This design comes from an exercise in tuning for small area on the open sky130 flow, not from production work. Function was checked by simulation only, so behaviour that the tests miss may differ from the original. Not every run is shown, and edits may drop behaviour that the tests do not exercise.

[design/flow/design.v]
module mux2Data(
	input select,
	input [31:0] a,b,
	output [31:0] y);
	wire [31:0] a_internal, b_internal;
	assign y = (select) ? b : a;
endmodule
module mux2RegD(
	input select,
	input[4:0] a,b,
	output [4:0] y);
	assign y = (select) ? b : a;
endmodule
module mux2Logic(
	input select,
	input[3:0] a,b,
	output [3:0] y);
	assign y = (select) ? b : a;
endmodule
module mux4Logic(
	input [1:0] select,
	input [3:0] a,b,c,d,
	output [3:0] y);
	assign y = select[1] ? (select[0] ? d : c) : (select[0] ? b : a);
endmodule
module mux4Data(
	input [1:0] select,
	input [31:0] a,b,c,d,
	output [31:0] y);
	assign y = select[1] ? (select[0] ? d : c) : (select[0] ? b : a);
endmodule
module flipflop (
    input clk, reset, writeEn,
    input [31:0] regIn,
    output reg [31:0] regOut);
    always @ (posedge clk) begin
        if (reset == 1) regOut <= 0;
        else if (writeEn) regOut <= regIn;
    end
endmodule  
module ALU(
    input [31:0] regA,regB,
    input [3:0] aluoperation,
    output reg [31:0] regD,
    output reg zero,lt,gt,
    output reg is_comp);
    always@(*) begin 
        gt = 1'b0;
        lt = 1'b0;
        if(regA>regB) begin
            gt = 1'b1;
            lt = 1'b0; 
        end 
        else if(regA<regB) begin
            gt = 1'b0;
            lt = 1'b1;  
        end
        case (aluoperation)
            4'b0000 : regD = regA | regB;  
            4'b0001 : regD = regA & regB;  
            4'b0010 : regD = regA + regB;  
            4'b0100 : regD = regA ^ regB;  
            4'b0110 : regD = regA - regB;  
            4'b0111 : regD = {31'b0,lt};  
        default : regD = regA + regB;  
        endcase
        if (aluoperation == 4'b1000)
            is_comp = 1'b1;
        else
            is_comp = 1'b0;
        if (regD==32'd0) zero=1'b1;
        else zero=1'b0;
    end
endmodule
module alu_control (
    input [5:0] alu_function,
    input [1:0] alu_op,
    output reg [3:0] alu_control
    );
    always @(*) begin
        alu_control = 4'b0010;  
        if (alu_op == 2'b10) begin
            case (alu_function)
                6'b000000: alu_control = 4'b0000;  
                6'b000001: alu_control = 4'b0001;  
                6'b000010: alu_control = 4'b0010;  
                6'b000100: alu_control = 4'b0100;  
                6'b000110: alu_control = 4'b0110;  
                6'b000111: alu_control = 4'b0111;  
                6'b001000: alu_control = 4'b1000;  
                default: alu_control = 4'b0010;  
            endcase
        end
    end
endmodule  
module forwarding_unit(
    input RegW_en_mem, RegW_en_wb,
    input [4:0] mem_regD, wb_regD,
    input [4:0] reg_s, reg_t,
    output reg [1:0] selMuxRegA, selMuxRegB
);
always @(*) begin
        selMuxRegB = 2'b00;
        selMuxRegA = 2'b00;
        if (RegW_en_mem == 1 && mem_regD != 0) begin
            if ( mem_regD == reg_s ) begin
                selMuxRegA = 2'b10;
                selMuxRegB = 2'b00;
            end
            if ( mem_regD == reg_t ) begin
                selMuxRegB = 2'b10;
                selMuxRegA = 2'b00;
            end
        end
        else if (RegW_en_wb == 1 && wb_regD != 0) begin
            if (!(RegW_en_mem == 1 && mem_regD != 0)  && (mem_regD == reg_s )) begin
                if ( wb_regD == reg_s ) begin
                    selMuxRegA = 2'b01;
                    selMuxRegB = 2'b00;
                end
            end 
            if (!(RegW_en_mem == 1 && mem_regD != 0)  && (mem_regD == reg_t )) begin
                if ( wb_regD == reg_t ) begin
                    selMuxRegB = 2'b01;
                    selMuxRegA = 2'b00;
                end
            end
        end
    end
endmodule
module RegFile (
    input [4:0] regA, regB, regD,
    input [31:0] data_to_w,
    input clk, reset, RegWriteEn,
    output [31:0] regA_data, regB_data);
    reg [31:0] regfile [31:0];
    integer i;
    always @(posedge clk)begin
        if (reset) begin
            for (i=0; i<32; i=i+1)
                regfile[i] <= i*10;
        end
        else begin
	    if (RegWriteEn) 
	 	    regfile[regD] <= data_to_w;
            if (!(RegWriteEn && regD == 5'd0))
                regfile[0] <= 0;
        end
    end
    assign regA_data = regfile[regA];
    assign regB_data = regfile[regB];
endmodule
module control (
    input clk,reset,
    input [31:0] instruction,
    input block_pipe_data_cache,
    input block_pipe_instr_cache,
    output reg ALU_REG_DEST,
    output reg is_branch,
    output reg MEM_R_EN, MEM_W_EN,
    output reg MEM_TO_REG,
    output reg WB_EN,
    output reg [1:0] ALU_OP,
    output [4:0] regA,
    output reg [4:0] regB, regD,
    output reg EN_REG_FETCH, EN_REG_DECODE, EN_REG_ALU, EN_REG_MEM,
    output reg is_immediate,
    output [31:0] inject_nop,
    output reg injecting_nop
    );
    wire [5:0] FUNCTION_INT;
    assign FUNCTION_INT = instruction [31:26];
    assign regA = instruction [25:21];
    reg [1:0] ALU_OP_internal;
    always @ ( * ) begin 
        WB_EN = 0;
        ALU_REG_DEST = 0;
        is_branch = 0;
        MEM_R_EN = 0;
        MEM_W_EN = 0;
        MEM_TO_REG = 0;
        ALU_OP = 2'b00;
        regD = 5'b00000;
        regB = 5'b00000;
        is_immediate = 0;
        EN_REG_FETCH = 1;
        EN_REG_DECODE = 1;
        EN_REG_ALU = 1;
        EN_REG_MEM = 1;
        injecting_nop = 1'b0;
        case({FUNCTION_INT})
            6'b000000: begin
                WB_EN = 1;
                ALU_REG_DEST = 1;
                is_branch = 0;
                MEM_R_EN = 0;
                MEM_W_EN = 0;
                MEM_TO_REG = 0;
                ALU_OP = 2'b10;
                regD = instruction[15:11];
                regB = instruction[20:16];
                is_immediate  = 0;
            end
            6'b000001: begin
                WB_EN = 0;
                ALU_REG_DEST = 1;
                is_branch = 0;
                MEM_R_EN = 0;
                MEM_W_EN = 0;
                MEM_TO_REG = 0;
                ALU_OP = 2'b10;
                regD = instruction[15:11];
                regB = instruction[20:16];
                is_immediate  = 0;
            end
            6'b000010: begin
                WB_EN = 1;
                ALU_REG_DEST = 1;
                is_branch = 0;
                MEM_R_EN = 0;
                MEM_W_EN = 0;
                MEM_TO_REG = 0;
                ALU_OP = 2'b11;
                regD = instruction[20:16];
                regB = 6'b000000;
                is_immediate  = 1;
            end
            6'b000011: begin
                WB_EN = 1;
                ALU_REG_DEST = 0;
                is_branch = 0;
                MEM_R_EN = 1;
                MEM_W_EN = 0;
                MEM_TO_REG = 1;
                ALU_OP = 2'b00;
                regD = instruction[20:16];
                regB = 6'b000000;
                is_immediate  = 1;
            end
            6'b000100: begin
                WB_EN = 1;
                ALU_REG_DEST = 0;
                is_branch = 0;
                MEM_R_EN = 1;
                MEM_W_EN = 0;
                MEM_TO_REG = 1;
                ALU_OP = 2'b00;
                regD = instruction[20:16];
                regB = 6'b000000;
                is_immediate  = 1;
            end
            6'b000101: begin
                WB_EN = 0;
                ALU_REG_DEST = 1;
                is_branch = 0;
                MEM_R_EN = 0;
                MEM_W_EN = 1;
                MEM_TO_REG = 0;
                ALU_OP = 2'b00;
                regB = instruction[20:16];
                regD = 6'b000000;
                is_immediate  = 1;
            end
            6'b000110: begin
                WB_EN = 0;
                ALU_REG_DEST = 1;
                is_branch = 0;
                MEM_R_EN = 0;
                MEM_W_EN = 1;
                MEM_TO_REG = 0;
                ALU_OP = 2'b00;
                regB = instruction[20:16];
                regD = 6'b000000;
                is_immediate  = 1;
            end
            6'b000111: begin
                WB_EN = 1;
                ALU_REG_DEST = 0;
                is_branch = 0;
                MEM_R_EN = 0;
                MEM_W_EN = 0;
                MEM_TO_REG = 0;
                ALU_OP = 2'b00;
                regD = instruction[20:16];
                regB = 6'b000000;
                is_immediate  = 0;
            end
            6'b001000: begin
                WB_EN = 1;
                ALU_REG_DEST = 0;
                is_branch = 0;
                MEM_R_EN = 0;
                MEM_W_EN = 0;
                MEM_TO_REG = 0;
                ALU_OP = 2'b00;
                regD = instruction[20:16];
                regB = 6'b000000;
                is_immediate  = 0;
            end
            6'b001001: begin
                WB_EN = 1;
                ALU_REG_DEST = 1;
                is_branch = 1;
                MEM_R_EN = 0;
                MEM_W_EN = 0;
                MEM_TO_REG = 0;
                ALU_OP = 2'b01;
                regD = 6'b000000;
                regB = instruction[20:16];
                is_immediate  = 1;
            end
            6'b001010: begin
                WB_EN = 0;
                ALU_REG_DEST = 1;
                is_branch = 1;
                MEM_R_EN = 0;
                MEM_W_EN = 0;
                MEM_TO_REG = 0;
                ALU_OP = 2'b01;
                regD = 6'b000000;
                regB = instruction[20:16];
                is_immediate  = 0;
            end
            6'b001011: begin
                WB_EN = 0;
                ALU_REG_DEST = 1;
                is_branch = 1;
                MEM_R_EN = 0;
                MEM_W_EN = 0;
                MEM_TO_REG = 0;
                ALU_OP = 2'b01;
                regD = 6'b000000;
                regB = instruction[20:16];
                is_immediate  = 0;
            end
            6'b001100: begin
                WB_EN = 1;
                ALU_REG_DEST = 1;
                is_branch = 0;
                MEM_R_EN = 0;
                MEM_W_EN = 0;
                MEM_TO_REG = 0;
                ALU_OP = 2'b10;
                is_immediate  = 0;
            end
            6'b001101: begin
                WB_EN = 1;
                ALU_REG_DEST = 1;
                is_branch = 0;
                MEM_R_EN = 0;
                MEM_W_EN =0;
                MEM_TO_REG =0;
                ALU_OP = 2'b10;
                is_immediate  = 0;
            end
            6'b001110: begin
                WB_EN = 1;
                ALU_REG_DEST = 1;
                is_branch = 0;
                MEM_R_EN = 0;
                MEM_W_EN =0;
                MEM_TO_REG =0;
                ALU_OP = 2'b10;
                is_immediate  = 0;
            end
            default: begin
                WB_EN = 0;
                ALU_REG_DEST = 0;
                is_branch = 0;
                MEM_R_EN = 0;
                MEM_W_EN =0;
                MEM_TO_REG =0;
                ALU_OP = 2'b10;
                is_immediate  = 0;
            end
        endcase
        if (block_pipe_instr_cache == 1'b1) begin
            EN_REG_FETCH = 0;
            EN_REG_DECODE = 1;
            EN_REG_ALU = 1;
            EN_REG_MEM = 1;
            injecting_nop = 1'b1;
             WB_EN =0; 
        end
        else begin
            EN_REG_FETCH = 1;
            injecting_nop = 1'b0;
        end
        if (block_pipe_data_cache  == 1'b1) begin
            EN_REG_FETCH = 0;
            EN_REG_DECODE = 0;
            EN_REG_ALU = 0;
            EN_REG_MEM = 0;
            WB_EN =0; 
        end
        else if (block_pipe_data_cache  == 1'b0 && block_pipe_instr_cache == 1'b0) begin
            EN_REG_FETCH = 1;
            EN_REG_DECODE = 1;
            EN_REG_ALU = 1;
            EN_REG_MEM = 1;     
        end
    end 
    assign inject_nop = 32'b0;
endmodule  
module store_buffer (    
    input clk, reset,flush, 
    input mem_read,
    input mem_write, 
    input [31:0] address, 
    input [31:0] writedata,
    input cache_ready_to_catch,
    output reg [31:0] data_read,
    output reg hit_storeBuffer,
    output reg [63:0] data_to_cache,
    output reg sending_data_to_cache,
    output reg storeBuffer_full,
    output reg exists_address,
    input cache_hit);
    reg [63:0] storeBuffer [0:3];
    reg storeBuffer_valid [0:3];
    wire pos_0, pos_1,pos_2,pos_3;
    assign pos_0 = storeBuffer[0][63:32] & address & storeBuffer_valid[0];
    assign pos_1 = storeBuffer[1][63:32] & address & storeBuffer_valid[1];
    assign pos_2 = storeBuffer[2][63:32] & address & storeBuffer_valid[2];
    assign pos_3 = storeBuffer[3][63:32] & address & storeBuffer_valid[3];
    assign exists_address = pos_0 | pos_1 | pos_2 | pos_3;
    int valid;
    reg [31:0] t_data_read;
    reg t_hit_storeBuffer, t_sending_data_to_cache, t_storeBuffer_full;
    reg [63:0] t_data_to_cache;
    int t_valid;
    reg [63:0] t_storeBuffer [0:3];
    reg t_storeBuffer_valid [0:3];
    always @ (posedge clk) begin
        t_data_read = data_read;
        t_hit_storeBuffer = hit_storeBuffer;
        t_data_to_cache = data_to_cache;
        t_sending_data_to_cache = sending_data_to_cache;
        t_storeBuffer_full = storeBuffer_full;
        t_valid = valid;
        for (int q = 0; q < 4; q++) t_storeBuffer[q] = storeBuffer[q];
        for (int q = 0; q < 4; q++) t_storeBuffer_valid[q] = storeBuffer_valid[q];
        if (reset == 1'b1) begin
            for (int k = 0; k < 4; k++) begin         
                t_storeBuffer[k] = 64'b0;
                t_storeBuffer_valid[k] = 1'b0;
            end
            t_sending_data_to_cache = 0;
            t_hit_storeBuffer = 0;
            t_storeBuffer_full = 1'b0;
            t_data_read = 32'b0;
            t_data_to_cache = 64'b0;
            t_valid = 0;
        end
        else begin
        if (flush == 1'b1) begin
            for (int k = 0; k < 4; k++) begin         
                t_storeBuffer[k] = 64'b0;
                t_storeBuffer_valid[k] = 1'b0;
            end
            t_sending_data_to_cache = 0;
            t_hit_storeBuffer = 0;
            t_storeBuffer_full = 1'b0;
        end
        if (mem_read == 1'b1 && cache_ready_to_catch == 1'b0) begin
            t_hit_storeBuffer = 1'b0;
            t_valid = 1;
            for (int k = 0; k < 4; k++) if (t_valid == 1) begin
                if (t_storeBuffer_valid[k] == 1'b1 && t_storeBuffer[k][63:32] == address) begin
                    t_data_read = t_storeBuffer[k][31:0];
                    t_hit_storeBuffer = 1'b1;
                    t_valid = 0;
                end
            end
        end
        if (mem_write == 1'b1 && cache_ready_to_catch == 1'b0) begin
            t_hit_storeBuffer = 1'b0;
            t_valid = 1;
            for (int k = 0; k < 4; k++) if (t_valid == 1) begin
                if (t_storeBuffer_valid[k] == 1'b1 && t_storeBuffer[k][63:32] == address) begin
                    t_storeBuffer[k][31:0] = writedata;
                    t_hit_storeBuffer = 1'b1;
                    t_valid = 0;
                end
                if (t_storeBuffer_valid[k] == 1'b0 && cache_hit == 1'b1) begin
                    t_storeBuffer[k][31:0] = writedata;
                    t_storeBuffer[k][63:32] = address;
                    t_hit_storeBuffer = 1'b0;
                    t_storeBuffer_valid[k] = 1'b1;
                    t_valid = 0;
                end
            end
        end
        if (cache_ready_to_catch == 1'b1) begin
            if (t_storeBuffer_valid[0] == 1'b1) begin
                t_sending_data_to_cache= 1'b1;
                t_data_to_cache = t_storeBuffer[0];
                t_storeBuffer_valid[0] = 1'b0;
                t_valid = 1;
                for (int k = 1; k < 4; k++) if (t_valid == 1) begin
                    if (t_storeBuffer_valid[k] == 1'b1) begin
                        t_storeBuffer[k-1] = t_storeBuffer[k];
                        t_storeBuffer_valid[k-1] = 1'b1;
                        t_storeBuffer_valid[k] = 1'b0;
                    end
                    else begin
                        t_valid = 0;
                    end
                end
            end
            else begin
                t_sending_data_to_cache= 1'b0;
            end
        end
        if (t_storeBuffer_valid[3] == 1'b1) begin
            t_storeBuffer_full = 1'b1;
        end
        else begin
            t_storeBuffer_full = 1'b0;
        end
        end
        data_read <= t_data_read;
        hit_storeBuffer <= t_hit_storeBuffer;
        data_to_cache <= t_data_to_cache;
        sending_data_to_cache <= t_sending_data_to_cache;
        storeBuffer_full <= t_storeBuffer_full;
        valid <= t_valid;
        for (int q = 0; q < 4; q++) storeBuffer[q] <= t_storeBuffer[q];
        for (int q = 0; q < 4; q++) storeBuffer_valid[q] <= t_storeBuffer_valid[q];
    end
endmodule
module data_cache (    
    input clk, reset,flush, 
    input mem_read,
    input mem_write, 
    input [31:0] address, 
    input [31:0] writedata, 
    output reg [31:0] readdata,
    input [127:0] data_from_mem,
    input read_ready_from_mem,
    input written_data_ack,
    output reg reqD_mem,
    output reg reqD_stop,
    output reg [25:0] reqAddrD_mem,
    output reg reqD_cache_write,
    output reg [127:0] data_to_mem,
    output reg [25:0] reqAddrD_write_mem);
    reg [127:0] dataCache [0:3];
    reg [25:0] dataTag [0:3];
    reg dataValid [0:3];
    reg dataDirty [0:3];
    wire [3:0] addr_byte;
    wire [1:0] addr_index;
    wire [25:0] addr_tag;
    reg req_valid;
    reg pending_req;
    reg ready_next;
    wire [31:0] next_instruction;
    reg [31:0] readdata_intern;
    reg cache_hit;
    assign addr_byte = address[3:0];
    assign    addr_index = address[5:4];
    assign    addr_tag = address[31:6];
    int row;
    wire [31:0] data_read_store_buffer;
    wire [63:0] data_to_write_from_SB;
    wire hit_storeBuffer,storeBuffer_full,exists_address_in_SB;
    wire sending_data_to_cache,cache_ready_to_catch;
    int addr_byte_SB;
    int rowSB;
    assign addr_byte_SB = data_to_write_from_SB[35:32];
    assign rowSB = data_to_write_from_SB[37:36];
    reg cache_ready_to_catch_SB;
    assign cache_ready_to_catch = (!mem_read & !mem_write) | cache_ready_to_catch_SB;
    store_buffer store_buffer(
        .clk(clk),
        .reset(reset),
        .flush(flush),
        .mem_read(mem_read),
        .mem_write(mem_write),
        .address(address),
        .writedata(writedata),
        .cache_ready_to_catch(cache_ready_to_catch),
        .data_read(data_read_store_buffer),
        .hit_storeBuffer(hit_storeBuffer),
        .data_to_cache(data_to_write_from_SB),
        .sending_data_to_cache(sending_data_to_cache),
        .storeBuffer_full(storeBuffer_full),
        .exists_address(exists_address_in_SB),
        .cache_hit(cache_hit)
    );
    mux2Data dataread_StoreBuffer(
        .select(hit_storeBuffer),
        .a(readdata_intern),
        .b(data_read_store_buffer),
        .y(readdata)
    );
    int flushing_SB;
    reg [158:0] line_ext;
    always @ (negedge clk) begin
        if (reset == 1'b1) begin
            cache_hit = 1'b0;
            req_valid = 1'b1;
            pending_req = 1'b0;
            reqD_mem = 1'b0;
            reqD_cache_write = 1'b0;
            reqAddrD_write_mem =26'b0;
            reqD_stop = 1'b0;
            flushing_SB = 0;
            reqAddrD_mem = 26'b0;
            data_to_mem = 128'b0;
            readdata_intern = 32'b0;
            cache_ready_to_catch_SB = 1'b0;
            ready_next = 1'b0;
            for (int k = 0; k < 4; k++) begin         
                dataDirty[k] = 0;
                dataValid[k] = 0;
                dataCache[k] = 128'b0;
                dataTag[k] = 26'b0;
            end
        end
        else begin
        if (flush == 1'b1) begin
            cache_hit = 1'b0;
            req_valid = 1'b1;
            pending_req = 1'b0;
            reqD_mem = 1'b0;
            reqD_cache_write = 1'b0;
            reqAddrD_write_mem =26'b0;
            reqD_stop = 1'b0;
            flushing_SB = 0;
            for (int k = 0; k < 4; k++) begin         
                dataDirty[k] = 0;
                dataValid[k] = 0;
            end
        end
        row = addr_index;
        cache_hit=1'b0;
        if (sending_data_to_cache == 1'b1 && flushing_SB == 1) begin
            line_ext = {31'b0, dataCache [rowSB]};
            line_ext[addr_byte_SB*8 +: 31] = data_to_write_from_SB[30:0];
            dataCache [rowSB] = line_ext[127:0];
            cache_hit=1'b1;
            dataDirty[rowSB]=1;
        end
        if (storeBuffer_full == 1'b1 || sending_data_to_cache == 1'b1) begin
            cache_ready_to_catch_SB = 1'b1;
            ready_next = 1'b0;
            flushing_SB= 1;
            reqD_stop = 1'b1;
        end
        else begin
            cache_ready_to_catch_SB = 1'b0;
            ready_next = 1'b1;
            reqD_stop = 1'b0;
            flushing_SB= 0;
        end
        if (pending_req && flushing_SB == 0 && read_ready_from_mem == 1'b1) begin
            if (dataDirty[row] == 0) begin
                dataCache [row] = data_from_mem;
                dataTag [row] = addr_tag;
                pending_req = 1'b0;
                dataValid [row] = 1'b1;
                ready_next = 1'b1;
                reqD_mem = 1'b0;
            end
        end
        if (pending_req == 1'b1 && written_data_ack == 1'b1 && flushing_SB == 0) begin
            pending_req = 1'b0;
        end
        if (!pending_req && req_valid && mem_read && flushing_SB == 0) begin
            if (dataTag [row] == addr_tag) begin
                if (dataValid [row] == 1'b1) begin
                    line_ext = {31'b0, dataCache [row]};
                    readdata_intern = {1'b0, line_ext[addr_byte*8 +: 31]};
                    cache_hit=1'b1;
                end
            end
            else begin
                cache_hit = 1'b0;
            end
            if (cache_hit == 1'b0) begin
                if (dataDirty[row] == 1'b0) begin
                    pending_req = 1'b1;
                    reqAddrD_mem = address[31:2];
                    reqD_mem = 1'b1;
                    ready_next = 1'b0;
                end
                else begin
                    pending_req = 1'b1;
                    data_to_mem = dataCache [row];
                    reqAddrD_mem = address[31:2];
                    reqD_mem = 1'b1;
                    ready_next = 1'b0;
                    reqD_cache_write = 1'b1;
                    dataDirty[row] = 1'b0;
                end 
            end
        end
        else if (!pending_req && req_valid && mem_write && flushing_SB == 0) begin
            if (dataTag [row] == addr_tag) begin
                if (dataValid [row] == 1'b1) begin
                    cache_hit=1'b1;
                    dataDirty[row]=1;
                end
            end
            else begin
                cache_hit = 1'b0;
            end
            if (cache_hit == 1'b0) begin
                if (dataDirty[row] == 1'b0) begin
                    pending_req = 1'b1;
                    reqAddrD_mem = address[31:2];
                    reqD_mem = 1'b1;
                    ready_next = 1'b0;
                    reqD_cache_write = 1'b0;
                end
                else begin
                    pending_req = 1'b1;
                    data_to_mem = dataCache [row];
                    reqAddrD_write_mem = {dataTag[row],row,4'b0000};
                    reqAddrD_mem = address[31:2];
                    reqD_mem = 1'b1;
                    ready_next = 1'b0;
                    reqD_cache_write = 1'b1;
                    dataDirty[row] = 1'b0;
                end 
            end
        end
        end
    end
endmodule  
module instr_cache (    
    input clk, reset,flush, 
    input mem_read,
    input [31:0] address, 
    output reg [31:0] readdata,
    input [127:0] data_from_mem,
    input read_ready_from_mem,
    input written_data_ack,
    output reg reqI_mem,
    output reg [25:0] reqAddrI_mem,
    output reg cache_hit);
    reg [127:0] dataCache [0:3];
    reg [25:0] dataTag [0:3];
    reg dataValid [0:3];
    wire [3:0] addr_byte;
    wire [1:0] addr_index;
    wire [25:0] addr_tag;
    reg req_valid;
    reg pending_req;
    reg ready_next;
    wire [31:0] next_instruction;
    assign addr_byte = address[3:0];
    assign    addr_index = address[5:4];
    assign    addr_tag = address[31:6];
    integer row;
    reg [158:0] line_ext;
    always @ (negedge clk) begin
        if (reset == 1'b1) begin
            for (int k = 0; k < 4; k++) begin         
                cache_hit = 1'b0;
                req_valid = 1'b1;
                pending_req = 1'b0;
                dataValid[k] = 0;
                dataCache[k] = 128'b0;
                dataTag[k] = 26'b0;
                reqI_mem = 1'b0;
                reqAddrI_mem = 26'b0;
                ready_next = 1'b0;
                readdata = 32'b0;
            end
        end
        else begin
        if (flush == 1'b1) begin
            for (int k = 0; k < 4; k++) begin         
                cache_hit = 1'b0;
                req_valid = 1'b1;
                pending_req = 1'b0;
                dataValid[k] = 0;
                reqI_mem = 1'b0;
                readdata = 32'b0;
            end
        end
        row = addr_index;
        cache_hit=1'b0;
        if (pending_req && read_ready_from_mem == 1'b1) begin
            dataCache [row] = data_from_mem;
            dataTag [row] = addr_tag;
            pending_req = 1'b0;
            dataValid [row] = 1'b1;
            ready_next = 1'b1;
            reqI_mem = 1'b0;
        end
        if (pending_req == 1'b1 && written_data_ack == 1'b1) begin
            pending_req = 1'b0;
        end
        if (!pending_req && req_valid && mem_read) begin
            if (dataTag [row] == addr_tag) begin
                if (dataValid [row] == 1'b1) begin
                    line_ext = {31'b0, dataCache [row]};
                    readdata = {1'b0, line_ext[addr_byte*8 +: 31]};
                    cache_hit=1'b1;
                end
            end
            else begin
                cache_hit = 1'b0;
            end
            if (cache_hit == 1'b0) begin
                pending_req = 1'b1;
                reqAddrI_mem = address[31:4];
                reqI_mem = 1'b1;
                ready_next = 1'b0;
            end
        end
        end
    end
endmodule  
module memory_controller (    
    input clk, reset, 
    input reqI_cache,
    input reqD_cache,
    input reqD_cache_write,
    input [25:0] reqAddrD_mem,
    input [25:0] reqAddrD_write_mem,
    input [25:0] reqAddrI_mem,
    input [127:0] data_from_cache,
    output reg [127:0] data_to_cache,
    output reg read_ready_for_icache,
    output reg read_ready_for_dcache,
    output reg written_data_ack,
    output [25:0] mem_addr,
    input [127:0] mem_rdata,
    output [25:0] mem_waddr,
    output [127:0] mem_wdata,
    output mem_we);
    integer count_mem_received;
    integer count_mem_response;
    reg recived_mem_access;
    reg attending_mem_access;
    reg arbitror;
    reg [25:0] data_req_to_mem,where_to_write;
    reg [127:0] data_req_by_cache;
    reg write_to_mem;
    reg [127:0] data_to_write;
    assign mem_addr = data_req_to_mem;
    assign mem_waddr = where_to_write;
    assign mem_wdata = data_to_write;
    assign mem_we = write_to_mem;
    always @ (*) data_req_by_cache = mem_rdata;
    integer t_count_mem_received, t_count_mem_response;
    reg t_recived_mem_access, t_attending_mem_access, t_arbitror;
    reg [25:0] t_data_req_to_mem, t_where_to_write;
    reg [127:0] t_data_to_write, t_data_to_cache;
    reg t_write_to_mem, t_written_data_ack, t_read_ready_for_icache, t_read_ready_for_dcache;
    always @ (posedge clk) begin
        t_count_mem_received = count_mem_received;
        t_count_mem_response = count_mem_response;
        t_recived_mem_access = recived_mem_access;
        t_attending_mem_access = attending_mem_access;
        t_arbitror = arbitror;
        t_data_req_to_mem = data_req_to_mem;
        t_where_to_write = where_to_write;
        t_data_to_write = data_to_write;
        t_write_to_mem = write_to_mem;
        t_written_data_ack = written_data_ack;
        t_data_to_cache = data_to_cache;
        t_read_ready_for_icache = read_ready_for_icache;
        t_read_ready_for_dcache = read_ready_for_dcache;
        if (reset == 1'b1) begin
            t_recived_mem_access = 1'b0;
            t_attending_mem_access = 1'b0;
            t_count_mem_received = 0;
            t_count_mem_response = 0;
            t_arbitror = 1'b0;
            t_data_req_to_mem = 26'b0;
            t_where_to_write = 26'b0;
            t_data_to_write = 128'b0;
            t_data_to_cache = 128'b0;
            t_read_ready_for_icache = 1'b0;
            t_read_ready_for_dcache = 1'b0;
            t_write_to_mem = 1'b0;
            t_written_data_ack = 1'b0;
        end
        else begin
        t_write_to_mem=0;
        t_written_data_ack=0;
        if (( reqI_cache == 1'b1 || reqD_cache == 1'b1) && t_recived_mem_access != 1'b1 && t_attending_mem_access != 1'b1 && t_read_ready_for_icache == 1'b0 && t_read_ready_for_dcache == 1'b0 ) begin
            t_recived_mem_access = 1'b1;
            if (reqD_cache == 1'b1) begin
                t_arbitror = 1'b0;
            end
            else begin
                t_arbitror = 1'b1;
            end
        end
        if (t_count_mem_received == 4) begin
            t_attending_mem_access = 1'b1;
            t_count_mem_received = 0;
            if (t_arbitror == 1'b0) begin
                t_data_req_to_mem = reqAddrD_mem;
                if (reqD_cache_write == 1'b1) begin
                    t_data_to_write = data_from_cache;
                    t_where_to_write = reqAddrD_write_mem;
                    t_write_to_mem = 1'b1;
                    t_written_data_ack = 1'b1;
                end
            end
            else begin
                t_data_req_to_mem = reqAddrI_mem;
            end
            t_recived_mem_access = 1'b0;
        end
        if (t_count_mem_response == 4) begin
            t_data_to_cache = data_req_by_cache;
            t_count_mem_response = 0;
            if (t_arbitror == 1'b0) begin
                t_read_ready_for_dcache = 1'b1;
                t_read_ready_for_icache = 1'b0;
            end
            else begin
                t_read_ready_for_icache = 1'b1;
                t_read_ready_for_dcache = 1'b0;
            end
            t_attending_mem_access = 1'b0;
        end
        else begin
            t_read_ready_for_dcache = 1'b0;
            t_read_ready_for_icache = 1'b0;
        end
        if (t_recived_mem_access ==  1'b1) begin
            t_count_mem_received = t_count_mem_received + 1; 
        end
        if (t_attending_mem_access ==  1'b1) begin
            t_count_mem_response = t_count_mem_response + 1; 
        end
        end
        count_mem_received <= t_count_mem_received;
        count_mem_response <= t_count_mem_response;
        recived_mem_access <= t_recived_mem_access;
        attending_mem_access <= t_attending_mem_access;
        arbitror <= t_arbitror;
        data_req_to_mem <= t_data_req_to_mem;
        where_to_write <= t_where_to_write;
        data_to_write <= t_data_to_write;
        write_to_mem <= t_write_to_mem;
        written_data_ack <= t_written_data_ack;
        data_to_cache <= t_data_to_cache;
        read_ready_for_icache <= t_read_ready_for_icache;
        read_ready_for_dcache <= t_read_ready_for_dcache;
    end
endmodule  
module fetch_stage(
    input [31:0] PCbranch,
    input clk,reset,writePCEn,flush,
    input BRANCH, 
    input EN_REG,
    input [127:0] instr_from_mem,
    input read_ready_from_mem,
    input written_data_ack_from_mem,
    output reg [31:0] PCnext,
    output reg [31:0] instruction,
    output reg reqI_mem,
    output reg [25:0] reqAddrI_mem);
    wire [31:0] PC_internal_plus_4, PC_internal_plus_4_int,PC_address_to_PC,instruction_internal;
    wire [31:0] PC_INTERNAL;
    reg cache_hit;
    int count_ready_next_inst;
    mux2Data muxSelectPC(
        .select(BRANCH),
        .a(PC_internal_plus_4),
        .b(PCbranch),
        .y(PC_address_to_PC)
    );
    assign PC_internal_plus_4 = PC_INTERNAL +4;
    instr_cache instr_cache(
        .clk(clk),
        .reset(reset),
        .flush(flush), 
        .mem_read(EN_REG),
        .address(PC_INTERNAL), 
        .readdata(instruction_internal),
        .data_from_mem(instr_from_mem),
        .read_ready_from_mem(read_ready_from_mem),
        .written_data_ack(written_data_ack_from_mem),
        .reqI_mem(reqI_mem),
        .reqAddrI_mem(reqAddrI_mem),
        .cache_hit(cache_hit)
    );
    flipflop PC(
        .clk(clk),
        .reset(reset),
        .writeEn(EN_REG & !read_ready_from_mem & cache_hit ),
        .regIn(PC_address_to_PC),
        .regOut(PC_INTERNAL)
    );
    assign instruction = instruction_internal;
    always @ (posedge clk) begin
        if (flush || reset) begin
            PCnext <= 0;
        end
        else if (EN_REG && !read_ready_from_mem) begin
            PCnext <= PC_address_to_PC;
        end
    end
endmodule
module decode_stage(
    input clk,reset,flush,
    input [31:0] PCNEXT_init,
    input [31:0] instruction,
    input [4:0] registerD,
    input [31:0]registerD_data,
    input RegW_en,
    input EN_REG,
    input block_pipe_data_cache,
    input block_pipe_instr_cache,
    output reg [31:0] RegAdata,
    output reg [31:0] RegBdata,
    output reg [31:0] lower_half_instruction,
    output reg [31:0] PCNEXT,
    output reg WB_EN, MEM_R_EN, MEM_W_EN,
    output reg [4:0] regD_reg,
    output reg [4:0] regD_imme,
    output reg ALU_REG_DEST,
    output reg is_BRANCH,
    output reg [5:0] FUNCTION,
    output reg [4:0] regA, regB,
    output reg MEM_TO_REG,
    output reg [1:0] ALU_OP,
    output reg EN_REG_FETCH, EN_REG_DECODE, EN_REG_ALU, EN_REG_MEM,
    output reg is_immediate    );
    wire [31:0] instruction_internal,lower_half_instruction_internal;
    wire [31:0] PC_internal,PCnext_internal;
    wire [31:0] regAdata_internal,regBdata_internal;
    wire [4:0] regD_reg_internal, regD_imme_internal;
    wire ALU_REG_DEST_INT, IS_BRANCH_INT;
    wire MEM_R_EN_INT, MEM_W_EN_INT, MEM_TO_REG_INT, WB_EN_INT;
    wire [1:0] ALU_OP_INT;
    wire [5:0] FUNCTION_INT;
    wire [4:0] regA_int, regB_int, regD_init,regD_int;
    wire EN_REG_FETCH_INT, EN_REG_DECODE_INT, EN_REG_ALU_INT, EN_REG_MEM_INT;
    wire is_immediate_int;
    wire [31:0] inject_nop;
    wire injecting_nop;
    assign EN_REG_FETCH = EN_REG_FETCH_INT;
    assign EN_REG_DECODE = EN_REG_DECODE_INT;
    assign EN_REG_ALU = EN_REG_ALU_INT;
    assign EN_REG_MEM = EN_REG_MEM_INT;
    assign FUNCTION_INT = instruction [31:26];
    control control(
        .clk(clk),
        .reset(reset),
        .instruction(instruction),
        .ALU_REG_DEST(ALU_REG_DEST_INT),
        .is_branch(IS_BRANCH_INT),
        .MEM_R_EN(MEM_R_EN_INT),
        .MEM_W_EN(MEM_W_EN_INT),
        .MEM_TO_REG(MEM_TO_REG_INT),
        .WB_EN(WB_EN_INT),
        .regA(regA_int),
        .regB(regB_int),
        .regD(regD_int),
        .ALU_OP(ALU_OP_INT),
        .EN_REG_FETCH(EN_REG_FETCH_INT),
        .EN_REG_DECODE(EN_REG_DECODE_INT),
        .EN_REG_ALU(EN_REG_ALU_INT),
        .EN_REG_MEM(EN_REG_MEM_INT),
        .is_immediate(is_immediate_int),
        .block_pipe_instr_cache(block_pipe_instr_cache),
        .block_pipe_data_cache(block_pipe_data_cache),
        .inject_nop(inject_nop),
        .injecting_nop(injecting_nop)
    );
    RegFile registers(
        .clk(clk),
        .reset(reset),
        .regA(regA_int),
        .regB(regB_int),
        .regD(registerD),
        .data_to_w(registerD_data),
        .RegWriteEn(RegW_en),
        .regA_data(regAdata_internal),
        .regB_data(regBdata_internal)
    );
    mux2Data nop_injection(
        .a(instruction),
        .b(inject_nop),
        .y(instruction_internal),
        .select(injecting_nop)
    );
    assign lower_half_instruction_internal = { 16'b0, instruction_internal[15:0] };
    assign regD_reg_internal = instruction_internal[20:16];
    assign regD_imme_internal = instruction_internal[15:11];
    always @ (posedge clk) begin
        if (reset) begin
            RegAdata <= 0;
            RegBdata <= 0;
            lower_half_instruction  <= 0;
            PCNEXT <= 0;
            WB_EN <= 0;
            MEM_R_EN <= 0;
            MEM_W_EN <= 0;
            regD_reg  <= 0;
            regD_imme  <= 0;
            ALU_REG_DEST <= 0;
            is_BRANCH <= 0;
            MEM_R_EN <= 0;
            MEM_W_EN <= 0;
            MEM_TO_REG <= 0;
            WB_EN <= 0;
            FUNCTION <= 6'b000000;
            regA  <= 5'b00000;
            regB <= 5'b00000;
            ALU_OP <= 0;
            is_immediate <= 0;
        end
        else begin
            if (flush) begin
                RegAdata <= 0;
                RegBdata <= 0;
                lower_half_instruction  <= 0;
                PCNEXT <= 0;
                WB_EN <= 0;
                MEM_R_EN <= 0;
                MEM_W_EN <= 0;
                regD_reg  <= 0;
                regD_imme  <= 0;
                ALU_REG_DEST <= 0;
                is_BRANCH <= 0;
                MEM_R_EN <= 0;
                MEM_W_EN <= 0;
                MEM_TO_REG <= 0;
                WB_EN <= 0;
                FUNCTION <= 6'b000000;
                regA  <= 5'b00000;
                regB <= 5'b00000;
                ALU_OP <= 0;
                is_immediate <= 0;
            end
            else if (EN_REG) begin
                RegAdata <= regAdata_internal;
                RegBdata <= regBdata_internal;
                lower_half_instruction  <= lower_half_instruction_internal;
                PCNEXT<= PCNEXT_init;
                WB_EN <= WB_EN_INT;
                MEM_R_EN <= MEM_R_EN_INT;
                MEM_W_EN <= MEM_W_EN_INT;
                regD_reg <= regD_int;
                regD_imme <= regD_imme_internal;
                ALU_REG_DEST <= ALU_REG_DEST_INT;
                is_BRANCH <= IS_BRANCH_INT;
                MEM_R_EN <= MEM_R_EN_INT;
                MEM_TO_REG <= MEM_TO_REG_INT;
                FUNCTION <= FUNCTION_INT;
                regA  <= regA_int;
                regB <= regB_int;
                ALU_OP <= ALU_OP_INT;
                is_immediate <= is_immediate_int;
            end
        end
    end
endmodule
module alu_stage(
    input clk, reset, 
    input [4:0] mem_regD, wb_regD,
    input RegW_en_mem, RegW_en_wb,
    input [31:0] regAdata_init,regBdata_init,
    input [4:0] reg_s,reg_t,
    input [31:0] regFromWB, regFromMem,
    input [31:0] lower_half_instruction,
    input WB_EN_INIT, MEM_R_EN_INIT, MEM_W_EN_INIT,
    input [31:0] PCNEXT_init,
    input [1:0] ALU_OP,
    input REG_DEST,
    input [4:0] regD_reg,
    input [4:0] regD_imme,
    input is_BRANCH_init,
    input EN_REG,
    input MEM_TO_REG_INIT,
    input [5:0] FUNCTION,
    input is_immediate,
    output reg MEM_TO_REG,
    output reg [31:0] regDdata, regBdata,
    output reg zero,  
    output reg WB_EN, MEM_R_EN, MEM_W_EN,
    output reg [31:0] PCNEXT,
    output reg is_BRANCH,
    output reg [4:0] regD
    );
    wire [31:0] unused_data;
    wire [31:0] regDdata_internal;
    wire [31:0] regBdata_internal,regBdata_pre_internal;
    wire [31:0] regAdata_internal;
    wire [31:0] immediate;
    wire zero_internal;
    wire [4:0] regD_internal;
    wire [1:0] selMuxRegA, selMuxRegB;
    wire lt,gt;
    wire [3:0] alu_control_int;
    wire [31:0] PC_NEXT_INTERNAL;
    wire [5:0] FUNCTION_TO_ALU;
    assign immediate = lower_half_instruction;
    assign FUNCTION_TO_ALU = lower_half_instruction [5:0];
    assign PC_NEXT_INTERNAL = PCNEXT_init + (lower_half_instruction << 2);
    assign unused_data = 32'h0000;
    alu_control alu_controller(
        .alu_function(FUNCTION_TO_ALU),
        .alu_op(ALU_OP),
        .alu_control(alu_control_int)
    );
    forwarding_unit forward_logic(
        .RegW_en_mem(RegW_en_mem),
        .RegW_en_wb(RegW_en_wb),
        .mem_regD(mem_regD),
        .wb_regD(wb_regD),
        .reg_s(reg_s),
        .reg_t(reg_t),
        .selMuxRegA(selMuxRegA),
        .selMuxRegB(selMuxRegB)
    );
    mux2RegD muxRegD (
        .select(REG_DEST),
        .a(regD_imme),
        .b(regD_reg),
        .y(regD_internal)
    );
    mux4Data muxRegA (
        .select(selMuxRegA),
        .a(regAdata_init),
        .b(regFromWB),
        .c(regFromMem),
        .d(unused_data),
        .y(regAdata_internal)
    );
    mux2Data muxImmeRegB(
        .select(is_immediate),
        .a(regBdata_init),
        .b(immediate),
        .y(regBdata_pre_internal)
    );
    mux4Data muxRegB (
        .select(selMuxRegB),
        .a(regBdata_pre_internal),
        .b(regFromWB),
        .c(regFromMem),
        .d(unused_data),
        .y(regBdata_internal)
    );
    ALU alu(
        .regA(regAdata_internal),
        .regB(regBdata_internal),
        .aluoperation(alu_control_int),
        .regD(regDdata_internal),
        .zero(zero_internal),
        .lt(lt),
        .gt(gt)
    );
    always @ (posedge clk) begin
        if (reset) begin
            WB_EN <= 0;
            MEM_R_EN <= 0;
            MEM_W_EN <= 0;
            regDdata <= 0;
            zero <= 0;
            regBdata <= 0;
            PCNEXT <= 0;
            regD <= 0;
            is_BRANCH <= 0;
            MEM_TO_REG <= 0;
        end
        else if (EN_REG) begin
            WB_EN <= WB_EN_INIT;
            MEM_R_EN <= MEM_R_EN_INIT;
            MEM_W_EN <= MEM_W_EN_INIT;
            regDdata <= regDdata_internal;
            regBdata <= regBdata_internal;
            zero <= zero_internal;
            PCNEXT <= PC_NEXT_INTERNAL;
            regD <= regD_internal;
            is_BRANCH <= is_BRANCH_init;
            MEM_TO_REG <= MEM_TO_REG_INIT;
        end
    end
endmodule
module mem_stage(
    input clk, reset,zero, flush,
    input WB_EN_INIT, MEM_R_EN_INIT, MEM_W_EN_INIT,
    input [31:0] regBdata_write_data,regData_address,
    input [31:0] PCNEXT_INIT,
    input is_BRANCH,
    input EN_REG,
    input [4:0] regD_init,
    input MEM_TO_REG_INIT,
    output reg WB_EN,
    output reg MEM_TO_REG,
    output reg [31:0] read_data_mem,
    output reg [31:0] alu_result,
    output reg BRANCH,
    output reg [31:0] PCNEXT,
    output reg [4:0] regD,
    input [127:0] data_from_mem,
    input read_ready_from_mem,
    input written_data_ack_from_mem,
    output reg reqD_mem,
    output reg [25:0] reqAddrD_mem,
    output reg [127:0] data_to_mem,
    output reg reqD_cache_write,
    output reg [25:0] reqAddrD_write_mem,
    output reg reqD_stop    
);
    wire [31:0] read_data_mem_intern;
    assign BRANCH = is_BRANCH & zero;
    data_cache data_cache(
        .clk(clk), 
        .reset(reset),
        .flush(flush), 
        .mem_read(MEM_R_EN_INIT),
        .mem_write(MEM_W_EN_INIT), 
        .address(regData_address), 
        .writedata(regBdata_write_data), 
        .readdata(read_data_mem_intern),
        .data_from_mem ( data_from_mem),
        .read_ready_from_mem (read_ready_from_mem),
        .written_data_ack( written_data_ack_from_mem),
        .reqD_mem (reqD_mem),
        .reqD_stop(reqD_stop),
        .reqAddrD_mem ( reqAddrD_mem),
        .reqD_cache_write ( reqD_cache_write),
        .data_to_mem ( data_to_mem),
        .reqAddrD_write_mem(reqAddrD_write_mem)
    );
    always @ (posedge clk) begin
        if (reset) begin
            WB_EN <= 0;
            MEM_TO_REG <= 0;
            read_data_mem <= 0;
            alu_result <= 0;
            PCNEXT <= 32'b00000000000000000000000000000000;
            regD <= 0;
        end
        else if (EN_REG) begin
            WB_EN <= WB_EN_INIT;
            MEM_TO_REG <= MEM_R_EN_INIT;
            alu_result <= regData_address;
            read_data_mem <= read_data_mem_intern;
            PCNEXT <= PCNEXT_INIT;
            regD <= regD_init;
        end
    end
endmodule
module writeB_stage(
    input clk, reset, 
    input RegW_en_init,
    input [31:0] alu_result, memReadVal,
    input [4:0] RegD_init,
    input MemToReg,
    output [31:0] WriteData,
    output [4:0] RegD,
    output RegW_en);
    wire [31:0] WriteData_internal;
    mux2Data dataFromtoW(
        .select(MemToReg),
        .a(alu_result),
        .b(memReadVal),
        .y(WriteData_internal)
    );
    assign RegD = RegD_init;
    assign WriteData = WriteData_internal;
    assign RegW_en = RegW_en_init;
endmodule 
module core(
    input clk, reset, flush,
    output [25:0] mem_addr,
    input [127:0] mem_rdata,
    output [25:0] mem_waddr,
    output [127:0] mem_wdata,
    output mem_we
);
    wire [31:0] instruction_to_decode;
    wire [31:0] PCnext_to_decode;
    wire [31:0] RegAdata_to_alu, RegBdata_to_alu;
    wire [31:0] lower_half_instruction_to_alu;
    wire WB_EN_TO_ALU, MEM_R_EN_TO_ALU, MEM_W_EN_TO_ALU, ALU_REG_DEST_TO_ALU;
    wire [31:0] PC_TO_ALU;
    wire [4:0] regD_reg_ALU, regD_imme_ALU;
    wire is_BRANCH_TO_ALU;
    wire [1:0] ALU_OP_TO_ALU;
    wire [5:0] FUNCTION_TO_ALU;
    wire [4:0] reg_s, reg_t;
    wire MEM_TO_REG_TO_ALU;
    wire [31:0] regDdata_to_mem, regBdata_to_mem;
    wire zero_to_mem;
    wire WB_EN_TO_MEM, MEM_R_EN_TO_MEM, MEM_W_EN_TO_MEM;
    wire [31:0] PC_TO_MEM;
    wire is_BRANCH_TO_MEM;
    wire MEM_TO_REG_TO_MEM;
    wire WB_EN_TO_WB;
    wire MEM_TO_REG_TO_WB;
    wire [31:0] alu_result_to_wb;
    wire [31:0] read_data_mem_to_wb;
    wire [31:0] write_data_to_reg;
    wire [4:0] destination_reg;
    wire RegW_en_to_decode;
    wire BRANCH_TO_FETCH;
    wire [31:0] PCNEXT_TO_FETCH;
    wire [4:0] regD_to_wb;
    wire [4:0] regD_to_mem;
    wire is_immediate;
    wire EN_REG_FETCH, EN_REG_DECODE, EN_REG_ALU, EN_REG_MEM;
    wire reqI_cache, read_ready_for_icache, write,written_data_ack;
    wire [127:0] data_to_cache,data_to_mem;
    wire [25:0] reqAddrI_mem;
    wire reqD_cache, reqD_stop,reqD_cache_write;
    wire read_ready_for_dcache;
    wire [25:0] reqAddrD_mem,reqAddrD_write_mem;
    wire block_pipe_data_cache, block_pipe_instr_cache;
    assign block_pipe_data_cache = reqD_cache | reqD_stop;
    assign block_pipe_instr_cache = reqI_cache;
    fetch_stage fetch_state(
        .PCbranch(PCNEXT_TO_FETCH),
        .clk(clk),
        .reset(reset),
        .flush(flush),
        .writePCEn(EN_REG_FETCH),
        .BRANCH(BRANCH_TO_FETCH),
        .PCnext(PCnext_to_decode),
        .instruction(instruction_to_decode),
        .EN_REG ( EN_REG_FETCH),
        .read_ready_from_mem(read_ready_for_icache),
        .written_data_ack_from_mem(written_data_ack),
        .reqI_mem(reqI_cache),
        .reqAddrI_mem(reqAddrI_mem),
        .instr_from_mem(data_to_cache)
    );
    decode_stage decode_state(
        .clk(clk),
        .reset(reset),
        .flush(flush),
        .PCNEXT_init(PCnext_to_decode),
        .instruction(instruction_to_decode),
        .registerD(destination_reg),
        .registerD_data(write_data_to_reg),
        .RegW_en ( RegW_en_to_decode),
        .EN_REG ( EN_REG_DECODE),
        .RegAdata(RegAdata_to_alu),
        .RegBdata(RegBdata_to_alu),
        .lower_half_instruction(lower_half_instruction_to_alu),
        .PCNEXT(PC_TO_ALU),
        .WB_EN(WB_EN_TO_ALU), 
        .MEM_R_EN(MEM_R_EN_TO_ALU), 
        .MEM_W_EN(MEM_W_EN_TO_ALU),
        .regD_reg(regD_reg_ALU),
        .regD_imme(regD_imme_ALU),
        .ALU_OP(ALU_OP_TO_ALU),
        .ALU_REG_DEST(ALU_REG_DEST_TO_ALU),
        .is_BRANCH(is_BRANCH_TO_ALU),
        .FUNCTION(FUNCTION_TO_ALU),
        .regA(reg_s),
        .regB(reg_t),
        .MEM_TO_REG(MEM_TO_REG_TO_ALU),
        .EN_REG_FETCH(EN_REG_FETCH),
        .EN_REG_DECODE(EN_REG_DECODE),
        .EN_REG_ALU(EN_REG_ALU),
        .EN_REG_MEM(EN_REG_MEM),
        .is_immediate(is_immediate),
        .block_pipe_data_cache(block_pipe_data_cache),
        .block_pipe_instr_cache(block_pipe_instr_cache)
    );
    alu_stage alu_state(
        .clk(clk),
        .reset(reset),
        .mem_regD(regD_to_mem),
        .wb_regD(regD_to_wb),
        .RegW_en_mem(WB_EN_TO_MEM),
        .RegW_en_wb(RegW_en_to_decode),
        .regAdata_init(RegAdata_to_alu),
        .regBdata_init(RegBdata_to_alu),
        .reg_s(reg_s),
        .reg_t(reg_t),
        .regFromWB(write_data_to_reg),
        .regFromMem(alu_result_to_wb),
        .lower_half_instruction(lower_half_instruction_to_alu),
        .FUNCTION(FUNCTION_TO_ALU),
        .WB_EN_INIT(WB_EN_TO_ALU), 
        .MEM_R_EN_INIT(MEM_R_EN_TO_ALU),
        .MEM_W_EN_INIT(MEM_W_EN_TO_ALU),
        .MEM_TO_REG_INIT( MEM_TO_REG_TO_ALU),
        .is_immediate(is_immediate),
        .PCNEXT_init(PC_TO_ALU),
        .ALU_OP(ALU_OP_TO_ALU),
        .REG_DEST(ALU_REG_DEST_TO_ALU),
        .regD_reg(regD_reg_ALU),
        .regD_imme(regD_imme_ALU),
        .is_BRANCH_init(is_BRANCH_TO_ALU),
        .EN_REG ( EN_REG_ALU),
        .regDdata(regDdata_to_mem),
        .regBdata(regBdata_to_mem),
        .zero(zero_to_mem),
        .WB_EN(WB_EN_TO_MEM), 
        .MEM_R_EN(MEM_R_EN_TO_MEM),
        .MEM_W_EN(MEM_W_EN_TO_MEM),
        .MEM_TO_REG( MEM_TO_REG_TO_MEM),
        .PCNEXT(PC_TO_MEM),
        .regD ( regD_to_mem),
        .is_BRANCH(is_BRANCH_TO_MEM)
    );
    mem_stage mem_state(
        .clk(clk),
        .reset(reset),
        .flush(flush),
        .WB_EN_INIT(WB_EN_TO_MEM), 
        .MEM_R_EN_INIT(MEM_R_EN_TO_MEM),
        .MEM_W_EN_INIT(MEM_W_EN_TO_MEM),
        .regBdata_write_data(regBdata_to_mem),
        .regData_address(regDdata_to_mem),
        .PCNEXT_INIT(PC_TO_MEM),
        .zero(zero_to_mem),
        .is_BRANCH(is_BRANCH_TO_MEM),
        .WB_EN(WB_EN_TO_WB),
        .MEM_TO_REG_INIT( MEM_TO_REG_TO_MEM),
        .MEM_TO_REG( MEM_TO_REG_TO_WB),
        .read_data_mem( read_data_mem_to_wb),
        .alu_result (alu_result_to_wb),
        .regD_init (regD_to_mem),
        .regD (regD_to_wb),
        .BRANCH (BRANCH_TO_FETCH),
        .PCNEXT (PCNEXT_TO_FETCH),
        .EN_REG (EN_REG_MEM),
        .data_from_mem(data_to_cache),
        .read_ready_from_mem(read_ready_for_dcache),
        .written_data_ack_from_mem(written_data_ack),
        .reqD_mem(reqD_cache),
        .reqAddrD_mem(reqAddrD_mem),
        .data_to_mem(data_to_mem),
        .reqD_cache_write(reqD_cache_write),
        .reqAddrD_write_mem(reqAddrD_write_mem),
        .reqD_stop(reqD_stop)
    );
    writeB_stage writeB_state(
        .clk(clk),
        .reset(reset),
        .RegW_en_init(WB_EN_TO_WB),
        .alu_result(alu_result_to_wb),
        .memReadVal(read_data_mem_to_wb),
        .RegD_init(regD_to_wb),
        .MemToReg( MEM_TO_REG_TO_WB),
        .WriteData(write_data_to_reg),
        .RegD(destination_reg),
        .RegW_en(RegW_en_to_decode)
    );
    memory_controller memory_controller(
        .clk(clk), 
        .reset(reset), 
        .reqI_cache (reqI_cache),
        .reqD_cache (reqD_cache),
        .reqD_cache_write ( reqD_cache_write),
        .reqAddrD_mem ( reqAddrD_mem),
        .reqAddrI_mem ( reqAddrI_mem),
        .data_from_cache ( data_to_mem),
        .data_to_cache (data_to_cache),
        .read_ready_for_icache (read_ready_for_icache),
        .read_ready_for_dcache(read_ready_for_dcache),
        .written_data_ack (written_data_ack),
        .reqAddrD_write_mem(reqAddrD_write_mem),
        .mem_addr(mem_addr),
        .mem_rdata(mem_rdata),
        .mem_waddr(mem_waddr),
        .mem_wdata(mem_wdata),
        .mem_we(mem_we)
    );
endmodule
[design/flow/run.sh]
#!/bin/bash
# synth_recipe.tcl (not shown) runs the flow's synth.tcl, then flattens the netlist and writes it again
# the make line also repeats each setting of config.mk as NAME=value (left out here)
make -C /OpenROAD-flow-scripts/flow DESIGN_CONFIG=/design/flow/config.mk WORK_HOME=/design/flow/orfs CLKGATE_MAP_FILE= SYNTH_SCRIPT=/design/flow/synth_recipe.tcl finish
[design/flow/config.mk]
export PLATFORM = sky130hd
export DESIGN_NAME = core
export DESIGN_NICKNAME = core
export VERILOG_FILES = /design/flow/design.v
export SDC_FILE = /design/flow/constraint.sdc
export NUM_CORES = 4
export LEC_CHECK = 0
export CAP_MARGIN = 20
export CORE_MARGIN = 2
export CORE_UTILIZATION = 35
export PLACE_DENSITY = 0.55
export SLEW_MARGIN = 20
[design/flow/constraint.sdc]
create_clock -name core_clock -period 25.0 [get_ports {clk}]
set_input_delay 5.0000 -clock core_clock [delete_from_list [all_inputs] [get_ports {clk}]]
set_output_delay 5.0000 -clock core_clock [all_outputs]
set_load 0.01 [all_outputs]
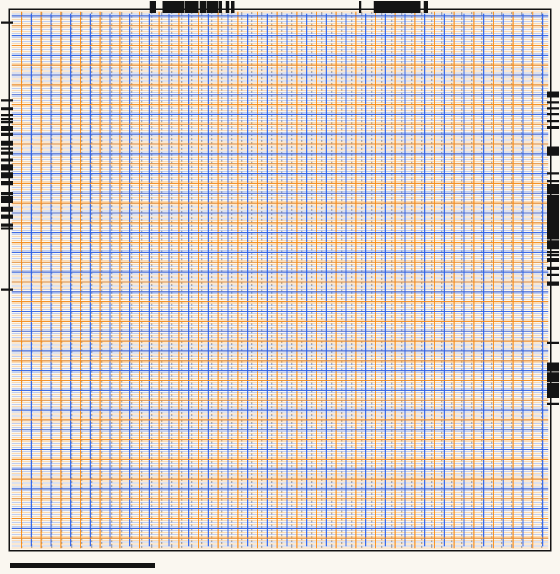
Run 1: power grid
Bar = 200 um. Pins as bars on the die edge. Tap cells in grey.
VDD -> blue
VSS -> orange
tap cells = 7261
met5 straps = 54
rows = 272
met4 straps = 54
signal pins = 312

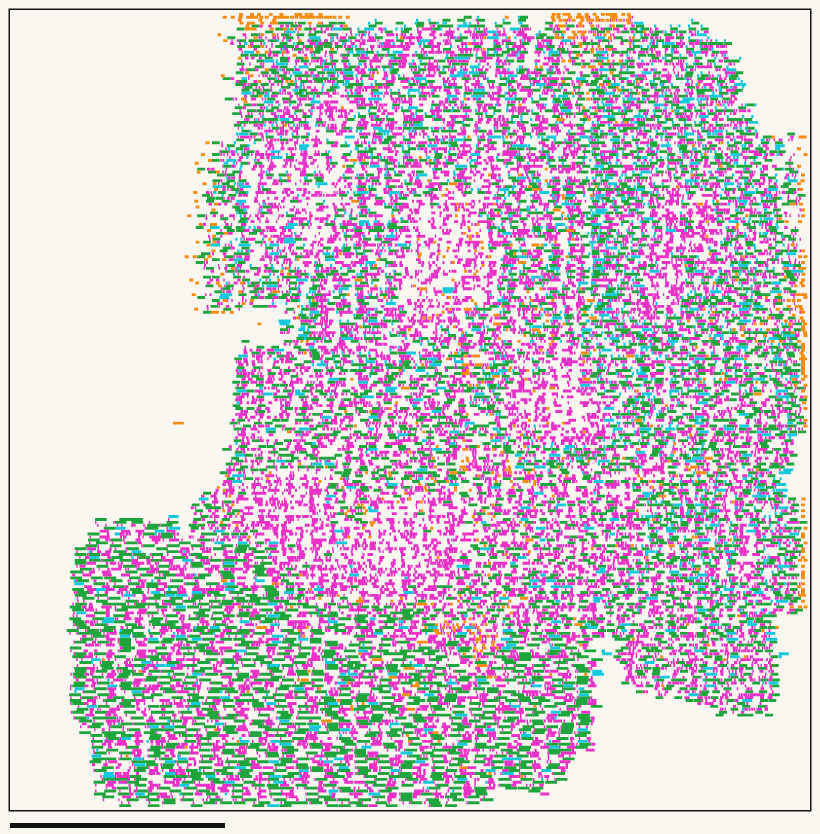
Run 1: cell classes on the final placement
Bar = 200 um.
flip-flops -> green  # cells 3664
all other logic -> magenta  # cells 16061
other buffers and delay cells -> orange  # cells 862
clock drivers and dummy loads -> cyan  # cells 2306
Core Rows: 272
core area: 548000 um2
sequential share of cell area: 0.377
Final Core Density: 0.405
post-route design area: 222000 um2

==> summary.txt, run 1 <==
Status
  • Outcome: finished clean

Die
  • I/O Pins: 312
  • Chip Width: 745 um

Logic synthesis
  • Register area share after synthesis: 0.435
  • Top cell type's share of synthesized area: 0.275
  • Post-synth cell types: 105
  • Async S/R FF share, synth: 0
  • Top cell type by total area after synthesis: dfxtp_1
  • Mapped Avg Cell Area: 8.77 um2
  • Post-Syn Instances: 21917

Clocking
  • Clock Pin Slew Worst Setup and Hold Paths: 0.06 ns
  • Hold_buf cts: 0
  • Clock Tree Buf Depth: 4
  • Clock latency (worst-skew pair): 1.08 ns
  • Post-cts sizing count: 0
  • Root buffer cell: clkbuf_16
  • CTS tree: built

Cells and area
  • Register with the most flip-flops: decode_state.registers.regfile
  • Max FFs per register: 1024
  • Layout Nets: 22782
  • Area of the multi-input gates: 100000 um2
  • Share of cells above drive strength 1: 0.112
  • Highest-count cells in the layout ignoring fill and taps: nand2_1 (3754), dfxtp_1 (2615), nor2_1 (2582), a21oi_1 (2239), inv_1 (1761)
  • Fillers: 54539
  • Most common cell after layout, fill and taps aside: nand2_1

Global route
  • Number of global-route vias before repair: 172833
  • Initial antenna violation count: 55
  • First-pass GRT wire length: 1250000 um
  • Gr ovfl total: 0
  • Overall routing resource usage: 0.301
  • Largest net degree at the start of global routing: 226

Placed design
  • DP Worst Slack: 1.91 ns
  • GPL Wtd Cong: 1.01
  • Dpl hpwl: 559000 um

Routing
  • Total number of vias: 183470
  • # DRC: 0
  • Initial DRC count: 25610
  • Detailed Route WL: 883000 um
  • Remaining antenna violation count: 0

Timing
  • Final setup vio count: 0
  • Max Transition Viols Final: 0
  • Slew HR: 0.151
  • Slew @ Worst Pin: 1.27 ns
  • Final WS setup: 2.66 ns

Worst setup path
  • Setup crit start kind: input port
  • Critical path type: in2reg
  • CP max FO: 33
  • CP Data Required Time: 13.45 ns
  • Arrival time at the worst endpoint: 10.80 ns
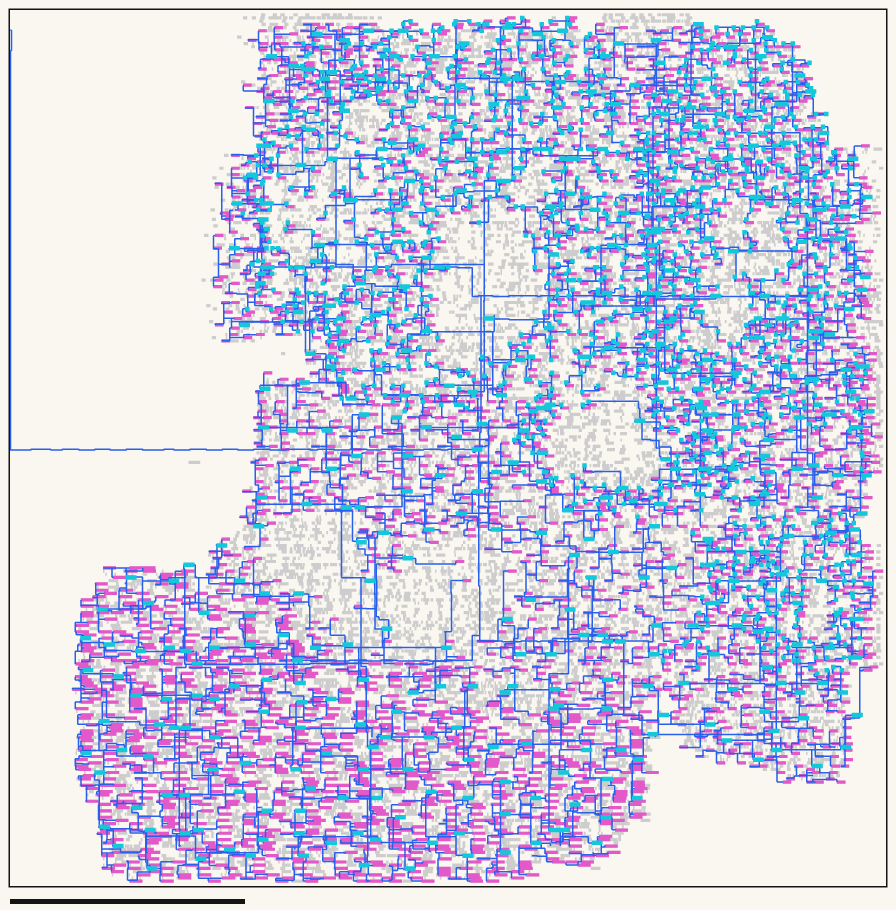
Run 1: routed clock nets over the placement
Bar = 200 um.
flip-flops -> magenta  # count 3664
cells driving clock nets -> cyan  # count 1942
clock wires -> blue  # length 61.4 mm
routed clock nets = 1943
flops lie = spread over the die
clk_skew: 0.129 ns

## run 1: metrics by stage
step	cells	cell area (um2)	hold slack, ns
6_report	30179	222000	0.390
4_1_cts	30149	222000	0.386
2_1_floorplan	21948	192000	0.403
3_5_place_dp	27844	202000	0.420
3_3_place_gp	27837	202000	0.419
5_1_grt	30155	222000	0.411
## run 1: cell usage after synthesis (59+ instances only)
library cell and n:
o221ai_1 271, a211oi_1 504, nand4_1 63, dfxtp_1 2640, nor3b_1 111, ha_1 117, inv_1 218, xnor2_1 120
a22o_1 61, o211ai_1 134, nand2_1 3805, nor2_1 2606, nor2b_1 211, o22ai_1 286, o22a_1 69, mux4_2 605
nand2b_1 65, nor3_1 265, and2_1 359, buf_1 271, a22oi_1 92, o221a_2 59, o21ai_0 685, a31oi_1 273
xor2_1 85, edfxtp_1 1024, clkbuf_1 1720, buf_2 201, mux2_2 425, a221oi_1 190, and3_1 140, or3_1 177
a21oi_1 2240, mux2i_1 698, nand3_1 252
## run 1: per-layer routing
layer | vias to the layer above | wire, um | share of wire | track usage
met1 | 89745 | 346000 | 0.39 | 0.392
met3 | 2328 | 111000 | 0.13 | 0.0969
met4 | 28 | 53700 | 0.061 | 0.166
met2 | 11606 | 372000 | 0.42 | 0.442
met5 | - | 182 | 0.00021 | 0
li1 | 79763 | - | - | -
## run 1: logic make-up (layout without fill, tap and decap cells)
kind of cell / count (synthesis) / in the layout / share of synthesized area
xor+xnor: 205 / 205 / 0.00934
fa+ha+maj: 121 / 121 / 0.00798
compound gates: 5450 / 5450 / 0.180
other cells: 1 / 57 / 0.0000195
simple gates: 8289 / 8289 / 0.186
buf+inv: 2455 / 3400 / 0.0500
mux: 1732 / 1732 / 0.132
flops: 3664 / 3664 / 0.435
## run 1: worst paths after layout
kind                          from                                      end  slack, ns
max reg2reg  alu_state.regDdata[5]  mem_state.data_cache.readdata_intern[6]       5.60
min reg2reg    alu_state.PCNEXT[9]                      mem_state.PCNEXT[9]       0.39
max                          flush  mem_state.data_cache.readdata_intern[6]       2.66
min            alu_state.PCNEXT[9]                      mem_state.PCNEXT[9]       0.39
## run 1: area by class of cell
type / count / area share
antenna: 25 / 0.000282
inverter: 232 / 0.00398
tap: 7261 / 0.0409
clock buffer: 532 / 0.0527
sequential: 3664 / 0.377
timing repair buffer: 862 / 0.0357
multi-input combinational: 15829 / 0.452
clock inverter: 1774 / 0.0378
## run 1: worst max-delay path: stages
cell and delay (ns):
buf_8 0.15, nand3b_4 0.53, nor4_4 0.99, nand2_4 0.54, a32oi_1 0.36, o32ai_1 0.14
a2111oi_2 0.47, nand4_1 0.29, nor2_2 0.39, and4_1 0.64, nand2_2 0.49, a2111oi_0 0.52
a22o_1 0.19
## Run 2: large edit since run 1, in outline
design/flow/design.v: 1571 -> 1377 lines; modules unchanged: 11
  ALU: edited, 34 -> 22 lines
  RegFile: edited, 22 -> 36 lines
  store_buffer: edited, 127 -> 74 lines
  data_cache: edited, 201 -> 148 lines
  instr_cache: edited, 86 -> 53 lines
  memory_controller: edited, 134 -> 65 lines
  fetch_stage: edited, 54 -> 56 lines
  alu_stage: edited, 122 -> 122 lines
  mem_stage: edited, 66 -> 70 lines
  core: edited, 201 -> 207 lines
==> module store_buffer as of run 2 <==
module store_buffer (    
    input clk, reset,flush, 
    input mem_read,
    input mem_write, 
    input [31:0] address, 
    input [31:0] writedata,
    input cache_ready_to_catch,
    output reg [31:0] data_read,
    output reg hit_storeBuffer,
    output [63:0] data_to_cache,
    output reg sending_data_to_cache,
    output reg storeBuffer_full,
    output exists_address,
    input cache_hit);
    reg [31:0] sbAddr [0:3];
    reg [31:0] sbData [0:3];
    reg [1:0] head;
    reg [2:0] count;
    assign exists_address = 1'b0;
    wire [2:0] cnt = flush ? 3'd0 : count;
    reg [3:0] vmask;
    reg [3:0] match;
    integer k;
    always @(*) begin
        for (k = 0; k < 4; k++) begin
            vmask[k] = ((k - head) & 3) < cnt;
            match[k] = vmask[k] && sbAddr[k] == address;
        end
    end
    wire any_match = |match;
    wire [31:0] match_data = ({32{match[0]}} & sbData[0]) | ({32{match[1]}} & sbData[1])
                           | ({32{match[2]}} & sbData[2]) | ({32{match[3]}} & sbData[3]);
    wire do_read = mem_read && !cache_ready_to_catch;
    wire do_write = mem_write && !cache_ready_to_catch;
    wire insert = do_write && !any_match && cache_hit && cnt != 3'd4;
    wire drain = cache_ready_to_catch && cnt != 3'd0;
    wire [1:0] tail = head + cnt[1:0];
    always @ (posedge clk) begin
        for (k = 0; k < 4; k++) begin
            if (!reset && do_write && (match[k] || (insert && tail == k)))
                sbData[k] <= writedata;
            if (!reset && insert && tail == k)
                sbAddr[k] <= address;
        end
    end
    always @ (posedge clk) begin
        if (reset == 1'b1) begin
            head <= 2'd0;
            count <= 3'd0;
            sending_data_to_cache <= 1'b0;
            hit_storeBuffer <= 1'b0;
            storeBuffer_full <= 1'b0;
            data_read <= 32'b0;
        end
        else begin
            if (do_read && any_match)
                data_read <= match_data;
            if (do_read || do_write)
                hit_storeBuffer <= any_match;
            else if (flush)
                hit_storeBuffer <= 1'b0;
            if (cache_ready_to_catch)
                sending_data_to_cache <= drain;
            else if (flush)
                sending_data_to_cache <= 1'b0;
            if (drain)
                head <= head + 2'd1;
            count <= cnt + (insert ? 3'd1 : 3'd0) - (drain ? 3'd1 : 3'd0);
            storeBuffer_full <= (cnt + (insert ? 3'd1 : 3'd0) - (drain ? 3'd1 : 3'd0)) == 3'd4;
        end
    end
    wire [1:0] last = head - 2'd1;
    assign data_to_cache = {sbAddr[last], sbData[last]};
endmodule
==> module RegFile as of run 2 <==
module RegFile (
    input [4:0] regA, regB, regD,
    input [31:0] data_to_w,
    input clk, reset, RegWriteEn,
    output [31:0] regA_data, regB_data);
    reg [31:0] regfile [1:31];
    reg [31:1] written;
    reg [31:0] reg0;
    integer i;
    always @(posedge clk) begin
        if (reset)
            written <= 31'b0;
        else if (RegWriteEn && regD != 5'd0)
            written[regD] <= 1'b1;
    end
    always @(posedge clk) begin
        if (RegWriteEn && regD != 5'd0)
            regfile[regD] <= data_to_w;
    end
    always @(posedge clk) begin
        reg0 <= (!reset && RegWriteEn && regD == 5'd0) ? data_to_w : 32'b0;
    end
    reg [31:0] rawA, rawB;
    always @(*) begin
        rawA = (regA == 5'd0) ? reg0 : 32'b0;
        rawB = (regB == 5'd0) ? reg0 : 32'b0;
        for (i = 1; i < 32; i = i + 1) begin
            rawA = rawA | ({32{regA == i}} & regfile[i]);
            rawB = rawB | ({32{regB == i}} & regfile[i]);
        end
    end
    wire wA = (regA == 5'd0) ? 1'b1 : written[regA];
    wire wB = (regB == 5'd0) ? 1'b1 : written[regB];
    assign regA_data = wA ? rawA : {23'b0, regA, 3'b0} + {25'b0, regA, 1'b0};
    assign regB_data = wB ? rawB : {23'b0, regB, 3'b0} + {25'b0, regB, 1'b0};
endmodule
==> module data_cache as of run 2 <==
module data_cache (    
    input clk, reset,flush, 
    input mem_read,
    input mem_write, 
    input [31:0] address, 
    input [31:0] writedata, 
    output [31:0] readdata,
    input [127:0] data_from_mem,
    input read_ready_from_mem,
    input written_data_ack,
    output reqD_mem,
    output reqD_stop,
    output [25:0] reqAddrD_mem,
    output reqD_cache_write,
    output reg [127:0] data_to_mem,
    output [25:0] reqAddrD_write_mem,
    output reg reqD_q,
    output reg reqD_stop_q);
    reg [127:0] dataCache [0:3];
    reg [25:0] dataTag [0:3];
    reg [3:0] dataValid;
    reg [3:0] dataDirty;
    reg pending_req;
    reg reqD_cache_write_q;
    reg [1:0] reqAddrD_write_row_q;
    reg [25:0] reqAddrD_mem_q;
    wire cache_hit;
    wire [3:0] addr_byte = address[3:0];
    wire [1:0] row = address[5:4];
    wire [25:0] addr_tag = address[31:6];
    wire [31:0] data_read_store_buffer;
    wire [63:0] data_to_write_from_SB;
    wire hit_storeBuffer, storeBuffer_full, exists_address_in_SB;
    wire sending_data_to_cache;
    wire [3:0] addr_byte_SB = data_to_write_from_SB[35:32];
    wire [1:0] rowSB = data_to_write_from_SB[37:36];
    wire cache_ready_to_catch = (!mem_read & !mem_write) | reqD_stop;
    store_buffer store_buffer(
        .clk(clk),
        .reset(reset),
        .flush(flush),
        .mem_read(mem_read),
        .mem_write(mem_write),
        .address(address),
        .writedata(writedata),
        .cache_ready_to_catch(cache_ready_to_catch),
        .data_read(data_read_store_buffer),
        .hit_storeBuffer(hit_storeBuffer),
        .data_to_cache(data_to_write_from_SB),
        .sending_data_to_cache(sending_data_to_cache),
        .storeBuffer_full(storeBuffer_full),
        .exists_address(exists_address_in_SB),
        .cache_hit(cache_hit)
    );
    assign readdata = hit_storeBuffer ? data_read_store_buffer : readdata_intern;
    wire [3:0] rowbit = 4'b1 << row;
    wire [3:0] rowSBbit = 4'b1 << rowSB;
    wire sbw = !reset && sending_data_to_cache && reqD_stop_q && !flush;
    wire fs_new = storeBuffer_full || sending_data_to_cache;
    wire p0 = pending_req && !flush;
    wire [3:0] v0 = flush ? 4'b0 : dataValid;
    wire [3:0] d0 = flush ? 4'b0 : dataDirty;
    wire [3:0] d1 = sbw ? (d0 | rowSBbit) : d0;
    wire fill = !reset && p0 && !fs_new && read_ready_from_mem && !d1[row];
    wire p2 = p0 && !fill && !(written_data_ack && !fs_new);
    wire look_r = !reset && !p2 && !fs_new && mem_read;
    wire look_w = !reset && !p2 && !fs_new && !mem_read && mem_write;
    wire [127:0] line_row = dataCache[row];
    wire [25:0] tag_row = dataTag[row];
    wire hit = fill || (v0[row] && tag_row == addr_tag);
    wire miss = (look_r || look_w) && !hit;
    wire dirty_miss = miss && d1[row];
    wire [127:0] line_rd = fill ? data_from_mem : line_row;
    wire [159:0] line_ext = {32'b0, line_rd};
    reg [63:0] win;
    always @(*) begin
        case (addr_byte[3:2])
            2'd0: win = line_ext[63:0];
            2'd1: win = line_ext[95:32];
            2'd2: win = line_ext[127:64];
            default: win = line_ext[159:96];
        endcase
    end
    reg [30:0] word_rd;
    always @(*) begin
        case (addr_byte[1:0])
            2'd0: word_rd = win[30:0];
            2'd1: word_rd = win[38:8];
            2'd2: word_rd = win[46:16];
            default: word_rd = win[54:24];
        endcase
    end
    wire [31:0] readdata_intern = {1'b0, word_rd};
    wire [158:0] sb_shift = {128'b0, data_to_write_from_SB[30:0]} << (addr_byte_SB*8);
    reg [15:0] byte_en, bit7_en;
    integer b;
    always @(*) begin
        for (b = 0; b < 16; b++) begin
            byte_en[b] = (b >= addr_byte_SB) && (b <= addr_byte_SB + 3);
            bit7_en[b] = (b >= addr_byte_SB) && (b < addr_byte_SB + 3);
        end
    end
    wire [127:0] line_wr = fill ? data_from_mem : sb_shift[127:0];
    integer r, j;
    always @ (posedge clk) begin
        for (r = 0; r < 4; r++) begin
            for (j = 0; j < 128; j++) begin
                if (!reset && ((fill && rowbit[r]) || (sbw && rowSBbit[r] && (j % 8 == 7 ? bit7_en[j/8] : byte_en[j/8]))))
                    dataCache[r][j] <= line_wr[j];
            end
            if (!reset && fill && rowbit[r])
                dataTag[r] <= addr_tag;
        end
    end
    assign cache_hit = sbw || ((look_r || look_w) && hit);
    assign reqD_stop = !reset && fs_new;
    assign reqD_mem = reset ? 1'b0 : miss ? 1'b1 : (flush || fill) ? 1'b0 : reqD_q;
    assign reqAddrD_mem = reset ? 26'b0 : miss ? address[27:2] : reqAddrD_mem_q;
    assign reqD_cache_write = reset ? 1'b0 : dirty_miss ? 1'b1 :
                              (flush || (look_w && miss)) ? 1'b0 : reqD_cache_write_q;
    wire [1:0] reqAddrD_write_row = reset ? 2'b0 : (look_w && dirty_miss) ? row :
                                    flush ? 2'b0 : reqAddrD_write_row_q;
    assign reqAddrD_write_mem = {20'b0, reqAddrD_write_row, 4'b0000};
    always @ (posedge clk) begin
        if (dirty_miss)
            data_to_mem <= line_row;
        reqD_q <= reqD_mem;
        reqD_stop_q <= reqD_stop;
        reqAddrD_mem_q <= reqAddrD_mem;
        reqD_cache_write_q <= reqD_cache_write;
        reqAddrD_write_row_q <= reqAddrD_write_row;
        if (reset == 1'b1) begin
            pending_req <= 1'b0;
            dataDirty <= 4'b0;
            dataValid <= 4'b0;
        end
        else begin
            pending_req <= p2 || miss;
            dataValid <= fill ? (v0 | rowbit) : v0;
            if (dirty_miss)
                dataDirty <= d1 & ~rowbit;
            else if (look_w && hit)
                dataDirty <= d1 | rowbit;
            else
                dataDirty <= d1;
        end
    end
endmodule  
==> module alu_stage as of run 2 <==
module alu_stage(
    input clk, reset, 
    input [4:0] mem_regD, wb_regD,
    input RegW_en_mem, RegW_en_wb,
    input [31:0] regAdata_init,regBdata_init,
    input [4:0] reg_s,reg_t,
    input [31:0] regFromWB, regFromMem,
    input [31:0] lower_half_instruction,
    input WB_EN_INIT, MEM_R_EN_INIT, MEM_W_EN_INIT,
    input [31:0] PCNEXT_init,
    input [1:0] ALU_OP,
    input REG_DEST,
    input [4:0] regD_reg,
    input [4:0] regD_imme,
    input is_BRANCH_init,
    input EN_REG,
    input MEM_TO_REG_INIT,
    input [5:0] FUNCTION,
    input is_immediate,
    output reg MEM_TO_REG,
    output reg [31:0] regDdata, regBdata,
    output reg zero,  
    output reg WB_EN, MEM_R_EN, MEM_W_EN,
    output reg [31:0] PCNEXT,
    output reg is_BRANCH,
    output reg [4:0] regD
    );
    wire [31:0] unused_data;
    wire [31:0] regDdata_internal;
    wire [31:0] regBdata_internal,regBdata_pre_internal;
    wire [31:0] regAdata_internal;
    wire [31:0] immediate;
    wire zero_internal;
    wire [4:0] regD_internal;
    wire [1:0] selMuxRegA, selMuxRegB;
    wire lt,gt;
    wire [3:0] alu_control_int;
    wire [31:0] PC_NEXT_INTERNAL;
    wire [5:0] FUNCTION_TO_ALU;
    assign immediate = lower_half_instruction;
    assign FUNCTION_TO_ALU = lower_half_instruction [5:0];
    assign PC_NEXT_INTERNAL = {PCNEXT_init[31:2] + lower_half_instruction[29:0], 2'b00};
    assign unused_data = 32'h0000;
    alu_control alu_controller(
        .alu_function(FUNCTION_TO_ALU),
        .alu_op(ALU_OP),
        .alu_control(alu_control_int)
    );
    forwarding_unit forward_logic(
        .RegW_en_mem(RegW_en_mem),
        .RegW_en_wb(RegW_en_wb),
        .mem_regD(mem_regD),
        .wb_regD(wb_regD),
        .reg_s(reg_s),
        .reg_t(reg_t),
        .selMuxRegA(selMuxRegA),
        .selMuxRegB(selMuxRegB)
    );
    mux2RegD muxRegD (
        .select(REG_DEST),
        .a(regD_imme),
        .b(regD_reg),
        .y(regD_internal)
    );
    mux4Data muxRegA (
        .select(selMuxRegA),
        .a(regAdata_init),
        .b(regFromWB),
        .c(regFromMem),
        .d(unused_data),
        .y(regAdata_internal)
    );
    mux2Data muxImmeRegB(
        .select(is_immediate),
        .a(regBdata_init),
        .b(immediate),
        .y(regBdata_pre_internal)
    );
    mux4Data muxRegB (
        .select(selMuxRegB),
        .a(regBdata_pre_internal),
        .b(regFromWB),
        .c(regFromMem),
        .d(unused_data),
        .y(regBdata_internal)
    );
    ALU alu(
        .regA(regAdata_internal),
        .regB(regBdata_internal),
        .aluoperation(alu_control_int),
        .regD(regDdata_internal),
        .zero(zero_internal),
        .lt(lt),
        .gt(gt)
    );
    always @ (posedge clk) begin
        if (reset) begin
            WB_EN <= 0;
            MEM_R_EN <= 0;
            MEM_W_EN <= 0;
            regDdata <= 0;
            zero <= 0;
            regBdata <= 0;
            PCNEXT <= 0;
            regD <= 0;
            is_BRANCH <= 0;
            MEM_TO_REG <= 0;
        end
        else if (EN_REG) begin
            WB_EN <= WB_EN_INIT;
            MEM_R_EN <= MEM_R_EN_INIT;
            MEM_W_EN <= MEM_W_EN_INIT;
            regDdata <= regDdata_internal;
            regBdata <= regBdata_internal;
            zero <= zero_internal;
            PCNEXT <= PC_NEXT_INTERNAL;
            regD <= regD_internal;
            is_BRANCH <= is_BRANCH_init;
            MEM_TO_REG <= MEM_TO_REG_INIT;
        end
    end
endmodule
==> module memory_controller as of run 2 <==
module memory_controller (    
    input clk, reset, 
    input reqI_cache,
    input reqD_cache,
    input reqD_cache_write,
    input [25:0] reqAddrD_mem,
    input [25:0] reqAddrD_write_mem,
    input [25:0] reqAddrI_mem,
    input [127:0] data_from_cache,
    output reg [127:0] data_to_cache,
    output reg read_ready_for_icache,
    output reg read_ready_for_dcache,
    output reg written_data_ack,
    output [25:0] mem_addr,
    input [127:0] mem_rdata,
    output [25:0] mem_waddr,
    output [127:0] mem_wdata,
    output mem_we);
    reg [3:0] state;
    reg arbitror;
    reg [25:0] data_req_to_mem;
    reg [1:0] where_to_write;
    reg write_to_mem;
    assign mem_addr = data_req_to_mem;
    assign mem_waddr = {20'b0, where_to_write, 4'b0000};
    assign mem_wdata = data_from_cache;
    assign mem_we = write_to_mem;
    wire accept = (reqI_cache || reqD_cache) && state == 4'd0 && !read_ready_for_icache && !read_ready_for_dcache;
    wire issue = state == 4'd4;
    wire respond = state == 4'd8;
    wire do_write = issue && !arbitror && reqD_cache_write;
    always @ (posedge clk) begin
        if (reset == 1'b1) begin
            state <= 4'd0;
            arbitror <= 1'b0;
            data_req_to_mem <= 26'b0;
            write_to_mem <= 1'b0;
            written_data_ack <= 1'b0;
            read_ready_for_icache <= 1'b0;
            read_ready_for_dcache <= 1'b0;
        end
        else begin
            if (accept) begin
                state <= 4'd1;
                arbitror <= !reqD_cache;
            end
            else if (respond)
                state <= 4'd0;
            else if (state != 4'd0)
                state <= state + 4'd1;
            if (issue)
                data_req_to_mem <= arbitror ? reqAddrI_mem : reqAddrD_mem;
            write_to_mem <= do_write;
            written_data_ack <= do_write;
            read_ready_for_icache <= respond && arbitror;
            read_ready_for_dcache <= respond && !arbitror;
        end
    end
    always @ (posedge clk) begin
        if (!reset && do_write) begin
            where_to_write <= reqAddrD_write_mem[5:4];
        end
    end
    always @ (*) data_to_cache = mem_rdata;
endmodule  
==> module instr_cache as of run 2 <==
module instr_cache (    
    input clk, reset,flush, 
    input mem_read,
    input [31:0] address, 
    output [31:0] readdata,
    input [127:0] data_from_mem,
    input read_ready_from_mem,
    input written_data_ack,
    output reqI_mem,
    output reg reqI_q,
    output [25:0] reqAddrI_mem,
    output cache_hit);
    reg [123:0] dataCache [0:3];
    reg [25:0] dataTag [0:3];
    reg [3:0] dataValid;
    reg pending_req;
    reg [31:0] readdata_q;
    wire [1:0] addr_word = address[3:2];
    wire [1:0] row = address[5:4];
    wire [25:0] addr_tag = address[31:6];
    assign reqAddrI_mem = address[29:4];
    wire [123:0] line_in = {data_from_mem[126:96], data_from_mem[94:64],
                            data_from_mem[62:32], data_from_mem[30:0]};
    wire fill = !reset && !flush && pending_req && read_ready_from_mem;
    wire p1 = pending_req && !flush && !read_ready_from_mem && !written_data_ack;
    wire [3:0] v1 = flush ? 4'b0 : dataValid;
    wire look = !reset && !p1 && mem_read;
    wire [123:0] line = dataCache[row];
    wire [30:0] word = line[addr_word*31 +: 31];
    wire hit = look && v1[row] && dataTag[row] == addr_tag;
    wire miss = look && !hit;
    assign cache_hit = hit;
    assign readdata = reset ? 32'b0 : hit ? {1'b0, word} : flush ? 32'b0 : readdata_q;
    assign reqI_mem = reset ? 1'b0 : miss ? 1'b1 : (flush || fill) ? 1'b0 : reqI_q;
    always @ (posedge clk) begin
        if (fill) begin
            dataCache[row] <= line_in;
            dataTag[row] <= addr_tag;
        end
    end
    always @ (posedge clk) begin
        readdata_q <= readdata;
        reqI_q <= reqI_mem;
        if (reset == 1'b1) begin
            pending_req <= 1'b0;
            dataValid <= 4'b0;
        end
        else begin
            dataValid <= fill ? (v1 | (4'b1 << row)) : v1;
            pending_req <= miss || p1;
        end
    end
endmodule
==> module ALU as of run 2 <==
module ALU(
    input [31:0] regA,regB,
    input [3:0] aluoperation,
    output reg [31:0] regD,
    output zero,lt,gt,
    output is_comp);
    wire sub = aluoperation == 4'b0110 || aluoperation == 4'b0111;
    wire [32:0] sum = {1'b0, regA} + {1'b0, regB ^ {32{sub}}} + {32'b0, sub};
    assign lt = !sum[32];
    assign gt = 1'b0;
    assign is_comp = aluoperation == 4'b1000;
    always @(*) begin
        case (aluoperation)
            4'b0000 : regD = regA | regB;  
            4'b0001 : regD = regA & regB;  
            4'b0100 : regD = regA ^ regB;  
            4'b0111 : regD = {31'b0, lt};  
            default : regD = sum[31:0];    
        endcase
    end
    assign zero = regD == 32'd0;
endmodule
--- a/design/flow/config.mk
+++ b/design/flow/config.mk
@@ -8,5 +8,8 @@
 export CAP_MARGIN = 20
 export CORE_MARGIN = 2
-export CORE_UTILIZATION = 35
-export PLACE_DENSITY = 0.55
+export CORE_UTILIZATION = 50
+export CTS_BUF_LIST = sky130_fd_sc_hd__clkbuf_16
+export CTS_CLUSTER_DIAMETER = 80
+export CTS_CLUSTER_SIZE = 20
+export PLACE_DENSITY = 0.6
 export SLEW_MARGIN = 20
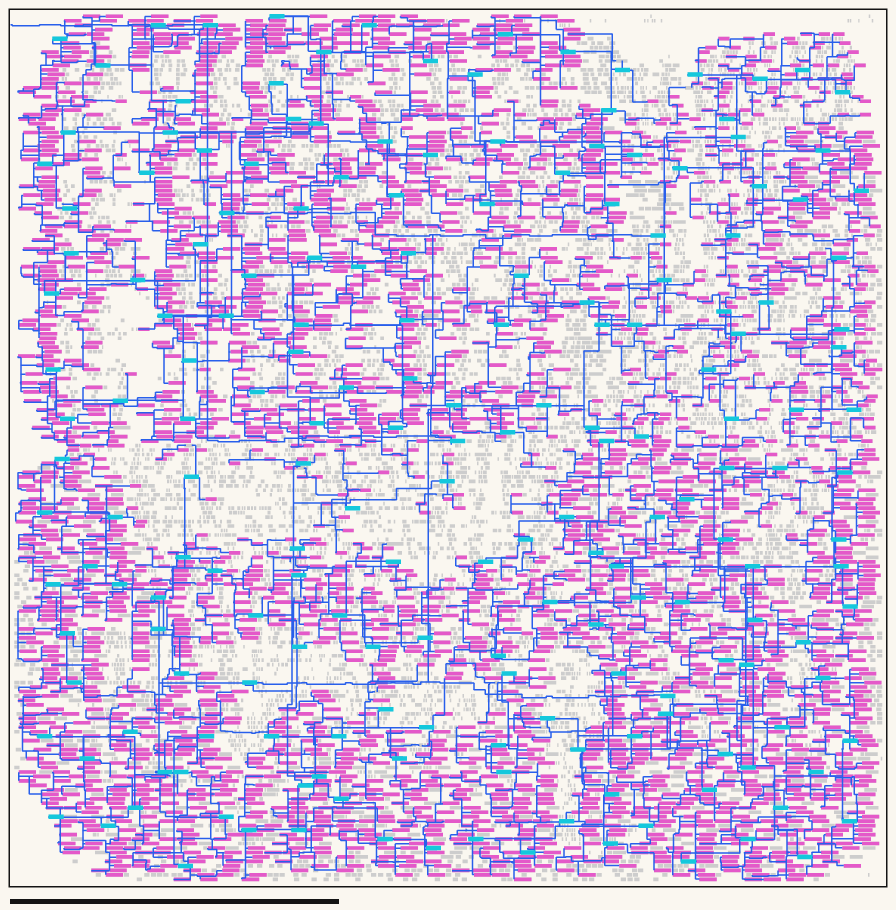
Run 2: routed clock nets over the placement
Bar = 200 um.
clock wires -> blue  # length 36.3 mm
flip-flops -> magenta  # count 3209
cells driving clock nets -> cyan  # count 195
routed clock nets = 196
flops lie = spread over the die

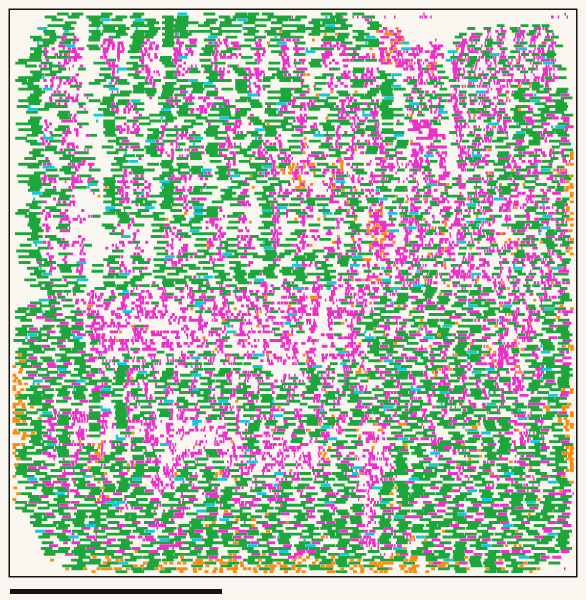
Run 2: cell classes on the final placement
Bar = 200 um.
all other logic -> magenta  # cells 6496
flip-flops -> green  # cells 3209
clock drivers and dummy loads -> cyan  # cells 329
other buffers and delay cells -> orange  # cells 635
Final Core Density: 0.551
core area: 279000 um2

==> run 2 against run 1 <==
Net effect: hold slack better by 0.045 ns; sequential cell count down 455; worst setup slack better by 10 ns; largest cell class is now sequential cells; highest routed layer unchanged.
==> summary.txt, run 2 <==
Worst setup path
  • Slowest cell on crit path: or4_2
  • Buf/Inv on CP: 6
  • Critical path type: in2reg
  • CP max FO: 37
  • CP Cell Sequence: clkdlybuf4s50_1 > buf_4 > nor4b_1 > nor3_1 > o211ai_1 > or4_1 > or4b_1 > or4_2 > mux2_2 > inv_1 > nand2_1 > inv_1 > ha_1 > clkinv_1 > nor3_2 > buf_4 > a22oi_1 > nand3_1 > or3_1 > o21ai_2 > a211oi_2
  • Arrival time at the worst endpoint: 13.09 ns

Logic synthesis
  • Compound-Gate Fraction of Synth Area: 0.132
  • Main combinational cell family by area after synthesis: compound AO/OA/AOI/OAI gates
  • Post-Synth XOR/XNOR Area: 0.0200
  • Post-Syn Instances: 10478
  • Simple-Gate Fraction of Synth Area: 0.0815
  • Mapped Avg Cell Area: 13.3 um2
  • Top post-synthesis cells by count: edfxtp_1 (2594), nand2_1 (1043), a22oi_1 (663)
  • Register area share after synthesis: 0.645
  • Area share of fa/ha/maj cells after synthesis: 0.0151

Routing
  • # DRC: 0
  • Total number of vias: 102312
  • Detailed Route WL: 566000 um
  • Initial DRC count: 18583
  • Remaining antenna violation count: 0

Clocking
  • Clock latency (worst-skew pair): 0.97 ns
  • Clock Tree Buf Depth: 4
  • Clock Pin Slew Worst Setup and Hold Paths: 0.09 ns
  • Root buffer cell: clkbuf_16
  • CTS tree: built

Cells and area
  • Post-route design area: 154000 um2
  • Share of cells above drive strength 1: 0.112
  • Max FFs per register: 992
  • Highest-count cells in the layout ignoring fill and taps: edfxtp_1 (2594), nand2_1 (1041), a22oi_1 (663), dfxtp_1 (601), nor2_1 (572)
  • Fillers: 22730
  • Register with the most flip-flops: decode_state.registers.regfile
  • Most common cell after layout, fill and taps aside: edfxtp_1
  • Layout Nets: 10834

Die
  • Chip Width: 533 um
  • I/O Pins: 312
  • Core Rows: 194

Global route
  • Initial antenna violation count: 34
  • Overall routing resource usage: 0.388
  • Largest net degree at the start of global routing: 140
  • Met3 Use GR: 0.130
  • Met2 global-route usage: 0.553
  • Grt met1 use: 0.539
  • Number of global-route vias before repair: 96261

Timing
  • Clk_skew: 0.0718 ns
  • Worst hold slack: 0.436 ns
  • Slew @ Worst Pin: 1.30 ns
  • Final setup vio count: 0
  • Slew HR: 0.130

Placed design
  • GPL Wtd Cong: 0.985

Status
  • Outcome: finished clean
run 2: layout make-up:
type                            count  area (um2)  share of cell area
Sequential cell                  3209       90200               0.587
Clock buffer                      203        5080              0.0330
Timing Repair Buffer              635        5520              0.0359
Inverter                          174         658             0.00428
Antenna cell                       23        57.6            0.000374
Tap cell                         3724        4660              0.0303
Clock inverter                    126         769             0.00501
Multi-Input combinational cell   6322       46700               0.304
run 2: cells by family (layout without fill, tap and decap cells):
kind of cell,after synthesis,after routing
compound gates,2661,2661
xor+xnor,317,317
fa+ha+maj,166,166
buf+inv,970,1138
flops,3209,3209
mux,633,633
other cells,1,47
simple gates,2521,2521
run 2: metal layers:
metal | routed length, um | vias up
met1 | 217000 | 51530
li1 | - | 40847
met5 | 226 | -
met2 | 237000 | 8168
met4 | 32100 | 24
met3 | 79500 | 1743
run 2: worst reg2reg max path, cell delays in order, from the launching register on:
cell and delay (ns):
dfxtp_4 0.60, buf_4 0.64, buf_4 0.86, mux4_2 0.44
mux4_2 0.66, a21o_1 0.24, a211o_1 0.30, a21oi_1 0.52
mux2_2 0.53, nand2_1 0.33, inv_1 0.21, ha_1 0.60
clkinv_1 0.69, nor3_2 0.82, buf_4 0.75, a22oi_1 0.27
nand3_1 0.13, or3_1 0.13, o21ai_2 0.06, a211oi_2 0.20
run 2: path summary, 6_finish.rpt:
check                             endpoint                   from  slack, ns  cells after the start
setup / recovery  decode_state.RegBdata[6]                  flush      12.76                     21
hold / removal          alu_state.MEM_R_EN  decode_state.MEM_R_EN       0.44                      2
setup reg to reg  decode_state.RegBdata[6]                   flop      15.97                     19
hold reg to reg         alu_state.MEM_R_EN  decode_state.MEM_R_EN       0.44                      2
run 2: per-stage QoR:
stage / worst slack (ns) / cells
3_5_place_dp: 12.15 / 14063
2_1_floorplan: 7.14 / 10501
3_3_place_gp: 12.30 / 14054
6_report: 12.76 / 14416
4_1_cts: 13.10 / 14392
5_1_grt: 12.72 / 14397
## Run 3: what changed since run 2
==> design/flow/flow/run.sh (new file) <==
#!/bin/bash
# The standard layout (standard.sh, unchanged synthesis and steps),
# with two choices of how cells are picked:
#  - port buffers use the smallest buffer cell instead of a delay cell;
#  - clock tree synthesis inserts no dummy loads, with larger sink clusters
#    and 16x clock buffers.
# Every tool's output goes to the ORFS logs under orfs/logs; the make output
# as a whole is kept in flow_run.log.
set -o pipefail
export BUFFER_PORTS_ARGS="-buffer_cell sky130_fd_sc_hd__buf_1"
export CTS_ARGS="-sink_clustering_enable -repair_clock_nets -dont_use_dummy_load -buf_list sky130_fd_sc_hd__clkbuf_16 -sink_clustering_size 20 -sink_clustering_max_diameter 80"
bash standard.sh 2>&1 | tee flow_run.log
==> design/flow/standard.sh (new file) <==
#!/bin/bash
# synth_recipe.tcl (not shown) runs the flow's synth.tcl, then flattens the netlist and writes it again
# the make line also repeats each setting of config.mk as NAME=value (left out here)
make -C /OpenROAD-flow-scripts/flow DESIGN_CONFIG=/design/flow/config.mk WORK_HOME=/design/flow/orfs CLKGATE_MAP_FILE= SYNTH_SCRIPT=/design/flow/synth_recipe.tcl "${@:-finish}"
removed: design/flow/run.sh
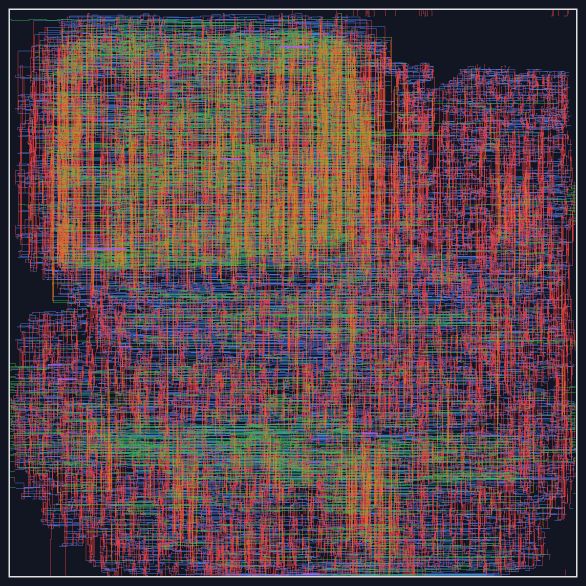
Run 3: signal wires by layer
met4 -> orange  # wire length 32.6 mm
met2 -> red  # wire length 229 mm
met3 -> green  # wire length 83.3 mm
met1 -> blue  # wire length 209 mm
met5 -> purple  # wire length 158 um

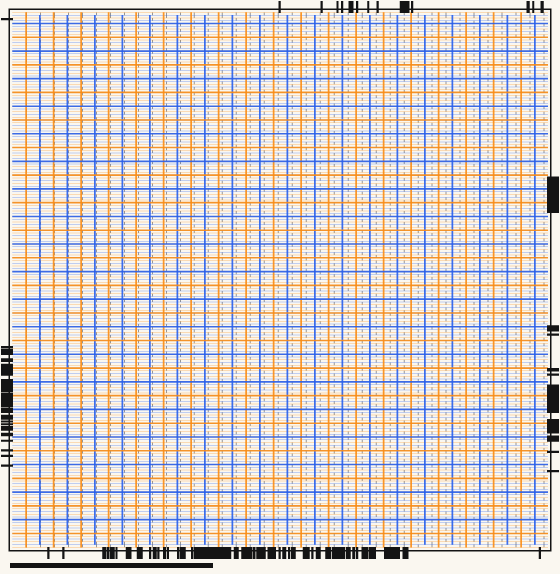
Run 3: power grid
Bar = 200 um. Pins as bars on the die edge. Tap cells in grey.
VSS -> orange
VDD -> blue
signal pins = 312
rows = 194
met5 straps = 38
met4 straps = 38
met1 rails = 195

==> run 3 against run 2 <==
Net effect: cell count decreased by 1.1%; largest cell class unchanged; count of clock-buffer cells in the layout fell by 7; critical path depth is 2 higher; sequential cell count stayed put; maximum frequency fell by 0.41%; die area unchanged; still clean on timing, DRC and antenna.
==> summary.txt, run 3 <==
Logic synthesis
  • Post-synth cell types: 93
  • Mux contribution to synthesized area: 0.0791
  • Main combinational cell family by area after synthesis: compound AO/OA/AOI/OAI gates
  • Top cell type by total area after synthesis: edfxtp_1
  • Area share of fa/ha/maj cells after synthesis: 0.0151

Global route
  • Largest net degree at the start of global routing: 140
  • Initial antenna violation count: 24
  • First-pass GRT wire length: 757000 um
  • Gr ovfl total: 0
  • Number of global-route vias before repair: 94998

Worst setup path
  • Slowest cell on crit path: nor3_2
  • Most frequent cell on the critical path: buf_4
  • Critical path type: in2reg

Die
  • I/O Pins: 312
  • Core Rows: 194

Cells and area
  • Final Core Density: 0.541
  • Highest-count cells in the layout ignoring fill and taps: edfxtp_1 (2594), nand2_1 (1040), a22oi_1 (663), dfxtp_1 (601), nor2_1 (572)
  • Fillers: 23008
  • Share of cells above drive strength 1: 0.108

Min path
  • Hold Path Depth: 2

Placed design
  • GPL Wtd Cong: 0.983

Timing
  • Max Transition Viols Final: 0
  • Final setup vio count: 0
  • Clk_skew: 0.0745 ns

Clocking
  • Clock latency (worst-skew pair): 0.95 ns
  • Post-cts sizing count: 0

Routing
  • # DRC: 0
  • Detailed Route WL: 554000 um

Status
  • Outcome: finished clean
run 3: cell counts after synthesis:
No cell type changed its count.
run 3: how the worst max path moves through the flow:
| stage | startpoint | endpoint | slack (ns) | cells past startpoint |
|---|---|---|---|---|
| finish | flush | decode_state.RegBdata[6] | 12.71 | 23 |
| global route | flush | decode_state.RegBdata[6] | 12.80 | 23 |
| CTS | flush | decode_state.RegBdata[6] | 13.16 | 23 |
| detailed placement | flush | decode_state.RegBdata[6] | 12.23 | 23 |
| global placement | flush | decode_state.RegBdata[6] | 12.39 | 23 |
| floorplan | reset | fetch_state.instr_cache.dataValid[1] | 7.14 | 6 |
run 3: stage by stage:
stage | area (um2) | hold slack (ns)
2_1_floorplan | 140000 | 0.414
3_3_place_gp | 146000 | 0.430
3_5_place_dp | 146000 | 0.437
4_1_cts | 151000 | 0.422
5_1_grt | 151000 | 0.444
6_report | 151000 | 0.427
run 3: metal layers:
layer  vias up  global-route usage  routed length (um)
li1      40662                   -                   -
met2      8451               0.531              229000
met5         -                   0                 158
met1     51188               0.529              209000
met4        18               0.173               32600
met3      1928               0.131               83300
run 3: worst max-delay path: cells and delay by family:
| family | cells | cell delay (ns) |
|---|---|---|
| and+or+nand+nor | 9 | 3.93 |
| buffers and inverters | 7 | 2.46 |
| AOI/OAI and AO/OA | 5 | 0.69 |
| adders and majority gates | 1 | 0.63 |
| muxes | 1 | 0.37 |
run 3: cell type report:
cell class	instances	area (um2)	area share
timing repair buffer	615	3620	0.0240
clock buffer	196	4900	0.0325
sequential	3209	90200	0.598
tap	3724	4660	0.0309
inverter	174	658	0.00436
multi-input combinational	6322	46800	0.310
antenna	19	47.5	0.000315
run 3: cells by family after synthesis:
| kind of cell | count (synthesis) |
|---|---|
| other cells | 1 |
| fa+ha+maj | 166 |
| simple gates | 2521 |
| compound gates | 2661 |
| flops | 3209 |
| xor+xnor | 317 |
| buf+inv | 970 |
| mux | 633 |
## Run 4: what changed since run 3
--- a/design/flow/design.v
+++ b/design/flow/design.v
@@ -39,4 +39,20 @@
     end
 endmodule  
+module ripple_add #(parameter W = 32) (
+    input [W-1:0] a, b,
+    input cin,
+    output [W-1:0] s,
+    output cout);
+    wire [W-1:0] p = a ^ b;
+    wire [W-1:0] g = a & b;
+    wire [W:0] c;
+    assign c[0] = cin;
+    genvar i;
+    for (i = 0; i < W; i = i + 1) begin : rc
+        assign c[i+1] = g[i] | (p[i] & c[i]);
+    end
+    assign s = p ^ c[W-1:0];
+    assign cout = c[W];
+endmodule
 module ALU(
     input [31:0] regA,regB,
@@ -46,6 +62,8 @@
     output is_comp);
     wire sub = aluoperation == 4'b0110 || aluoperation == 4'b0111;
-    wire [32:0] sum = {1'b0, regA} + {1'b0, regB ^ {32{sub}}} + {32'b0, sub};
-    assign lt = !sum[32];
+    wire [31:0] sum;
+    wire carry;
+    ripple_add #(32) adder (.a(regA), .b(regB ^ {32{sub}}), .cin(sub), .s(sum), .cout(carry));
+    assign lt = !carry;
     assign gt = 1'b0;
     assign is_comp = aluoperation == 4'b1000;
@@ -56,5 +74,5 @@
             4'b0100 : regD = regA ^ regB;  
             4'b0111 : regD = {31'b0, lt};  
-            default : regD = sum[31:0];    
+            default : regD = sum;          
         endcase
     end
@@ -150,6 +168,18 @@
     wire wA = (regA == 5'd0) ? 1'b1 : written[regA];
     wire wB = (regB == 5'd0) ? 1'b1 : written[regB];
-    assign regA_data = wA ? rawA : {23'b0, regA, 3'b0} + {25'b0, regA, 1'b0};
-    assign regB_data = wB ? rawB : {23'b0, regB, 3'b0} + {25'b0, regB, 1'b0};
+    function [8:0] times10 (input [4:0] r);
+        times10 = r * 9'd10;
+    endfunction
+    reg [8:0] initA, initB;
+    integer t;
+    always @(*) begin
+        initA = 9'd0; initB = 9'd0;
+        for (t = 0; t < 32; t = t + 1) begin
+            if (regA == t) initA = times10(t);
+            if (regB == t) initB = times10(t);
+        end
+    end
+    assign regA_data = wA ? rawA : {23'b0, initA};
+    assign regB_data = wB ? rawB : {23'b0, initB};
 endmodule
 module control (
@@ -430,5 +460,10 @@
     always @(*) begin
         for (k = 0; k < 4; k++) begin
-            vmask[k] = ((k - head) & 3) < cnt;
+            case (2'(k) - head)
+                2'd0: vmask[k] = cnt != 3'd0;
+                2'd1: vmask[k] = cnt[2] | cnt[1];
+                2'd2: vmask[k] = cnt[2] | (cnt[1] & cnt[0]);
+                default: vmask[k] = cnt[2];
+            endcase
             match[k] = vmask[k] && sbAddr[k] == address;
         end
@@ -573,12 +608,7 @@
     wire [31:0] readdata_intern = {1'b0, word_rd};
     wire [158:0] sb_shift = {128'b0, data_to_write_from_SB[30:0]} << (addr_byte_SB*8);
-    reg [15:0] byte_en, bit7_en;
-    integer b;
-    always @(*) begin
-        for (b = 0; b < 16; b++) begin
-            byte_en[b] = (b >= addr_byte_SB) && (b <= addr_byte_SB + 3);
-            bit7_en[b] = (b >= addr_byte_SB) && (b < addr_byte_SB + 3);
-        end
-    end
+    wire [18:0] off_hot = {3'b0, 16'b1 << addr_byte_SB};
+    wire [15:0] byte_en = off_hot[15:0] | (off_hot[15:0] << 1) | (off_hot[15:0] << 2) | (off_hot[15:0] << 3);
+    wire [15:0] bit7_en = off_hot[15:0] | (off_hot[15:0] << 1) | (off_hot[15:0] << 2);
     wire [127:0] line_wr = fill ? data_from_mem : sb_shift[127:0];
     integer r, j;
@@ -643,5 +673,5 @@
     reg [3:0] dataValid;
     reg pending_req;
-    reg [31:0] readdata_q;
+    reg [30:0] readdata_q;
     wire [1:0] addr_word = address[3:2];
     wire [1:0] row = address[5:4];
@@ -659,5 +689,5 @@
     wire miss = look && !hit;
     assign cache_hit = hit;
-    assign readdata = reset ? 32'b0 : hit ? {1'b0, word} : flush ? 32'b0 : readdata_q;
+    assign readdata = reset ? 32'b0 : hit ? {1'b0, word} : flush ? 32'b0 : {1'b0, readdata_q};
     assign reqI_mem = reset ? 1'b0 : miss ? 1'b1 : (flush || fill) ? 1'b0 : reqI_q;
     always @ (posedge clk) begin
@@ -668,5 +698,5 @@
     end
     always @ (posedge clk) begin
-        readdata_q <= readdata;
+        readdata_q <= readdata[30:0];
         reqI_q <= reqI_mem;
         if (reset == 1'b1) begin
@@ -739,7 +769,8 @@
     end
     always @ (posedge clk) begin
-        if (!reset && do_write) begin
+        if (reset)
+            where_to_write <= 2'b0;
+        else if (do_write)
             where_to_write <= reqAddrD_write_mem[5:4];
-        end
     end
     always @ (*) data_to_cache = mem_rdata;
@@ -769,5 +800,8 @@
         .y(PC_address_to_PC)
     );
-    assign PC_internal_plus_4 = PC_INTERNAL +4;
+    wire [31:2] PC_inc;
+    wire PC_inc_carry;
+    ripple_add #(30) pc_inc (.a(PC_INTERNAL[31:2]), .b(30'b0), .cin(1'b1), .s(PC_inc), .cout(PC_inc_carry));
+    assign PC_internal_plus_4 = {PC_inc, 2'b00};
     instr_cache instr_cache(
         .clk(clk),
@@ -998,5 +1032,8 @@
     assign immediate = lower_half_instruction;
     assign FUNCTION_TO_ALU = lower_half_instruction [5:0];
-    assign PC_NEXT_INTERNAL = {PCNEXT_init[31:2] + lower_half_instruction[29:0], 2'b00};
+    wire [31:2] PC_target;
+    wire PC_target_carry;
+    ripple_add #(30) pc_add (.a(PCNEXT_init[31:2]), .b(lower_half_instruction[29:0]), .cin(1'b0), .s(PC_target), .cout(PC_target_carry));
+    assign PC_NEXT_INTERNAL = {PC_target, 2'b00};
     assign unused_data = 32'h0000;
     alu_control alu_controller(
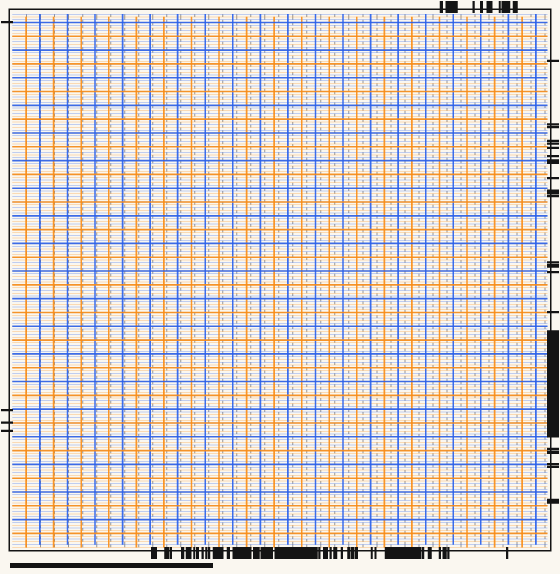
Run 4: power grid
Bar = 200 um. Pins as bars on the die edge. Tap cells in grey.
Die Y-Extent: 532 um
Chip Width: 532 um
core area: 277000 um2

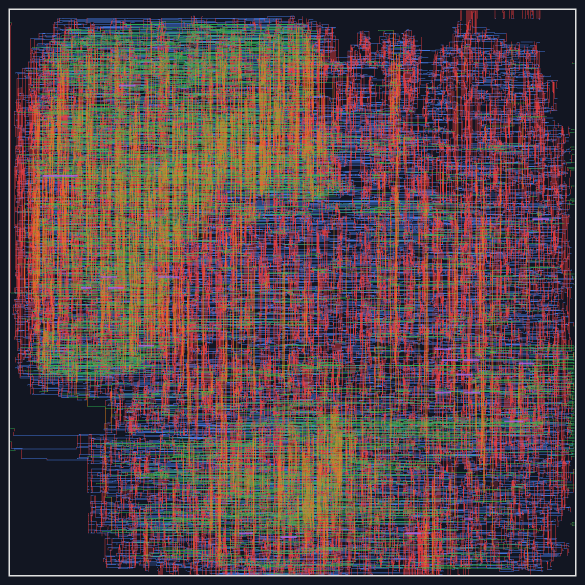
Run 4: signal wires by layer
met3 -> green  # wire length 85.8 mm
met4 -> orange  # wire length 35.2 mm
met2 -> red  # wire length 225 mm
met1 -> blue  # wire length 204 mm
met5 -> purple  # wire length 282 um

==> run 4 against run 3 <==
Net effect: still clean; wire length down 0.71%; via count down 0.85%; synthesized area down 0.39%; global-route usage down 0.23 points; worst setup slack worse by 4.6 ns; hold slack worse by 0.019 ns.
==> summary.txt, run 4 <==
Logic synthesis
  • Post-Syn Instances: 10244
  • Count leader, synth: edfxtp_1
  • Async S/R FF share, synth: 0
  • Mapped Avg Cell Area: 13.6 um2
  • Top cell type's share of synthesized area: 0.559
  • Register area share after synthesis: 0.647

Timing
  • Clk_skew: 0.132 ns
  • Slew HR: 0.102
  • Slew @ Worst Pin: 1.35 ns
  • Final setup vio count: 0

Worst setup path
  • CP max FO: 36
  • Max stage delay on crit path: 0.58 ns
  • R2R setup slack: 8.14 ns
  • Most frequent cell on the critical path: fa_1
  • Critical path type: reg2reg
  • CP Data Required Time: 25.83 ns
  • Buf/Inv on CP: 4

Die
  • Core Rows: 193

Cells and area
  • Register with the most flip-flops: decode_state.registers.regfile
  • Sequential cell area: 90200 um2
  • Post-route design area: 150000 um2
  • Fillers: 22714
  • Most common cell after layout, fill and taps aside: edfxtp_1

Clocking
  • Hold_buf cts: 0
  • Clock latency (worst-skew pair): 1.00 ns
  • Root buffer cell: clkbuf_16
  • Clock Pin Slew Worst Setup and Hold Paths: 0.08 ns

Global route
  • Gr ovfl total: 0
  • Largest net degree at the start of global routing: 125

Placed design
  • Dpl hpwl: 345000 um

Status
  • Outcome: finished clean
[run 4: changes by cell type after synthesis, sizes merged, moves of 42 or more]
cell and delta:
a22o -63, a22oi -74, a222oi +75, nor2 -55, xor2 -96, clkbuf -77
buf +57, a211oi +66, fa +42
[run 4: worst register-to-register path: cells and delay by family (launching register included)]
family	cells	cell delay [ns]
flops	1	0.37
buf+inv	4	0.49
compound gates	6	1.52
fa+ha+maj	31	12.11
simple gates	10	2.26
[run 4: worst max path at each step]
stage / startpoint / end / slack, ns / cells after the start
2_1_floorplan: flush / fetch_state.instr_cache.dataValid[2] / 8.11 / 6
3_3_place_gp: alu_state.regD[1] / alu_state.zero / 8.44 / 51
3_5_place_dp: alu_state.regD[0] / alu_state.zero / 8.35 / 51
4_1_cts: alu_state.regD[0] / alu_state.zero / 8.27 / 51
5_1_grt: alu_state.regD[0] / alu_state.zero / 7.50 / 51
6_report: alu_state.regD[0] / alu_state.zero / 8.14 / 51
[run 4: stage by stage]
stage               std cells  hold slack [ns]  setup slack, ns   util
floorplan               10267            0.418             8.11      -
global placement        13810            0.430             8.44  0.525
detailed placement      13812            0.439             8.35  0.525
CTS                     14006            0.420             8.27  0.543
global route            14017            0.428             7.50  0.543
finish                  14041            0.408             8.14  0.543
[run 4: cell type report]
cell class                 instances  area share
sequential                      3208       0.600
antenna                           32    0.000533
clock buffer                     194      0.0323
timing repair buffer             619      0.0245
multi-input combinational       6112       0.307
inverter                         171     0.00429
tap                             3705      0.0308
[run 4: logic make-up (layout without fill, tap and decap cells)]
logic type | count (synthesis) | in the layout | share of synthesized area
other cells | 1 | 56 | 0.0000269
flops | 3208 | 3208 | 0.647
xor+xnor | 251 | 251 | 0.0158
buf+inv | 947 | 984 | 0.0286
fa+ha+maj | 191 | 191 | 0.0197
mux | 623 | 623 | 0.0771
simple gates | 2459 | 2459 | 0.0816
compound gates | 2564 | 2564 | 0.130
[run 4: layer usage]
| layer | GRT usage | up-vias | share of wire |
|---|---|---|---|
| met5 | 0.000843 | - | 0.00051 |
| met4 | 0.191 | 40 | 0.064 |
| met3 | 0.137 | 1895 | 0.16 |
| met2 | 0.522 | 8696 | 0.41 |
| met1 | 0.519 | 50763 | 0.37 |
| li1 | - | 39979 | - |
## Run 5: what changed since run 4
--- a/design/flow/config.mk
+++ b/design/flow/config.mk
@@ -8,8 +8,8 @@
 export CAP_MARGIN = 20
 export CORE_MARGIN = 2
-export CORE_UTILIZATION = 50
+export CORE_UTILIZATION = 62
 export CTS_BUF_LIST = sky130_fd_sc_hd__clkbuf_16
 export CTS_CLUSTER_DIAMETER = 80
 export CTS_CLUSTER_SIZE = 20
-export PLACE_DENSITY = 0.6
+export PLACE_DENSITY = 0.7
 export SLEW_MARGIN = 20
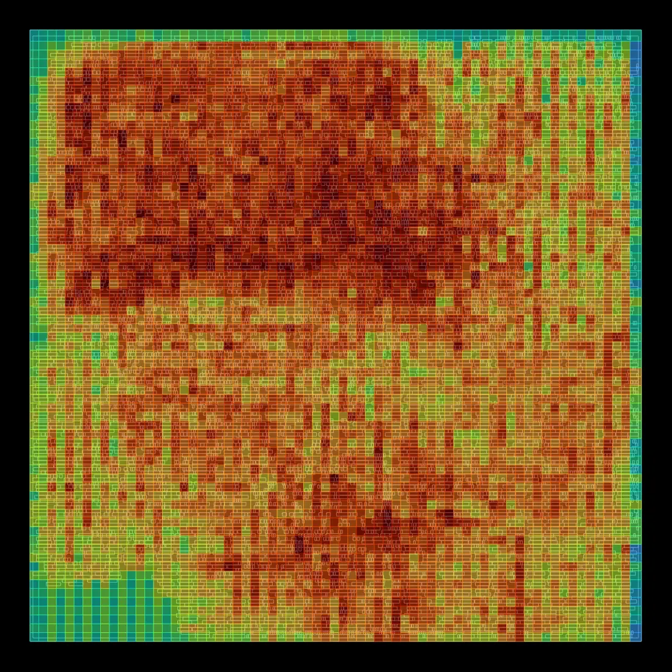
Run 5: congestion heat map
grt met1 use: 0.604
met2 global-route usage: 0.606
layer with the highest usage: met2

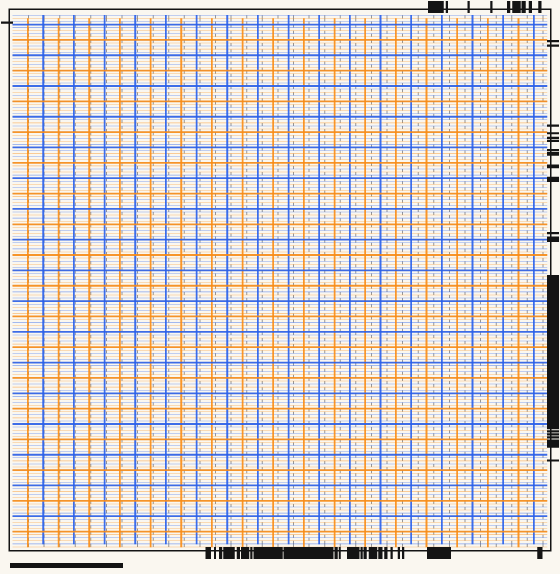
Run 5: power grid
Bar = 100 um. Pins as bars on the die edge. Tap cells in grey.
VSS -> orange
VDD -> blue
rows = 173
met4 straps = 34

==> run 5 against run 4 <==
Net effect: cell count decreased by 5.4%; sequential cell count unchanged; register-to-register slack got worse by 0.46 ns; die area decreased by 19%; clock skew decreased by 0.031 ns; cell area decreased by 0.94%; still clean; highest routed layer unchanged; worst setup slack got worse by 0.46 ns; non-clock buffer count decreased by 39.
==> summary.txt, run 5 <==
Cells and area
  • Area of the multi-input gates: 46200 um2
  • Post-route design area: 149000 um2
  • Most common cell after layout, fill and taps aside: edfxtp_1
  • Max FFs per register: 992
  • Layout Nets: 10581
  • Share of cells above drive strength 1: 0.103
  • Sequential cell area: 90200 um2
  • Register with the most flip-flops: decode_state.registers.regfile

Clocking
  • Post-cts sizing count: 0
  • Clock Tree Buf Depth: 3
  • Clock latency (worst-skew pair): 0.92 ns
  • Root buffer cell: clkbuf_16

Die
  • Die Y-Extent: 478 um
  • Core area: 223000 um2
  • Core Rows: 173
  • Chip Width: 478 um

Worst setup path
  • CP max FO: 38
  • Max stage delay on crit path: 0.73 ns
  • Slowest cell on crit path: or2_2
  • Critical path type: reg2reg

Timing
  • Clk_skew: 0.101 ns
  • Final setup vio count: 0
  • Slew @ Worst Pin: 1.26 ns
  • Slew HR: 0.135

Placed design
  • Dpl hpwl: 321000 um
  • Number of instances in the placed design: 13042
  • Placed Area: 144000 um2

Logic synthesis
  • Post-Syn Instances: 10244
  • Count leader, synth: edfxtp_1
  • Top post-synthesis cells by count: edfxtp_1 (2592), nand2_1 (1012), dfxtp_1 (616)
  • Async S/R FF share, synth: 0
  • Register area share after synthesis: 0.647

Global route
  • Gr ovfl total: 0
  • Number of global-route vias before repair: 94863
  • First-pass GRT wire length: 722000 um

Status
  • Outcome: finished clean

Routing
  • Initial DRC count: 21792
  • Detailed Route WL: 525000 um
run 5: critical path: cells and delay by family (launching register included):
kind                       cells  cell delay, ns
adders and majority gates     32           12.41
AOI/OAI and AO/OA              5            1.71
and+or+nand+nor                7            1.53
buffers and inverters          5            0.93
DFF                            1            0.48
xor gates and xnor gates       1            0.18
run 5: final cells by class:
type	instances	area share
flip-flops and latches	3208	0.606
multi-input cells	6112	0.310
clock buffers	186	0.0313
well taps	2975	0.0250
repair buffers	580	0.0228
inverters	171	0.00433
diodes	44	0.000740
run 5: per-layer routing:
layer	vias to the layer above	wire (um)	global-route usage
met5	-	354	0.00672
met4	50	38700	0.245
met3	2421	98900	0.207
met2	10132	209000	0.606
met1	50013	177000	0.604
li1	39927	-	-
run 5: metrics by stage:
stage / setup slack (ns) / hold slack, ns
finish: 7.69 / 0.430
global route: 7.10 / 0.451
CTS: 7.96 / 0.423
detailed placement: 7.96 / 0.432
global placement: 8.17 / 0.431
floorplan: 8.11 / 0.418
run 5: path summary, 6_finish.rpt:
path / endpoint / slack, ns / cells past startpoint / from
worst max-delay path: alu_state.zero / 7.69 / 50 / mem_state.regD[0]
worst min-delay path: mem_state.PCNEXT[2] / 0.43 / 2 / alu_state.PCNEXT[2]
worst max register to register: alu_state.zero / 7.69 / 50 / mem_state.regD[0]
worst min register to register: mem_state.PCNEXT[2] / 0.43 / 2 / alu_state.PCNEXT[2]
run 5: cells by family after synthesis:
family	after synthesis	synth area share
AOI/OAI and AO/OA	2564	0.130
xor gates and xnor gates	251	0.0158
adders and majority gates	191	0.0197
buffers and inverters	947	0.0286
DFF	3208	0.647
muxes	623	0.0771
other	1	0.0000269
and+or+nand+nor	2459	0.0816
## Run 6: what changed since run 5
--- a/design/flow/design.v
+++ b/design/flow/design.v
@@ -684,6 +684,12 @@
     wire [3:0] v1 = flush ? 4'b0 : dataValid;
     wire look = !reset && !p1 && mem_read;
-    wire [123:0] line = dataCache[row];
-    wire [30:0] word = line[addr_word*31 +: 31];
+    reg [30:0] word;
+    integer wr, ww;
+    always @(*) begin
+        word = 31'b0;
+        for (wr = 0; wr < 4; wr = wr + 1)
+            for (ww = 0; ww < 4; ww = ww + 1)
+                word = word | ({31{row == wr && addr_word == ww}} & dataCache[wr][ww*31 +: 31]);
+    end
     wire hit = look && v1[row] && dataTag[row] == addr_tag;
     wire miss = look && !hit;
--- a/design/flow/config.mk
+++ b/design/flow/config.mk
@@ -8,8 +8,8 @@
 export CAP_MARGIN = 20
 export CORE_MARGIN = 2
-export CORE_UTILIZATION = 62
+export CORE_UTILIZATION = 50
 export CTS_BUF_LIST = sky130_fd_sc_hd__clkbuf_16
 export CTS_CLUSTER_DIAMETER = 80
 export CTS_CLUSTER_SIZE = 20
-export PLACE_DENSITY = 0.7
+export PLACE_DENSITY = 0.6
 export SLEW_MARGIN = 20
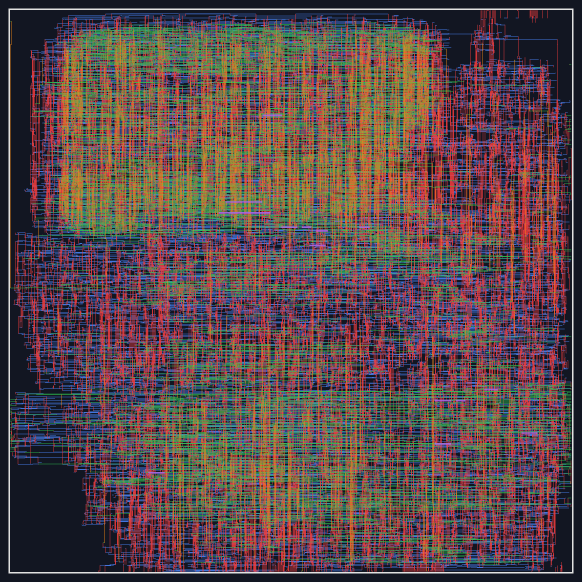
Run 6: signal wires by layer
met1 -> blue  # wire length 209 mm
met4 -> orange  # wire length 32.8 mm
met5 -> purple  # wire length 223 um
met2 -> red  # wire length 225 mm
met3 -> green  # wire length 98.1 mm
total number of vias: 102857
WL/cell: 39.7 um
Detailed Route WL: 565000 um
overall routing resource usage: 0.393

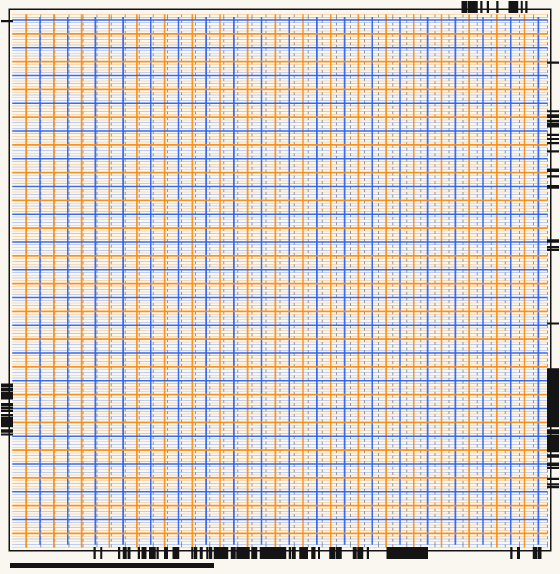
Run 6: power grid
Bar = 200 um. Pins as bars on the die edge. Tap cells in grey.
VDD -> blue
VSS -> orange
met5 straps = 38
signal pins = 312
met1 rails = 193
rows = 192
met4 straps = 38
core area: 274000 um2
Chip Width: 529 um

==> run 6 against run 5 <==
Net effect: maximum frequency rose by 3.4%; count of clock-buffer cells in the layout up 9; via count is 0.31% higher; highest routed layer unchanged; worst setup slack better by 0.57 ns; clock skew grew 0.015 ns; global-route usage down 5.7 points; register-to-register slack improved by 0.57 ns; critical path depth fell by 1; critical endpoint unchanged.
==> summary.txt, run 6 <==
Global route
  • Largest net degree at the start of global routing: 151
  • Number of global-route vias before repair: 95268
  • Initial antenna violation count: 56
  • Met2 global-route usage: 0.532
  • Layer with the highest usage: met1
  • Met3 Use GR: 0.180
  • Gr ovfl total: 0
  • First-pass GRT wire length: 768000 um
  • Grt met1 use: 0.536

Die
  • I/O Pins: 312
  • Core Rows: 192

Timing
  • Slew @ Worst Pin: 1.34 ns
  • Clk_skew: 0.116 ns
  • Worst hold slack: 0.428 ns
  • Slew HR: 0.0992
  • Final setup vio count: 0
  • RSZ-0062 raised after global routing: no
  • Max Transition Viols Final: 0

Clocking
  • Clock Pin Slew Worst Setup and Hold Paths: 0.09 ns
  • CTS Sinks: 3208
  • Hold_buf cts: 0
  • Root buffer cell: clkbuf_16
  • Clock latency (worst-skew pair): 0.96 ns
  • Post-cts sizing count: 0
  • Clock Tree Buf Depth: 4

Worst setup path
  • Arrival time at the worst endpoint: 17.59 ns
  • CP max FO: 44
  • Max stage delay on crit path: 0.55 ns
  • Most frequent cell on the critical path: fa_1
  • Setup crit start kind: flop
  • CP Data Required Time: 25.85 ns

Routing
  • # DRC: 0
  • Remaining antenna violation count: 0
  • Initial DRC count: 19436

Placed design
  • GPL Wtd Cong: 0.975
  • Number of instances in the placed design: 13998
  • Dpl hpwl: 348000 um

Status
  • Outcome: finished clean

Cells and area
  • Layout Nets: 10834
  • Share of cells above drive strength 1: 0.0924
  • Most common cell after layout, fill and taps aside: edfxtp_1
  • Fillers: 22669
  • Highest-count cells in the layout ignoring fill and taps: edfxtp_1 (2592), nand2_1 (1102), a22oi_1 (617), dfxtp_1 (601), a21oi_1 (527)
  • Filler-free cell count of the finished design: 14230
  • Register with the most flip-flops: decode_state.registers.regfile

Logic synthesis
  • Mapped Avg Cell Area: 13.1 um2
  • Async S/R FF share, synth: 0
  • Post-Syn Instances: 10494
  • Post-synth cell types: 98
  • Register area share after synthesis: 0.653
  • Count leader, synth: edfxtp_1
  • Top cell type by total area after synthesis: edfxtp_1
  • Top cell type's share of synthesized area: 0.564
[run 6: cell count changes after synthesis, moves of 41 or more]
cell | previous run | this run
a22o_1 | 179 | 302
mux4_2 | 330 | 205
nor2_1 | 573 | 529
nand2_1 | 1012 | 1108
clkbuf_1 | 545 | 647
nor2b_1 | 67 | 26
a221oi_1 | 187 | 333
a222oi_1 | 156 | 109
nor3_1 | 126 | 174
o21ai_0 | 367 | 420
[run 6: metal layers]
metal | vias up | part of all wire
met5 | - | 0.00039
met4 | 28 | 0.058
met3 | 1896 | 0.17
met2 | 8793 | 0.40
met1 | 51380 | 0.37
li1 | 40760 | -
[run 6: layout make-up]
type                    count  area [um2]  share of cell area
diodes                     35        87.6            0.000589
clock buffers             195        4880              0.0328
inverters                 170         638             0.00429
multi-input cells        6316       44800               0.301
repair buffers            620        3600              0.0242
well taps                3686        4610              0.0310
flip-flops and latches   3208       90200               0.606
[run 6: final timing paths]
kind | startpoint | end | slack, ns | depth (start not counted)
worst max-delay path | alu_state.regD[0] | alu_state.zero | 8.26 | 49
worst min-delay path | alu_state.PCNEXT[15] | mem_state.PCNEXT[15] | 0.43 | 2
worst max register to register | alu_state.regD[0] | alu_state.zero | 8.26 | 49
worst min register to register | alu_state.PCNEXT[15] | mem_state.PCNEXT[15] | 0.43 | 2
[run 6: logic make-up (layout without fill, tap and decap cells)]
| kind of cell | count (synthesis) | count (layout) | share of synthesized area |
|---|---|---|---|
| other | 1 | 59 | 0.0000272 |
| flip-flops | 3208 | 3208 | 0.653 |
| AO/OA/AOI/OAI | 2811 | 2811 | 0.144 |
| adder cells (fa/ha/maj) | 192 | 192 | 0.0200 |
| buffers and inverters | 993 | 985 | 0.0287 |
| XOR/XNOR | 252 | 252 | 0.0162 |
| AND/OR/NAND/NOR | 2568 | 2568 | 0.0846 |
| multiplexers | 469 | 469 | 0.0530 |
[run 6: critical path, delay by kind of cell, from the launching register on]
family          cells  cell delay (ns)
compound gates      6             1.67
flops               1             0.39
fa+ha+maj          31            11.67
buf+inv             3             0.51
simple gates        9             2.37
[run 6: through the flow]
stage	utilization	cell area [um2]	setup WS [ns]
6_report	0.543	149000	8.26
5_1_grt	0.543	149000	7.64
4_1_cts	0.542	149000	8.33
3_5_place_dp	0.524	144000	8.38
3_3_place_gp	0.524	144000	8.43
2_1_floorplan	-	138000	8.23
## Run 7: what changed since run 6
--- a/design/flow/flow/run.sh
+++ b/design/flow/flow/run.sh
@@ -9,4 +9,4 @@
 set -o pipefail
 export BUFFER_PORTS_ARGS="-buffer_cell sky130_fd_sc_hd__buf_1"
-export CTS_ARGS="-sink_clustering_enable -repair_clock_nets -dont_use_dummy_load -buf_list sky130_fd_sc_hd__clkbuf_16 -sink_clustering_size 20 -sink_clustering_max_diameter 80"
+export CTS_ARGS="-sink_clustering_enable -repair_clock_nets -dont_use_dummy_load -buf_list sky130_fd_sc_hd__clkbuf_16 -sink_clustering_size 25 -sink_clustering_max_diameter 90"
 bash standard.sh 2>&1 | tee flow_run.log
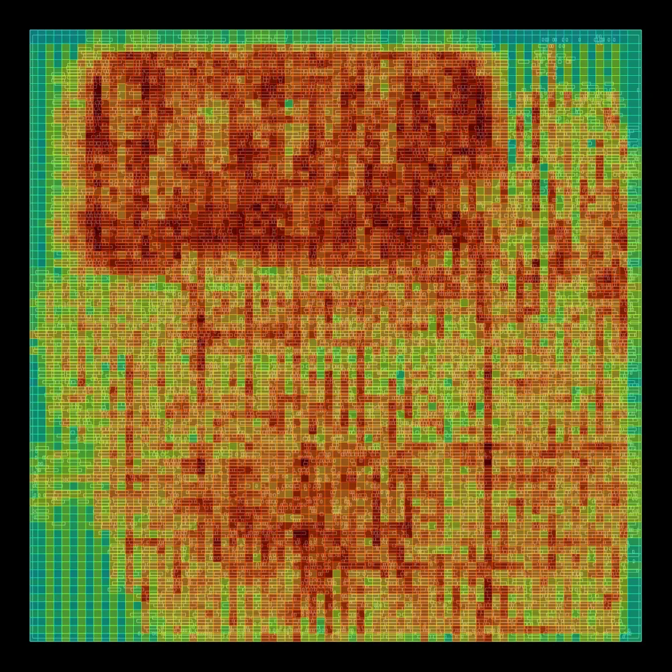
Run 7: congestion heat map
layer with the highest usage: met1
met2 global-route usage: 0.533
WL/cell: 39.7 um

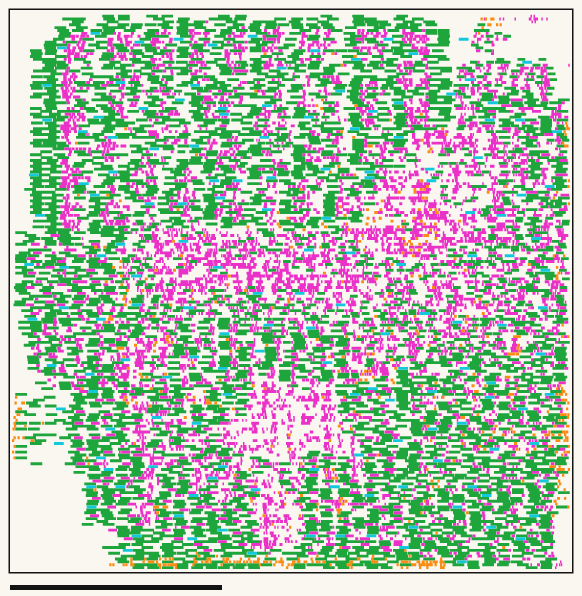
Run 7: cell classes on the final placement
Bar = 200 um.
all other logic -> magenta  # cells 6486
flip-flops -> green  # cells 3208
other buffers and delay cells -> orange  # cells 621
cells driving clock nets -> cyan  # cells 159
post-route design area: 148000 um2
Core Rows: 192
sequential share of cell area: 0.610
Final Core Density: 0.539

==> run 7 against run 6 <==
Net effect: still clean; critical path depth stayed put; cell count is 0.28% lower; cell area is 0.61% lower; maximum frequency is 0.26% higher.
==> summary.txt, run 7 <==
Worst setup path
  • CP endpoint: alu_state.zero
  • Most frequent cell on the critical path: fa_1
  • CP Data Required Time: 25.83 ns
  • Setup crit start kind: flop
  • R2R setup slack: 8.30 ns
  • RR Endpoint: alu_state.zero
  • Arrival time at the worst endpoint: 17.53 ns
  • CP startpoint: alu_state.regD[0]
  • Reg2reg path depth: 49
  • Critical path type: reg2reg
  • FF-to-FF Start: alu_state.regD[0]
  • Slowest cell on crit path: or4_1
  • Max stage delay on crit path: 0.55 ns

Cells and area
  • Share of cells above drive strength 1: 0.0895
  • Max FFs per register: 992
  • Register with the most flip-flops: decode_state.registers.regfile
  • Fillers: 22773
  • Most common cell after layout, fill and taps aside: edfxtp_1
  • Layout Nets: 10799

Placed design
  • DP Worst Slack: 8.38 ns
  • Number of instances in the placed design: 13998
  • GPL Wtd Cong: 0.975
  • Dpl hpwl: 348000 um

Logic synthesis
  • Top cell type by total area after synthesis: edfxtp_1
  • Top post-synthesis cells by count: edfxtp_1 (2592), nand2_1 (1108), clkbuf_1 (647)
  • Count leader, synth: edfxtp_1
  • Top cell type's share of synthesized area: 0.564

Min path
  • Hold Crit Start: mem_state.data_cache.dataValid[3]
  • Hold Path Depth: 2

Routing
  • Remaining antenna violation count: 0
  • Detailed Route WL: 564000 um
  • Total number of vias: 102697
  • # DRC: 0
  • Initial DRC count: 19392

Global route
  • Largest net degree at the start of global routing: 151
  • Number of global-route vias before repair: 94857
  • Initial antenna violation count: 50
  • First-pass GRT wire length: 765000 um

Clocking
  • Clock latency (worst-skew pair): 0.93 ns
  • Clock Pin Slew Worst Setup and Hold Paths: 0.10 ns
  • Clock Tree Buf Depth: 4
  • Hold_buf cts: 0
  • Root buffer cell: clkbuf_16
  • Post-cts sizing count: 0
  • CTS tree: built

Die
  • Chip Width: 529 um
  • Core area: 274000 um2

Timing
  • Final WS setup: 8.30 ns
  • Clk_skew: 0.0989 ns
  • Slew @ Worst Pin: 1.33 ns
  • Worst hold slack: 0.446 ns

Status
  • Outcome: finished clean
run 7: cell counts after synthesis:
Identical to the previous run, type by type.
run 7: worst min-delay path by stage:
stage | to | slack, ns
5_1_grt | decode_state.RegBdata[1] | 0.46
3_3_place_gp | mem_state.data_cache.dataValid[0] | 0.43
2_1_floorplan | mem_state.data_cache.dataValid[2] | 0.42
4_1_cts | mem_state.data_cache.dataValid[3] | 0.45
6_report | mem_state.data_cache.dataValid[3] | 0.45
3_5_place_dp | mem_state.data_cache.dataValid[1] | 0.43
run 7: cell families (layout without fill, tap and decap cells):
family / Yosys count / count (layout) / synth area share
buffers and inverters: 993 / 950 / 0.0287
muxes: 469 / 469 / 0.0530
AOI/OAI and AO/OA: 2811 / 2811 / 0.144
DFF: 3208 / 3208 / 0.653
adders and majority gates: 192 / 192 / 0.0200
and+or+nand+nor: 2568 / 2568 / 0.0846
other: 1 / 54 / 0.0000272
xor gates and xnor gates: 252 / 252 / 0.0162
run 7: area by class of cell:
cell class	count	area, um2	area share
multi-input combinational	6316	44800	0.303
tap	3686	4610	0.0312
antenna	30	75.1	0.000508
clock buffer	159	3980	0.0269
timing repair buffer	621	3600	0.0244
inverter	170	638	0.00432
sequential	3208	90200	0.610
run 7: worst max-delay path, delay by kind of cell, from the launching register on:
family | cells | cell delay (ns)
buffers and inverters | 3 | 0.50
DFF | 1 | 0.39
AOI/OAI and AO/OA | 6 | 1.67
adders and majority gates | 31 | 11.68
and+or+nand+nor | 9 | 2.38
run 7: stage by stage:
stage / utilization / cell area (um2)
floorplan: - / 138000
detailed placement: 0.524 / 144000
finish: 0.539 / 148000
CTS: 0.539 / 148000
global placement: 0.524 / 144000
global route: 0.539 / 148000
run 7: per-layer routing:
layer / routed length [um] / part of all wire / vias up / GRT usage
met5: 167 / 0.00030 / - / 0
met4: 32800 / 0.058 / 26 / 0.178
met3: 96600 / 0.17 / 1813 / 0.173
met2: 225000 / 0.40 / 8870 / 0.533
met1: 209000 / 0.37 / 51341 / 0.536
li1: - / - / 40647 / -

## separate check: timing with driven ports
How much do the figures lean on ideal ports? The routed layouts below were timed once more, with nothing changed but the port constraints. Step 1 assumes that a clkbuf_16 drives the clock port and a buf_2 every other input. Step 2 adds t to the input delays and takes it off the output delays; t is the mean of the earliest and latest rising clock arrival at the registers after step 1. Input paths then give back, and output paths get back, about the clock's delay inside the block. Three values: ideal, step 1, step 2; two values: the first two.
run | t, ns | slack for setup (ns) | slew at the worst register clock pin (ns)
run 2 | 1.051 | 12.760 / 12.855 / 11.803 | 0.09 / 0.09
run 3 | 1.012 | 12.710 / 12.782 / 11.770 | 0.10 / 0.10
run 4 | 1.014 | 8.142 / 8.142 / 8.142 | 0.10 / 0.10
run 5 | 0.964 | 7.686 / 7.686 / 7.686 | 0.09 / 0.09
run 6 | 1.010 | 8.258 / 8.258 / 8.258 | 0.09 / 0.09
run 7 | 0.978 | 8.302 / 8.302 / 8.302 | 0.11 / 0.11
After both steps setup and hold are still met in every run listed. The setup slack of run 2, which loses most, moves by +0.095 ns with the drivers and by -0.957 ns with both steps.
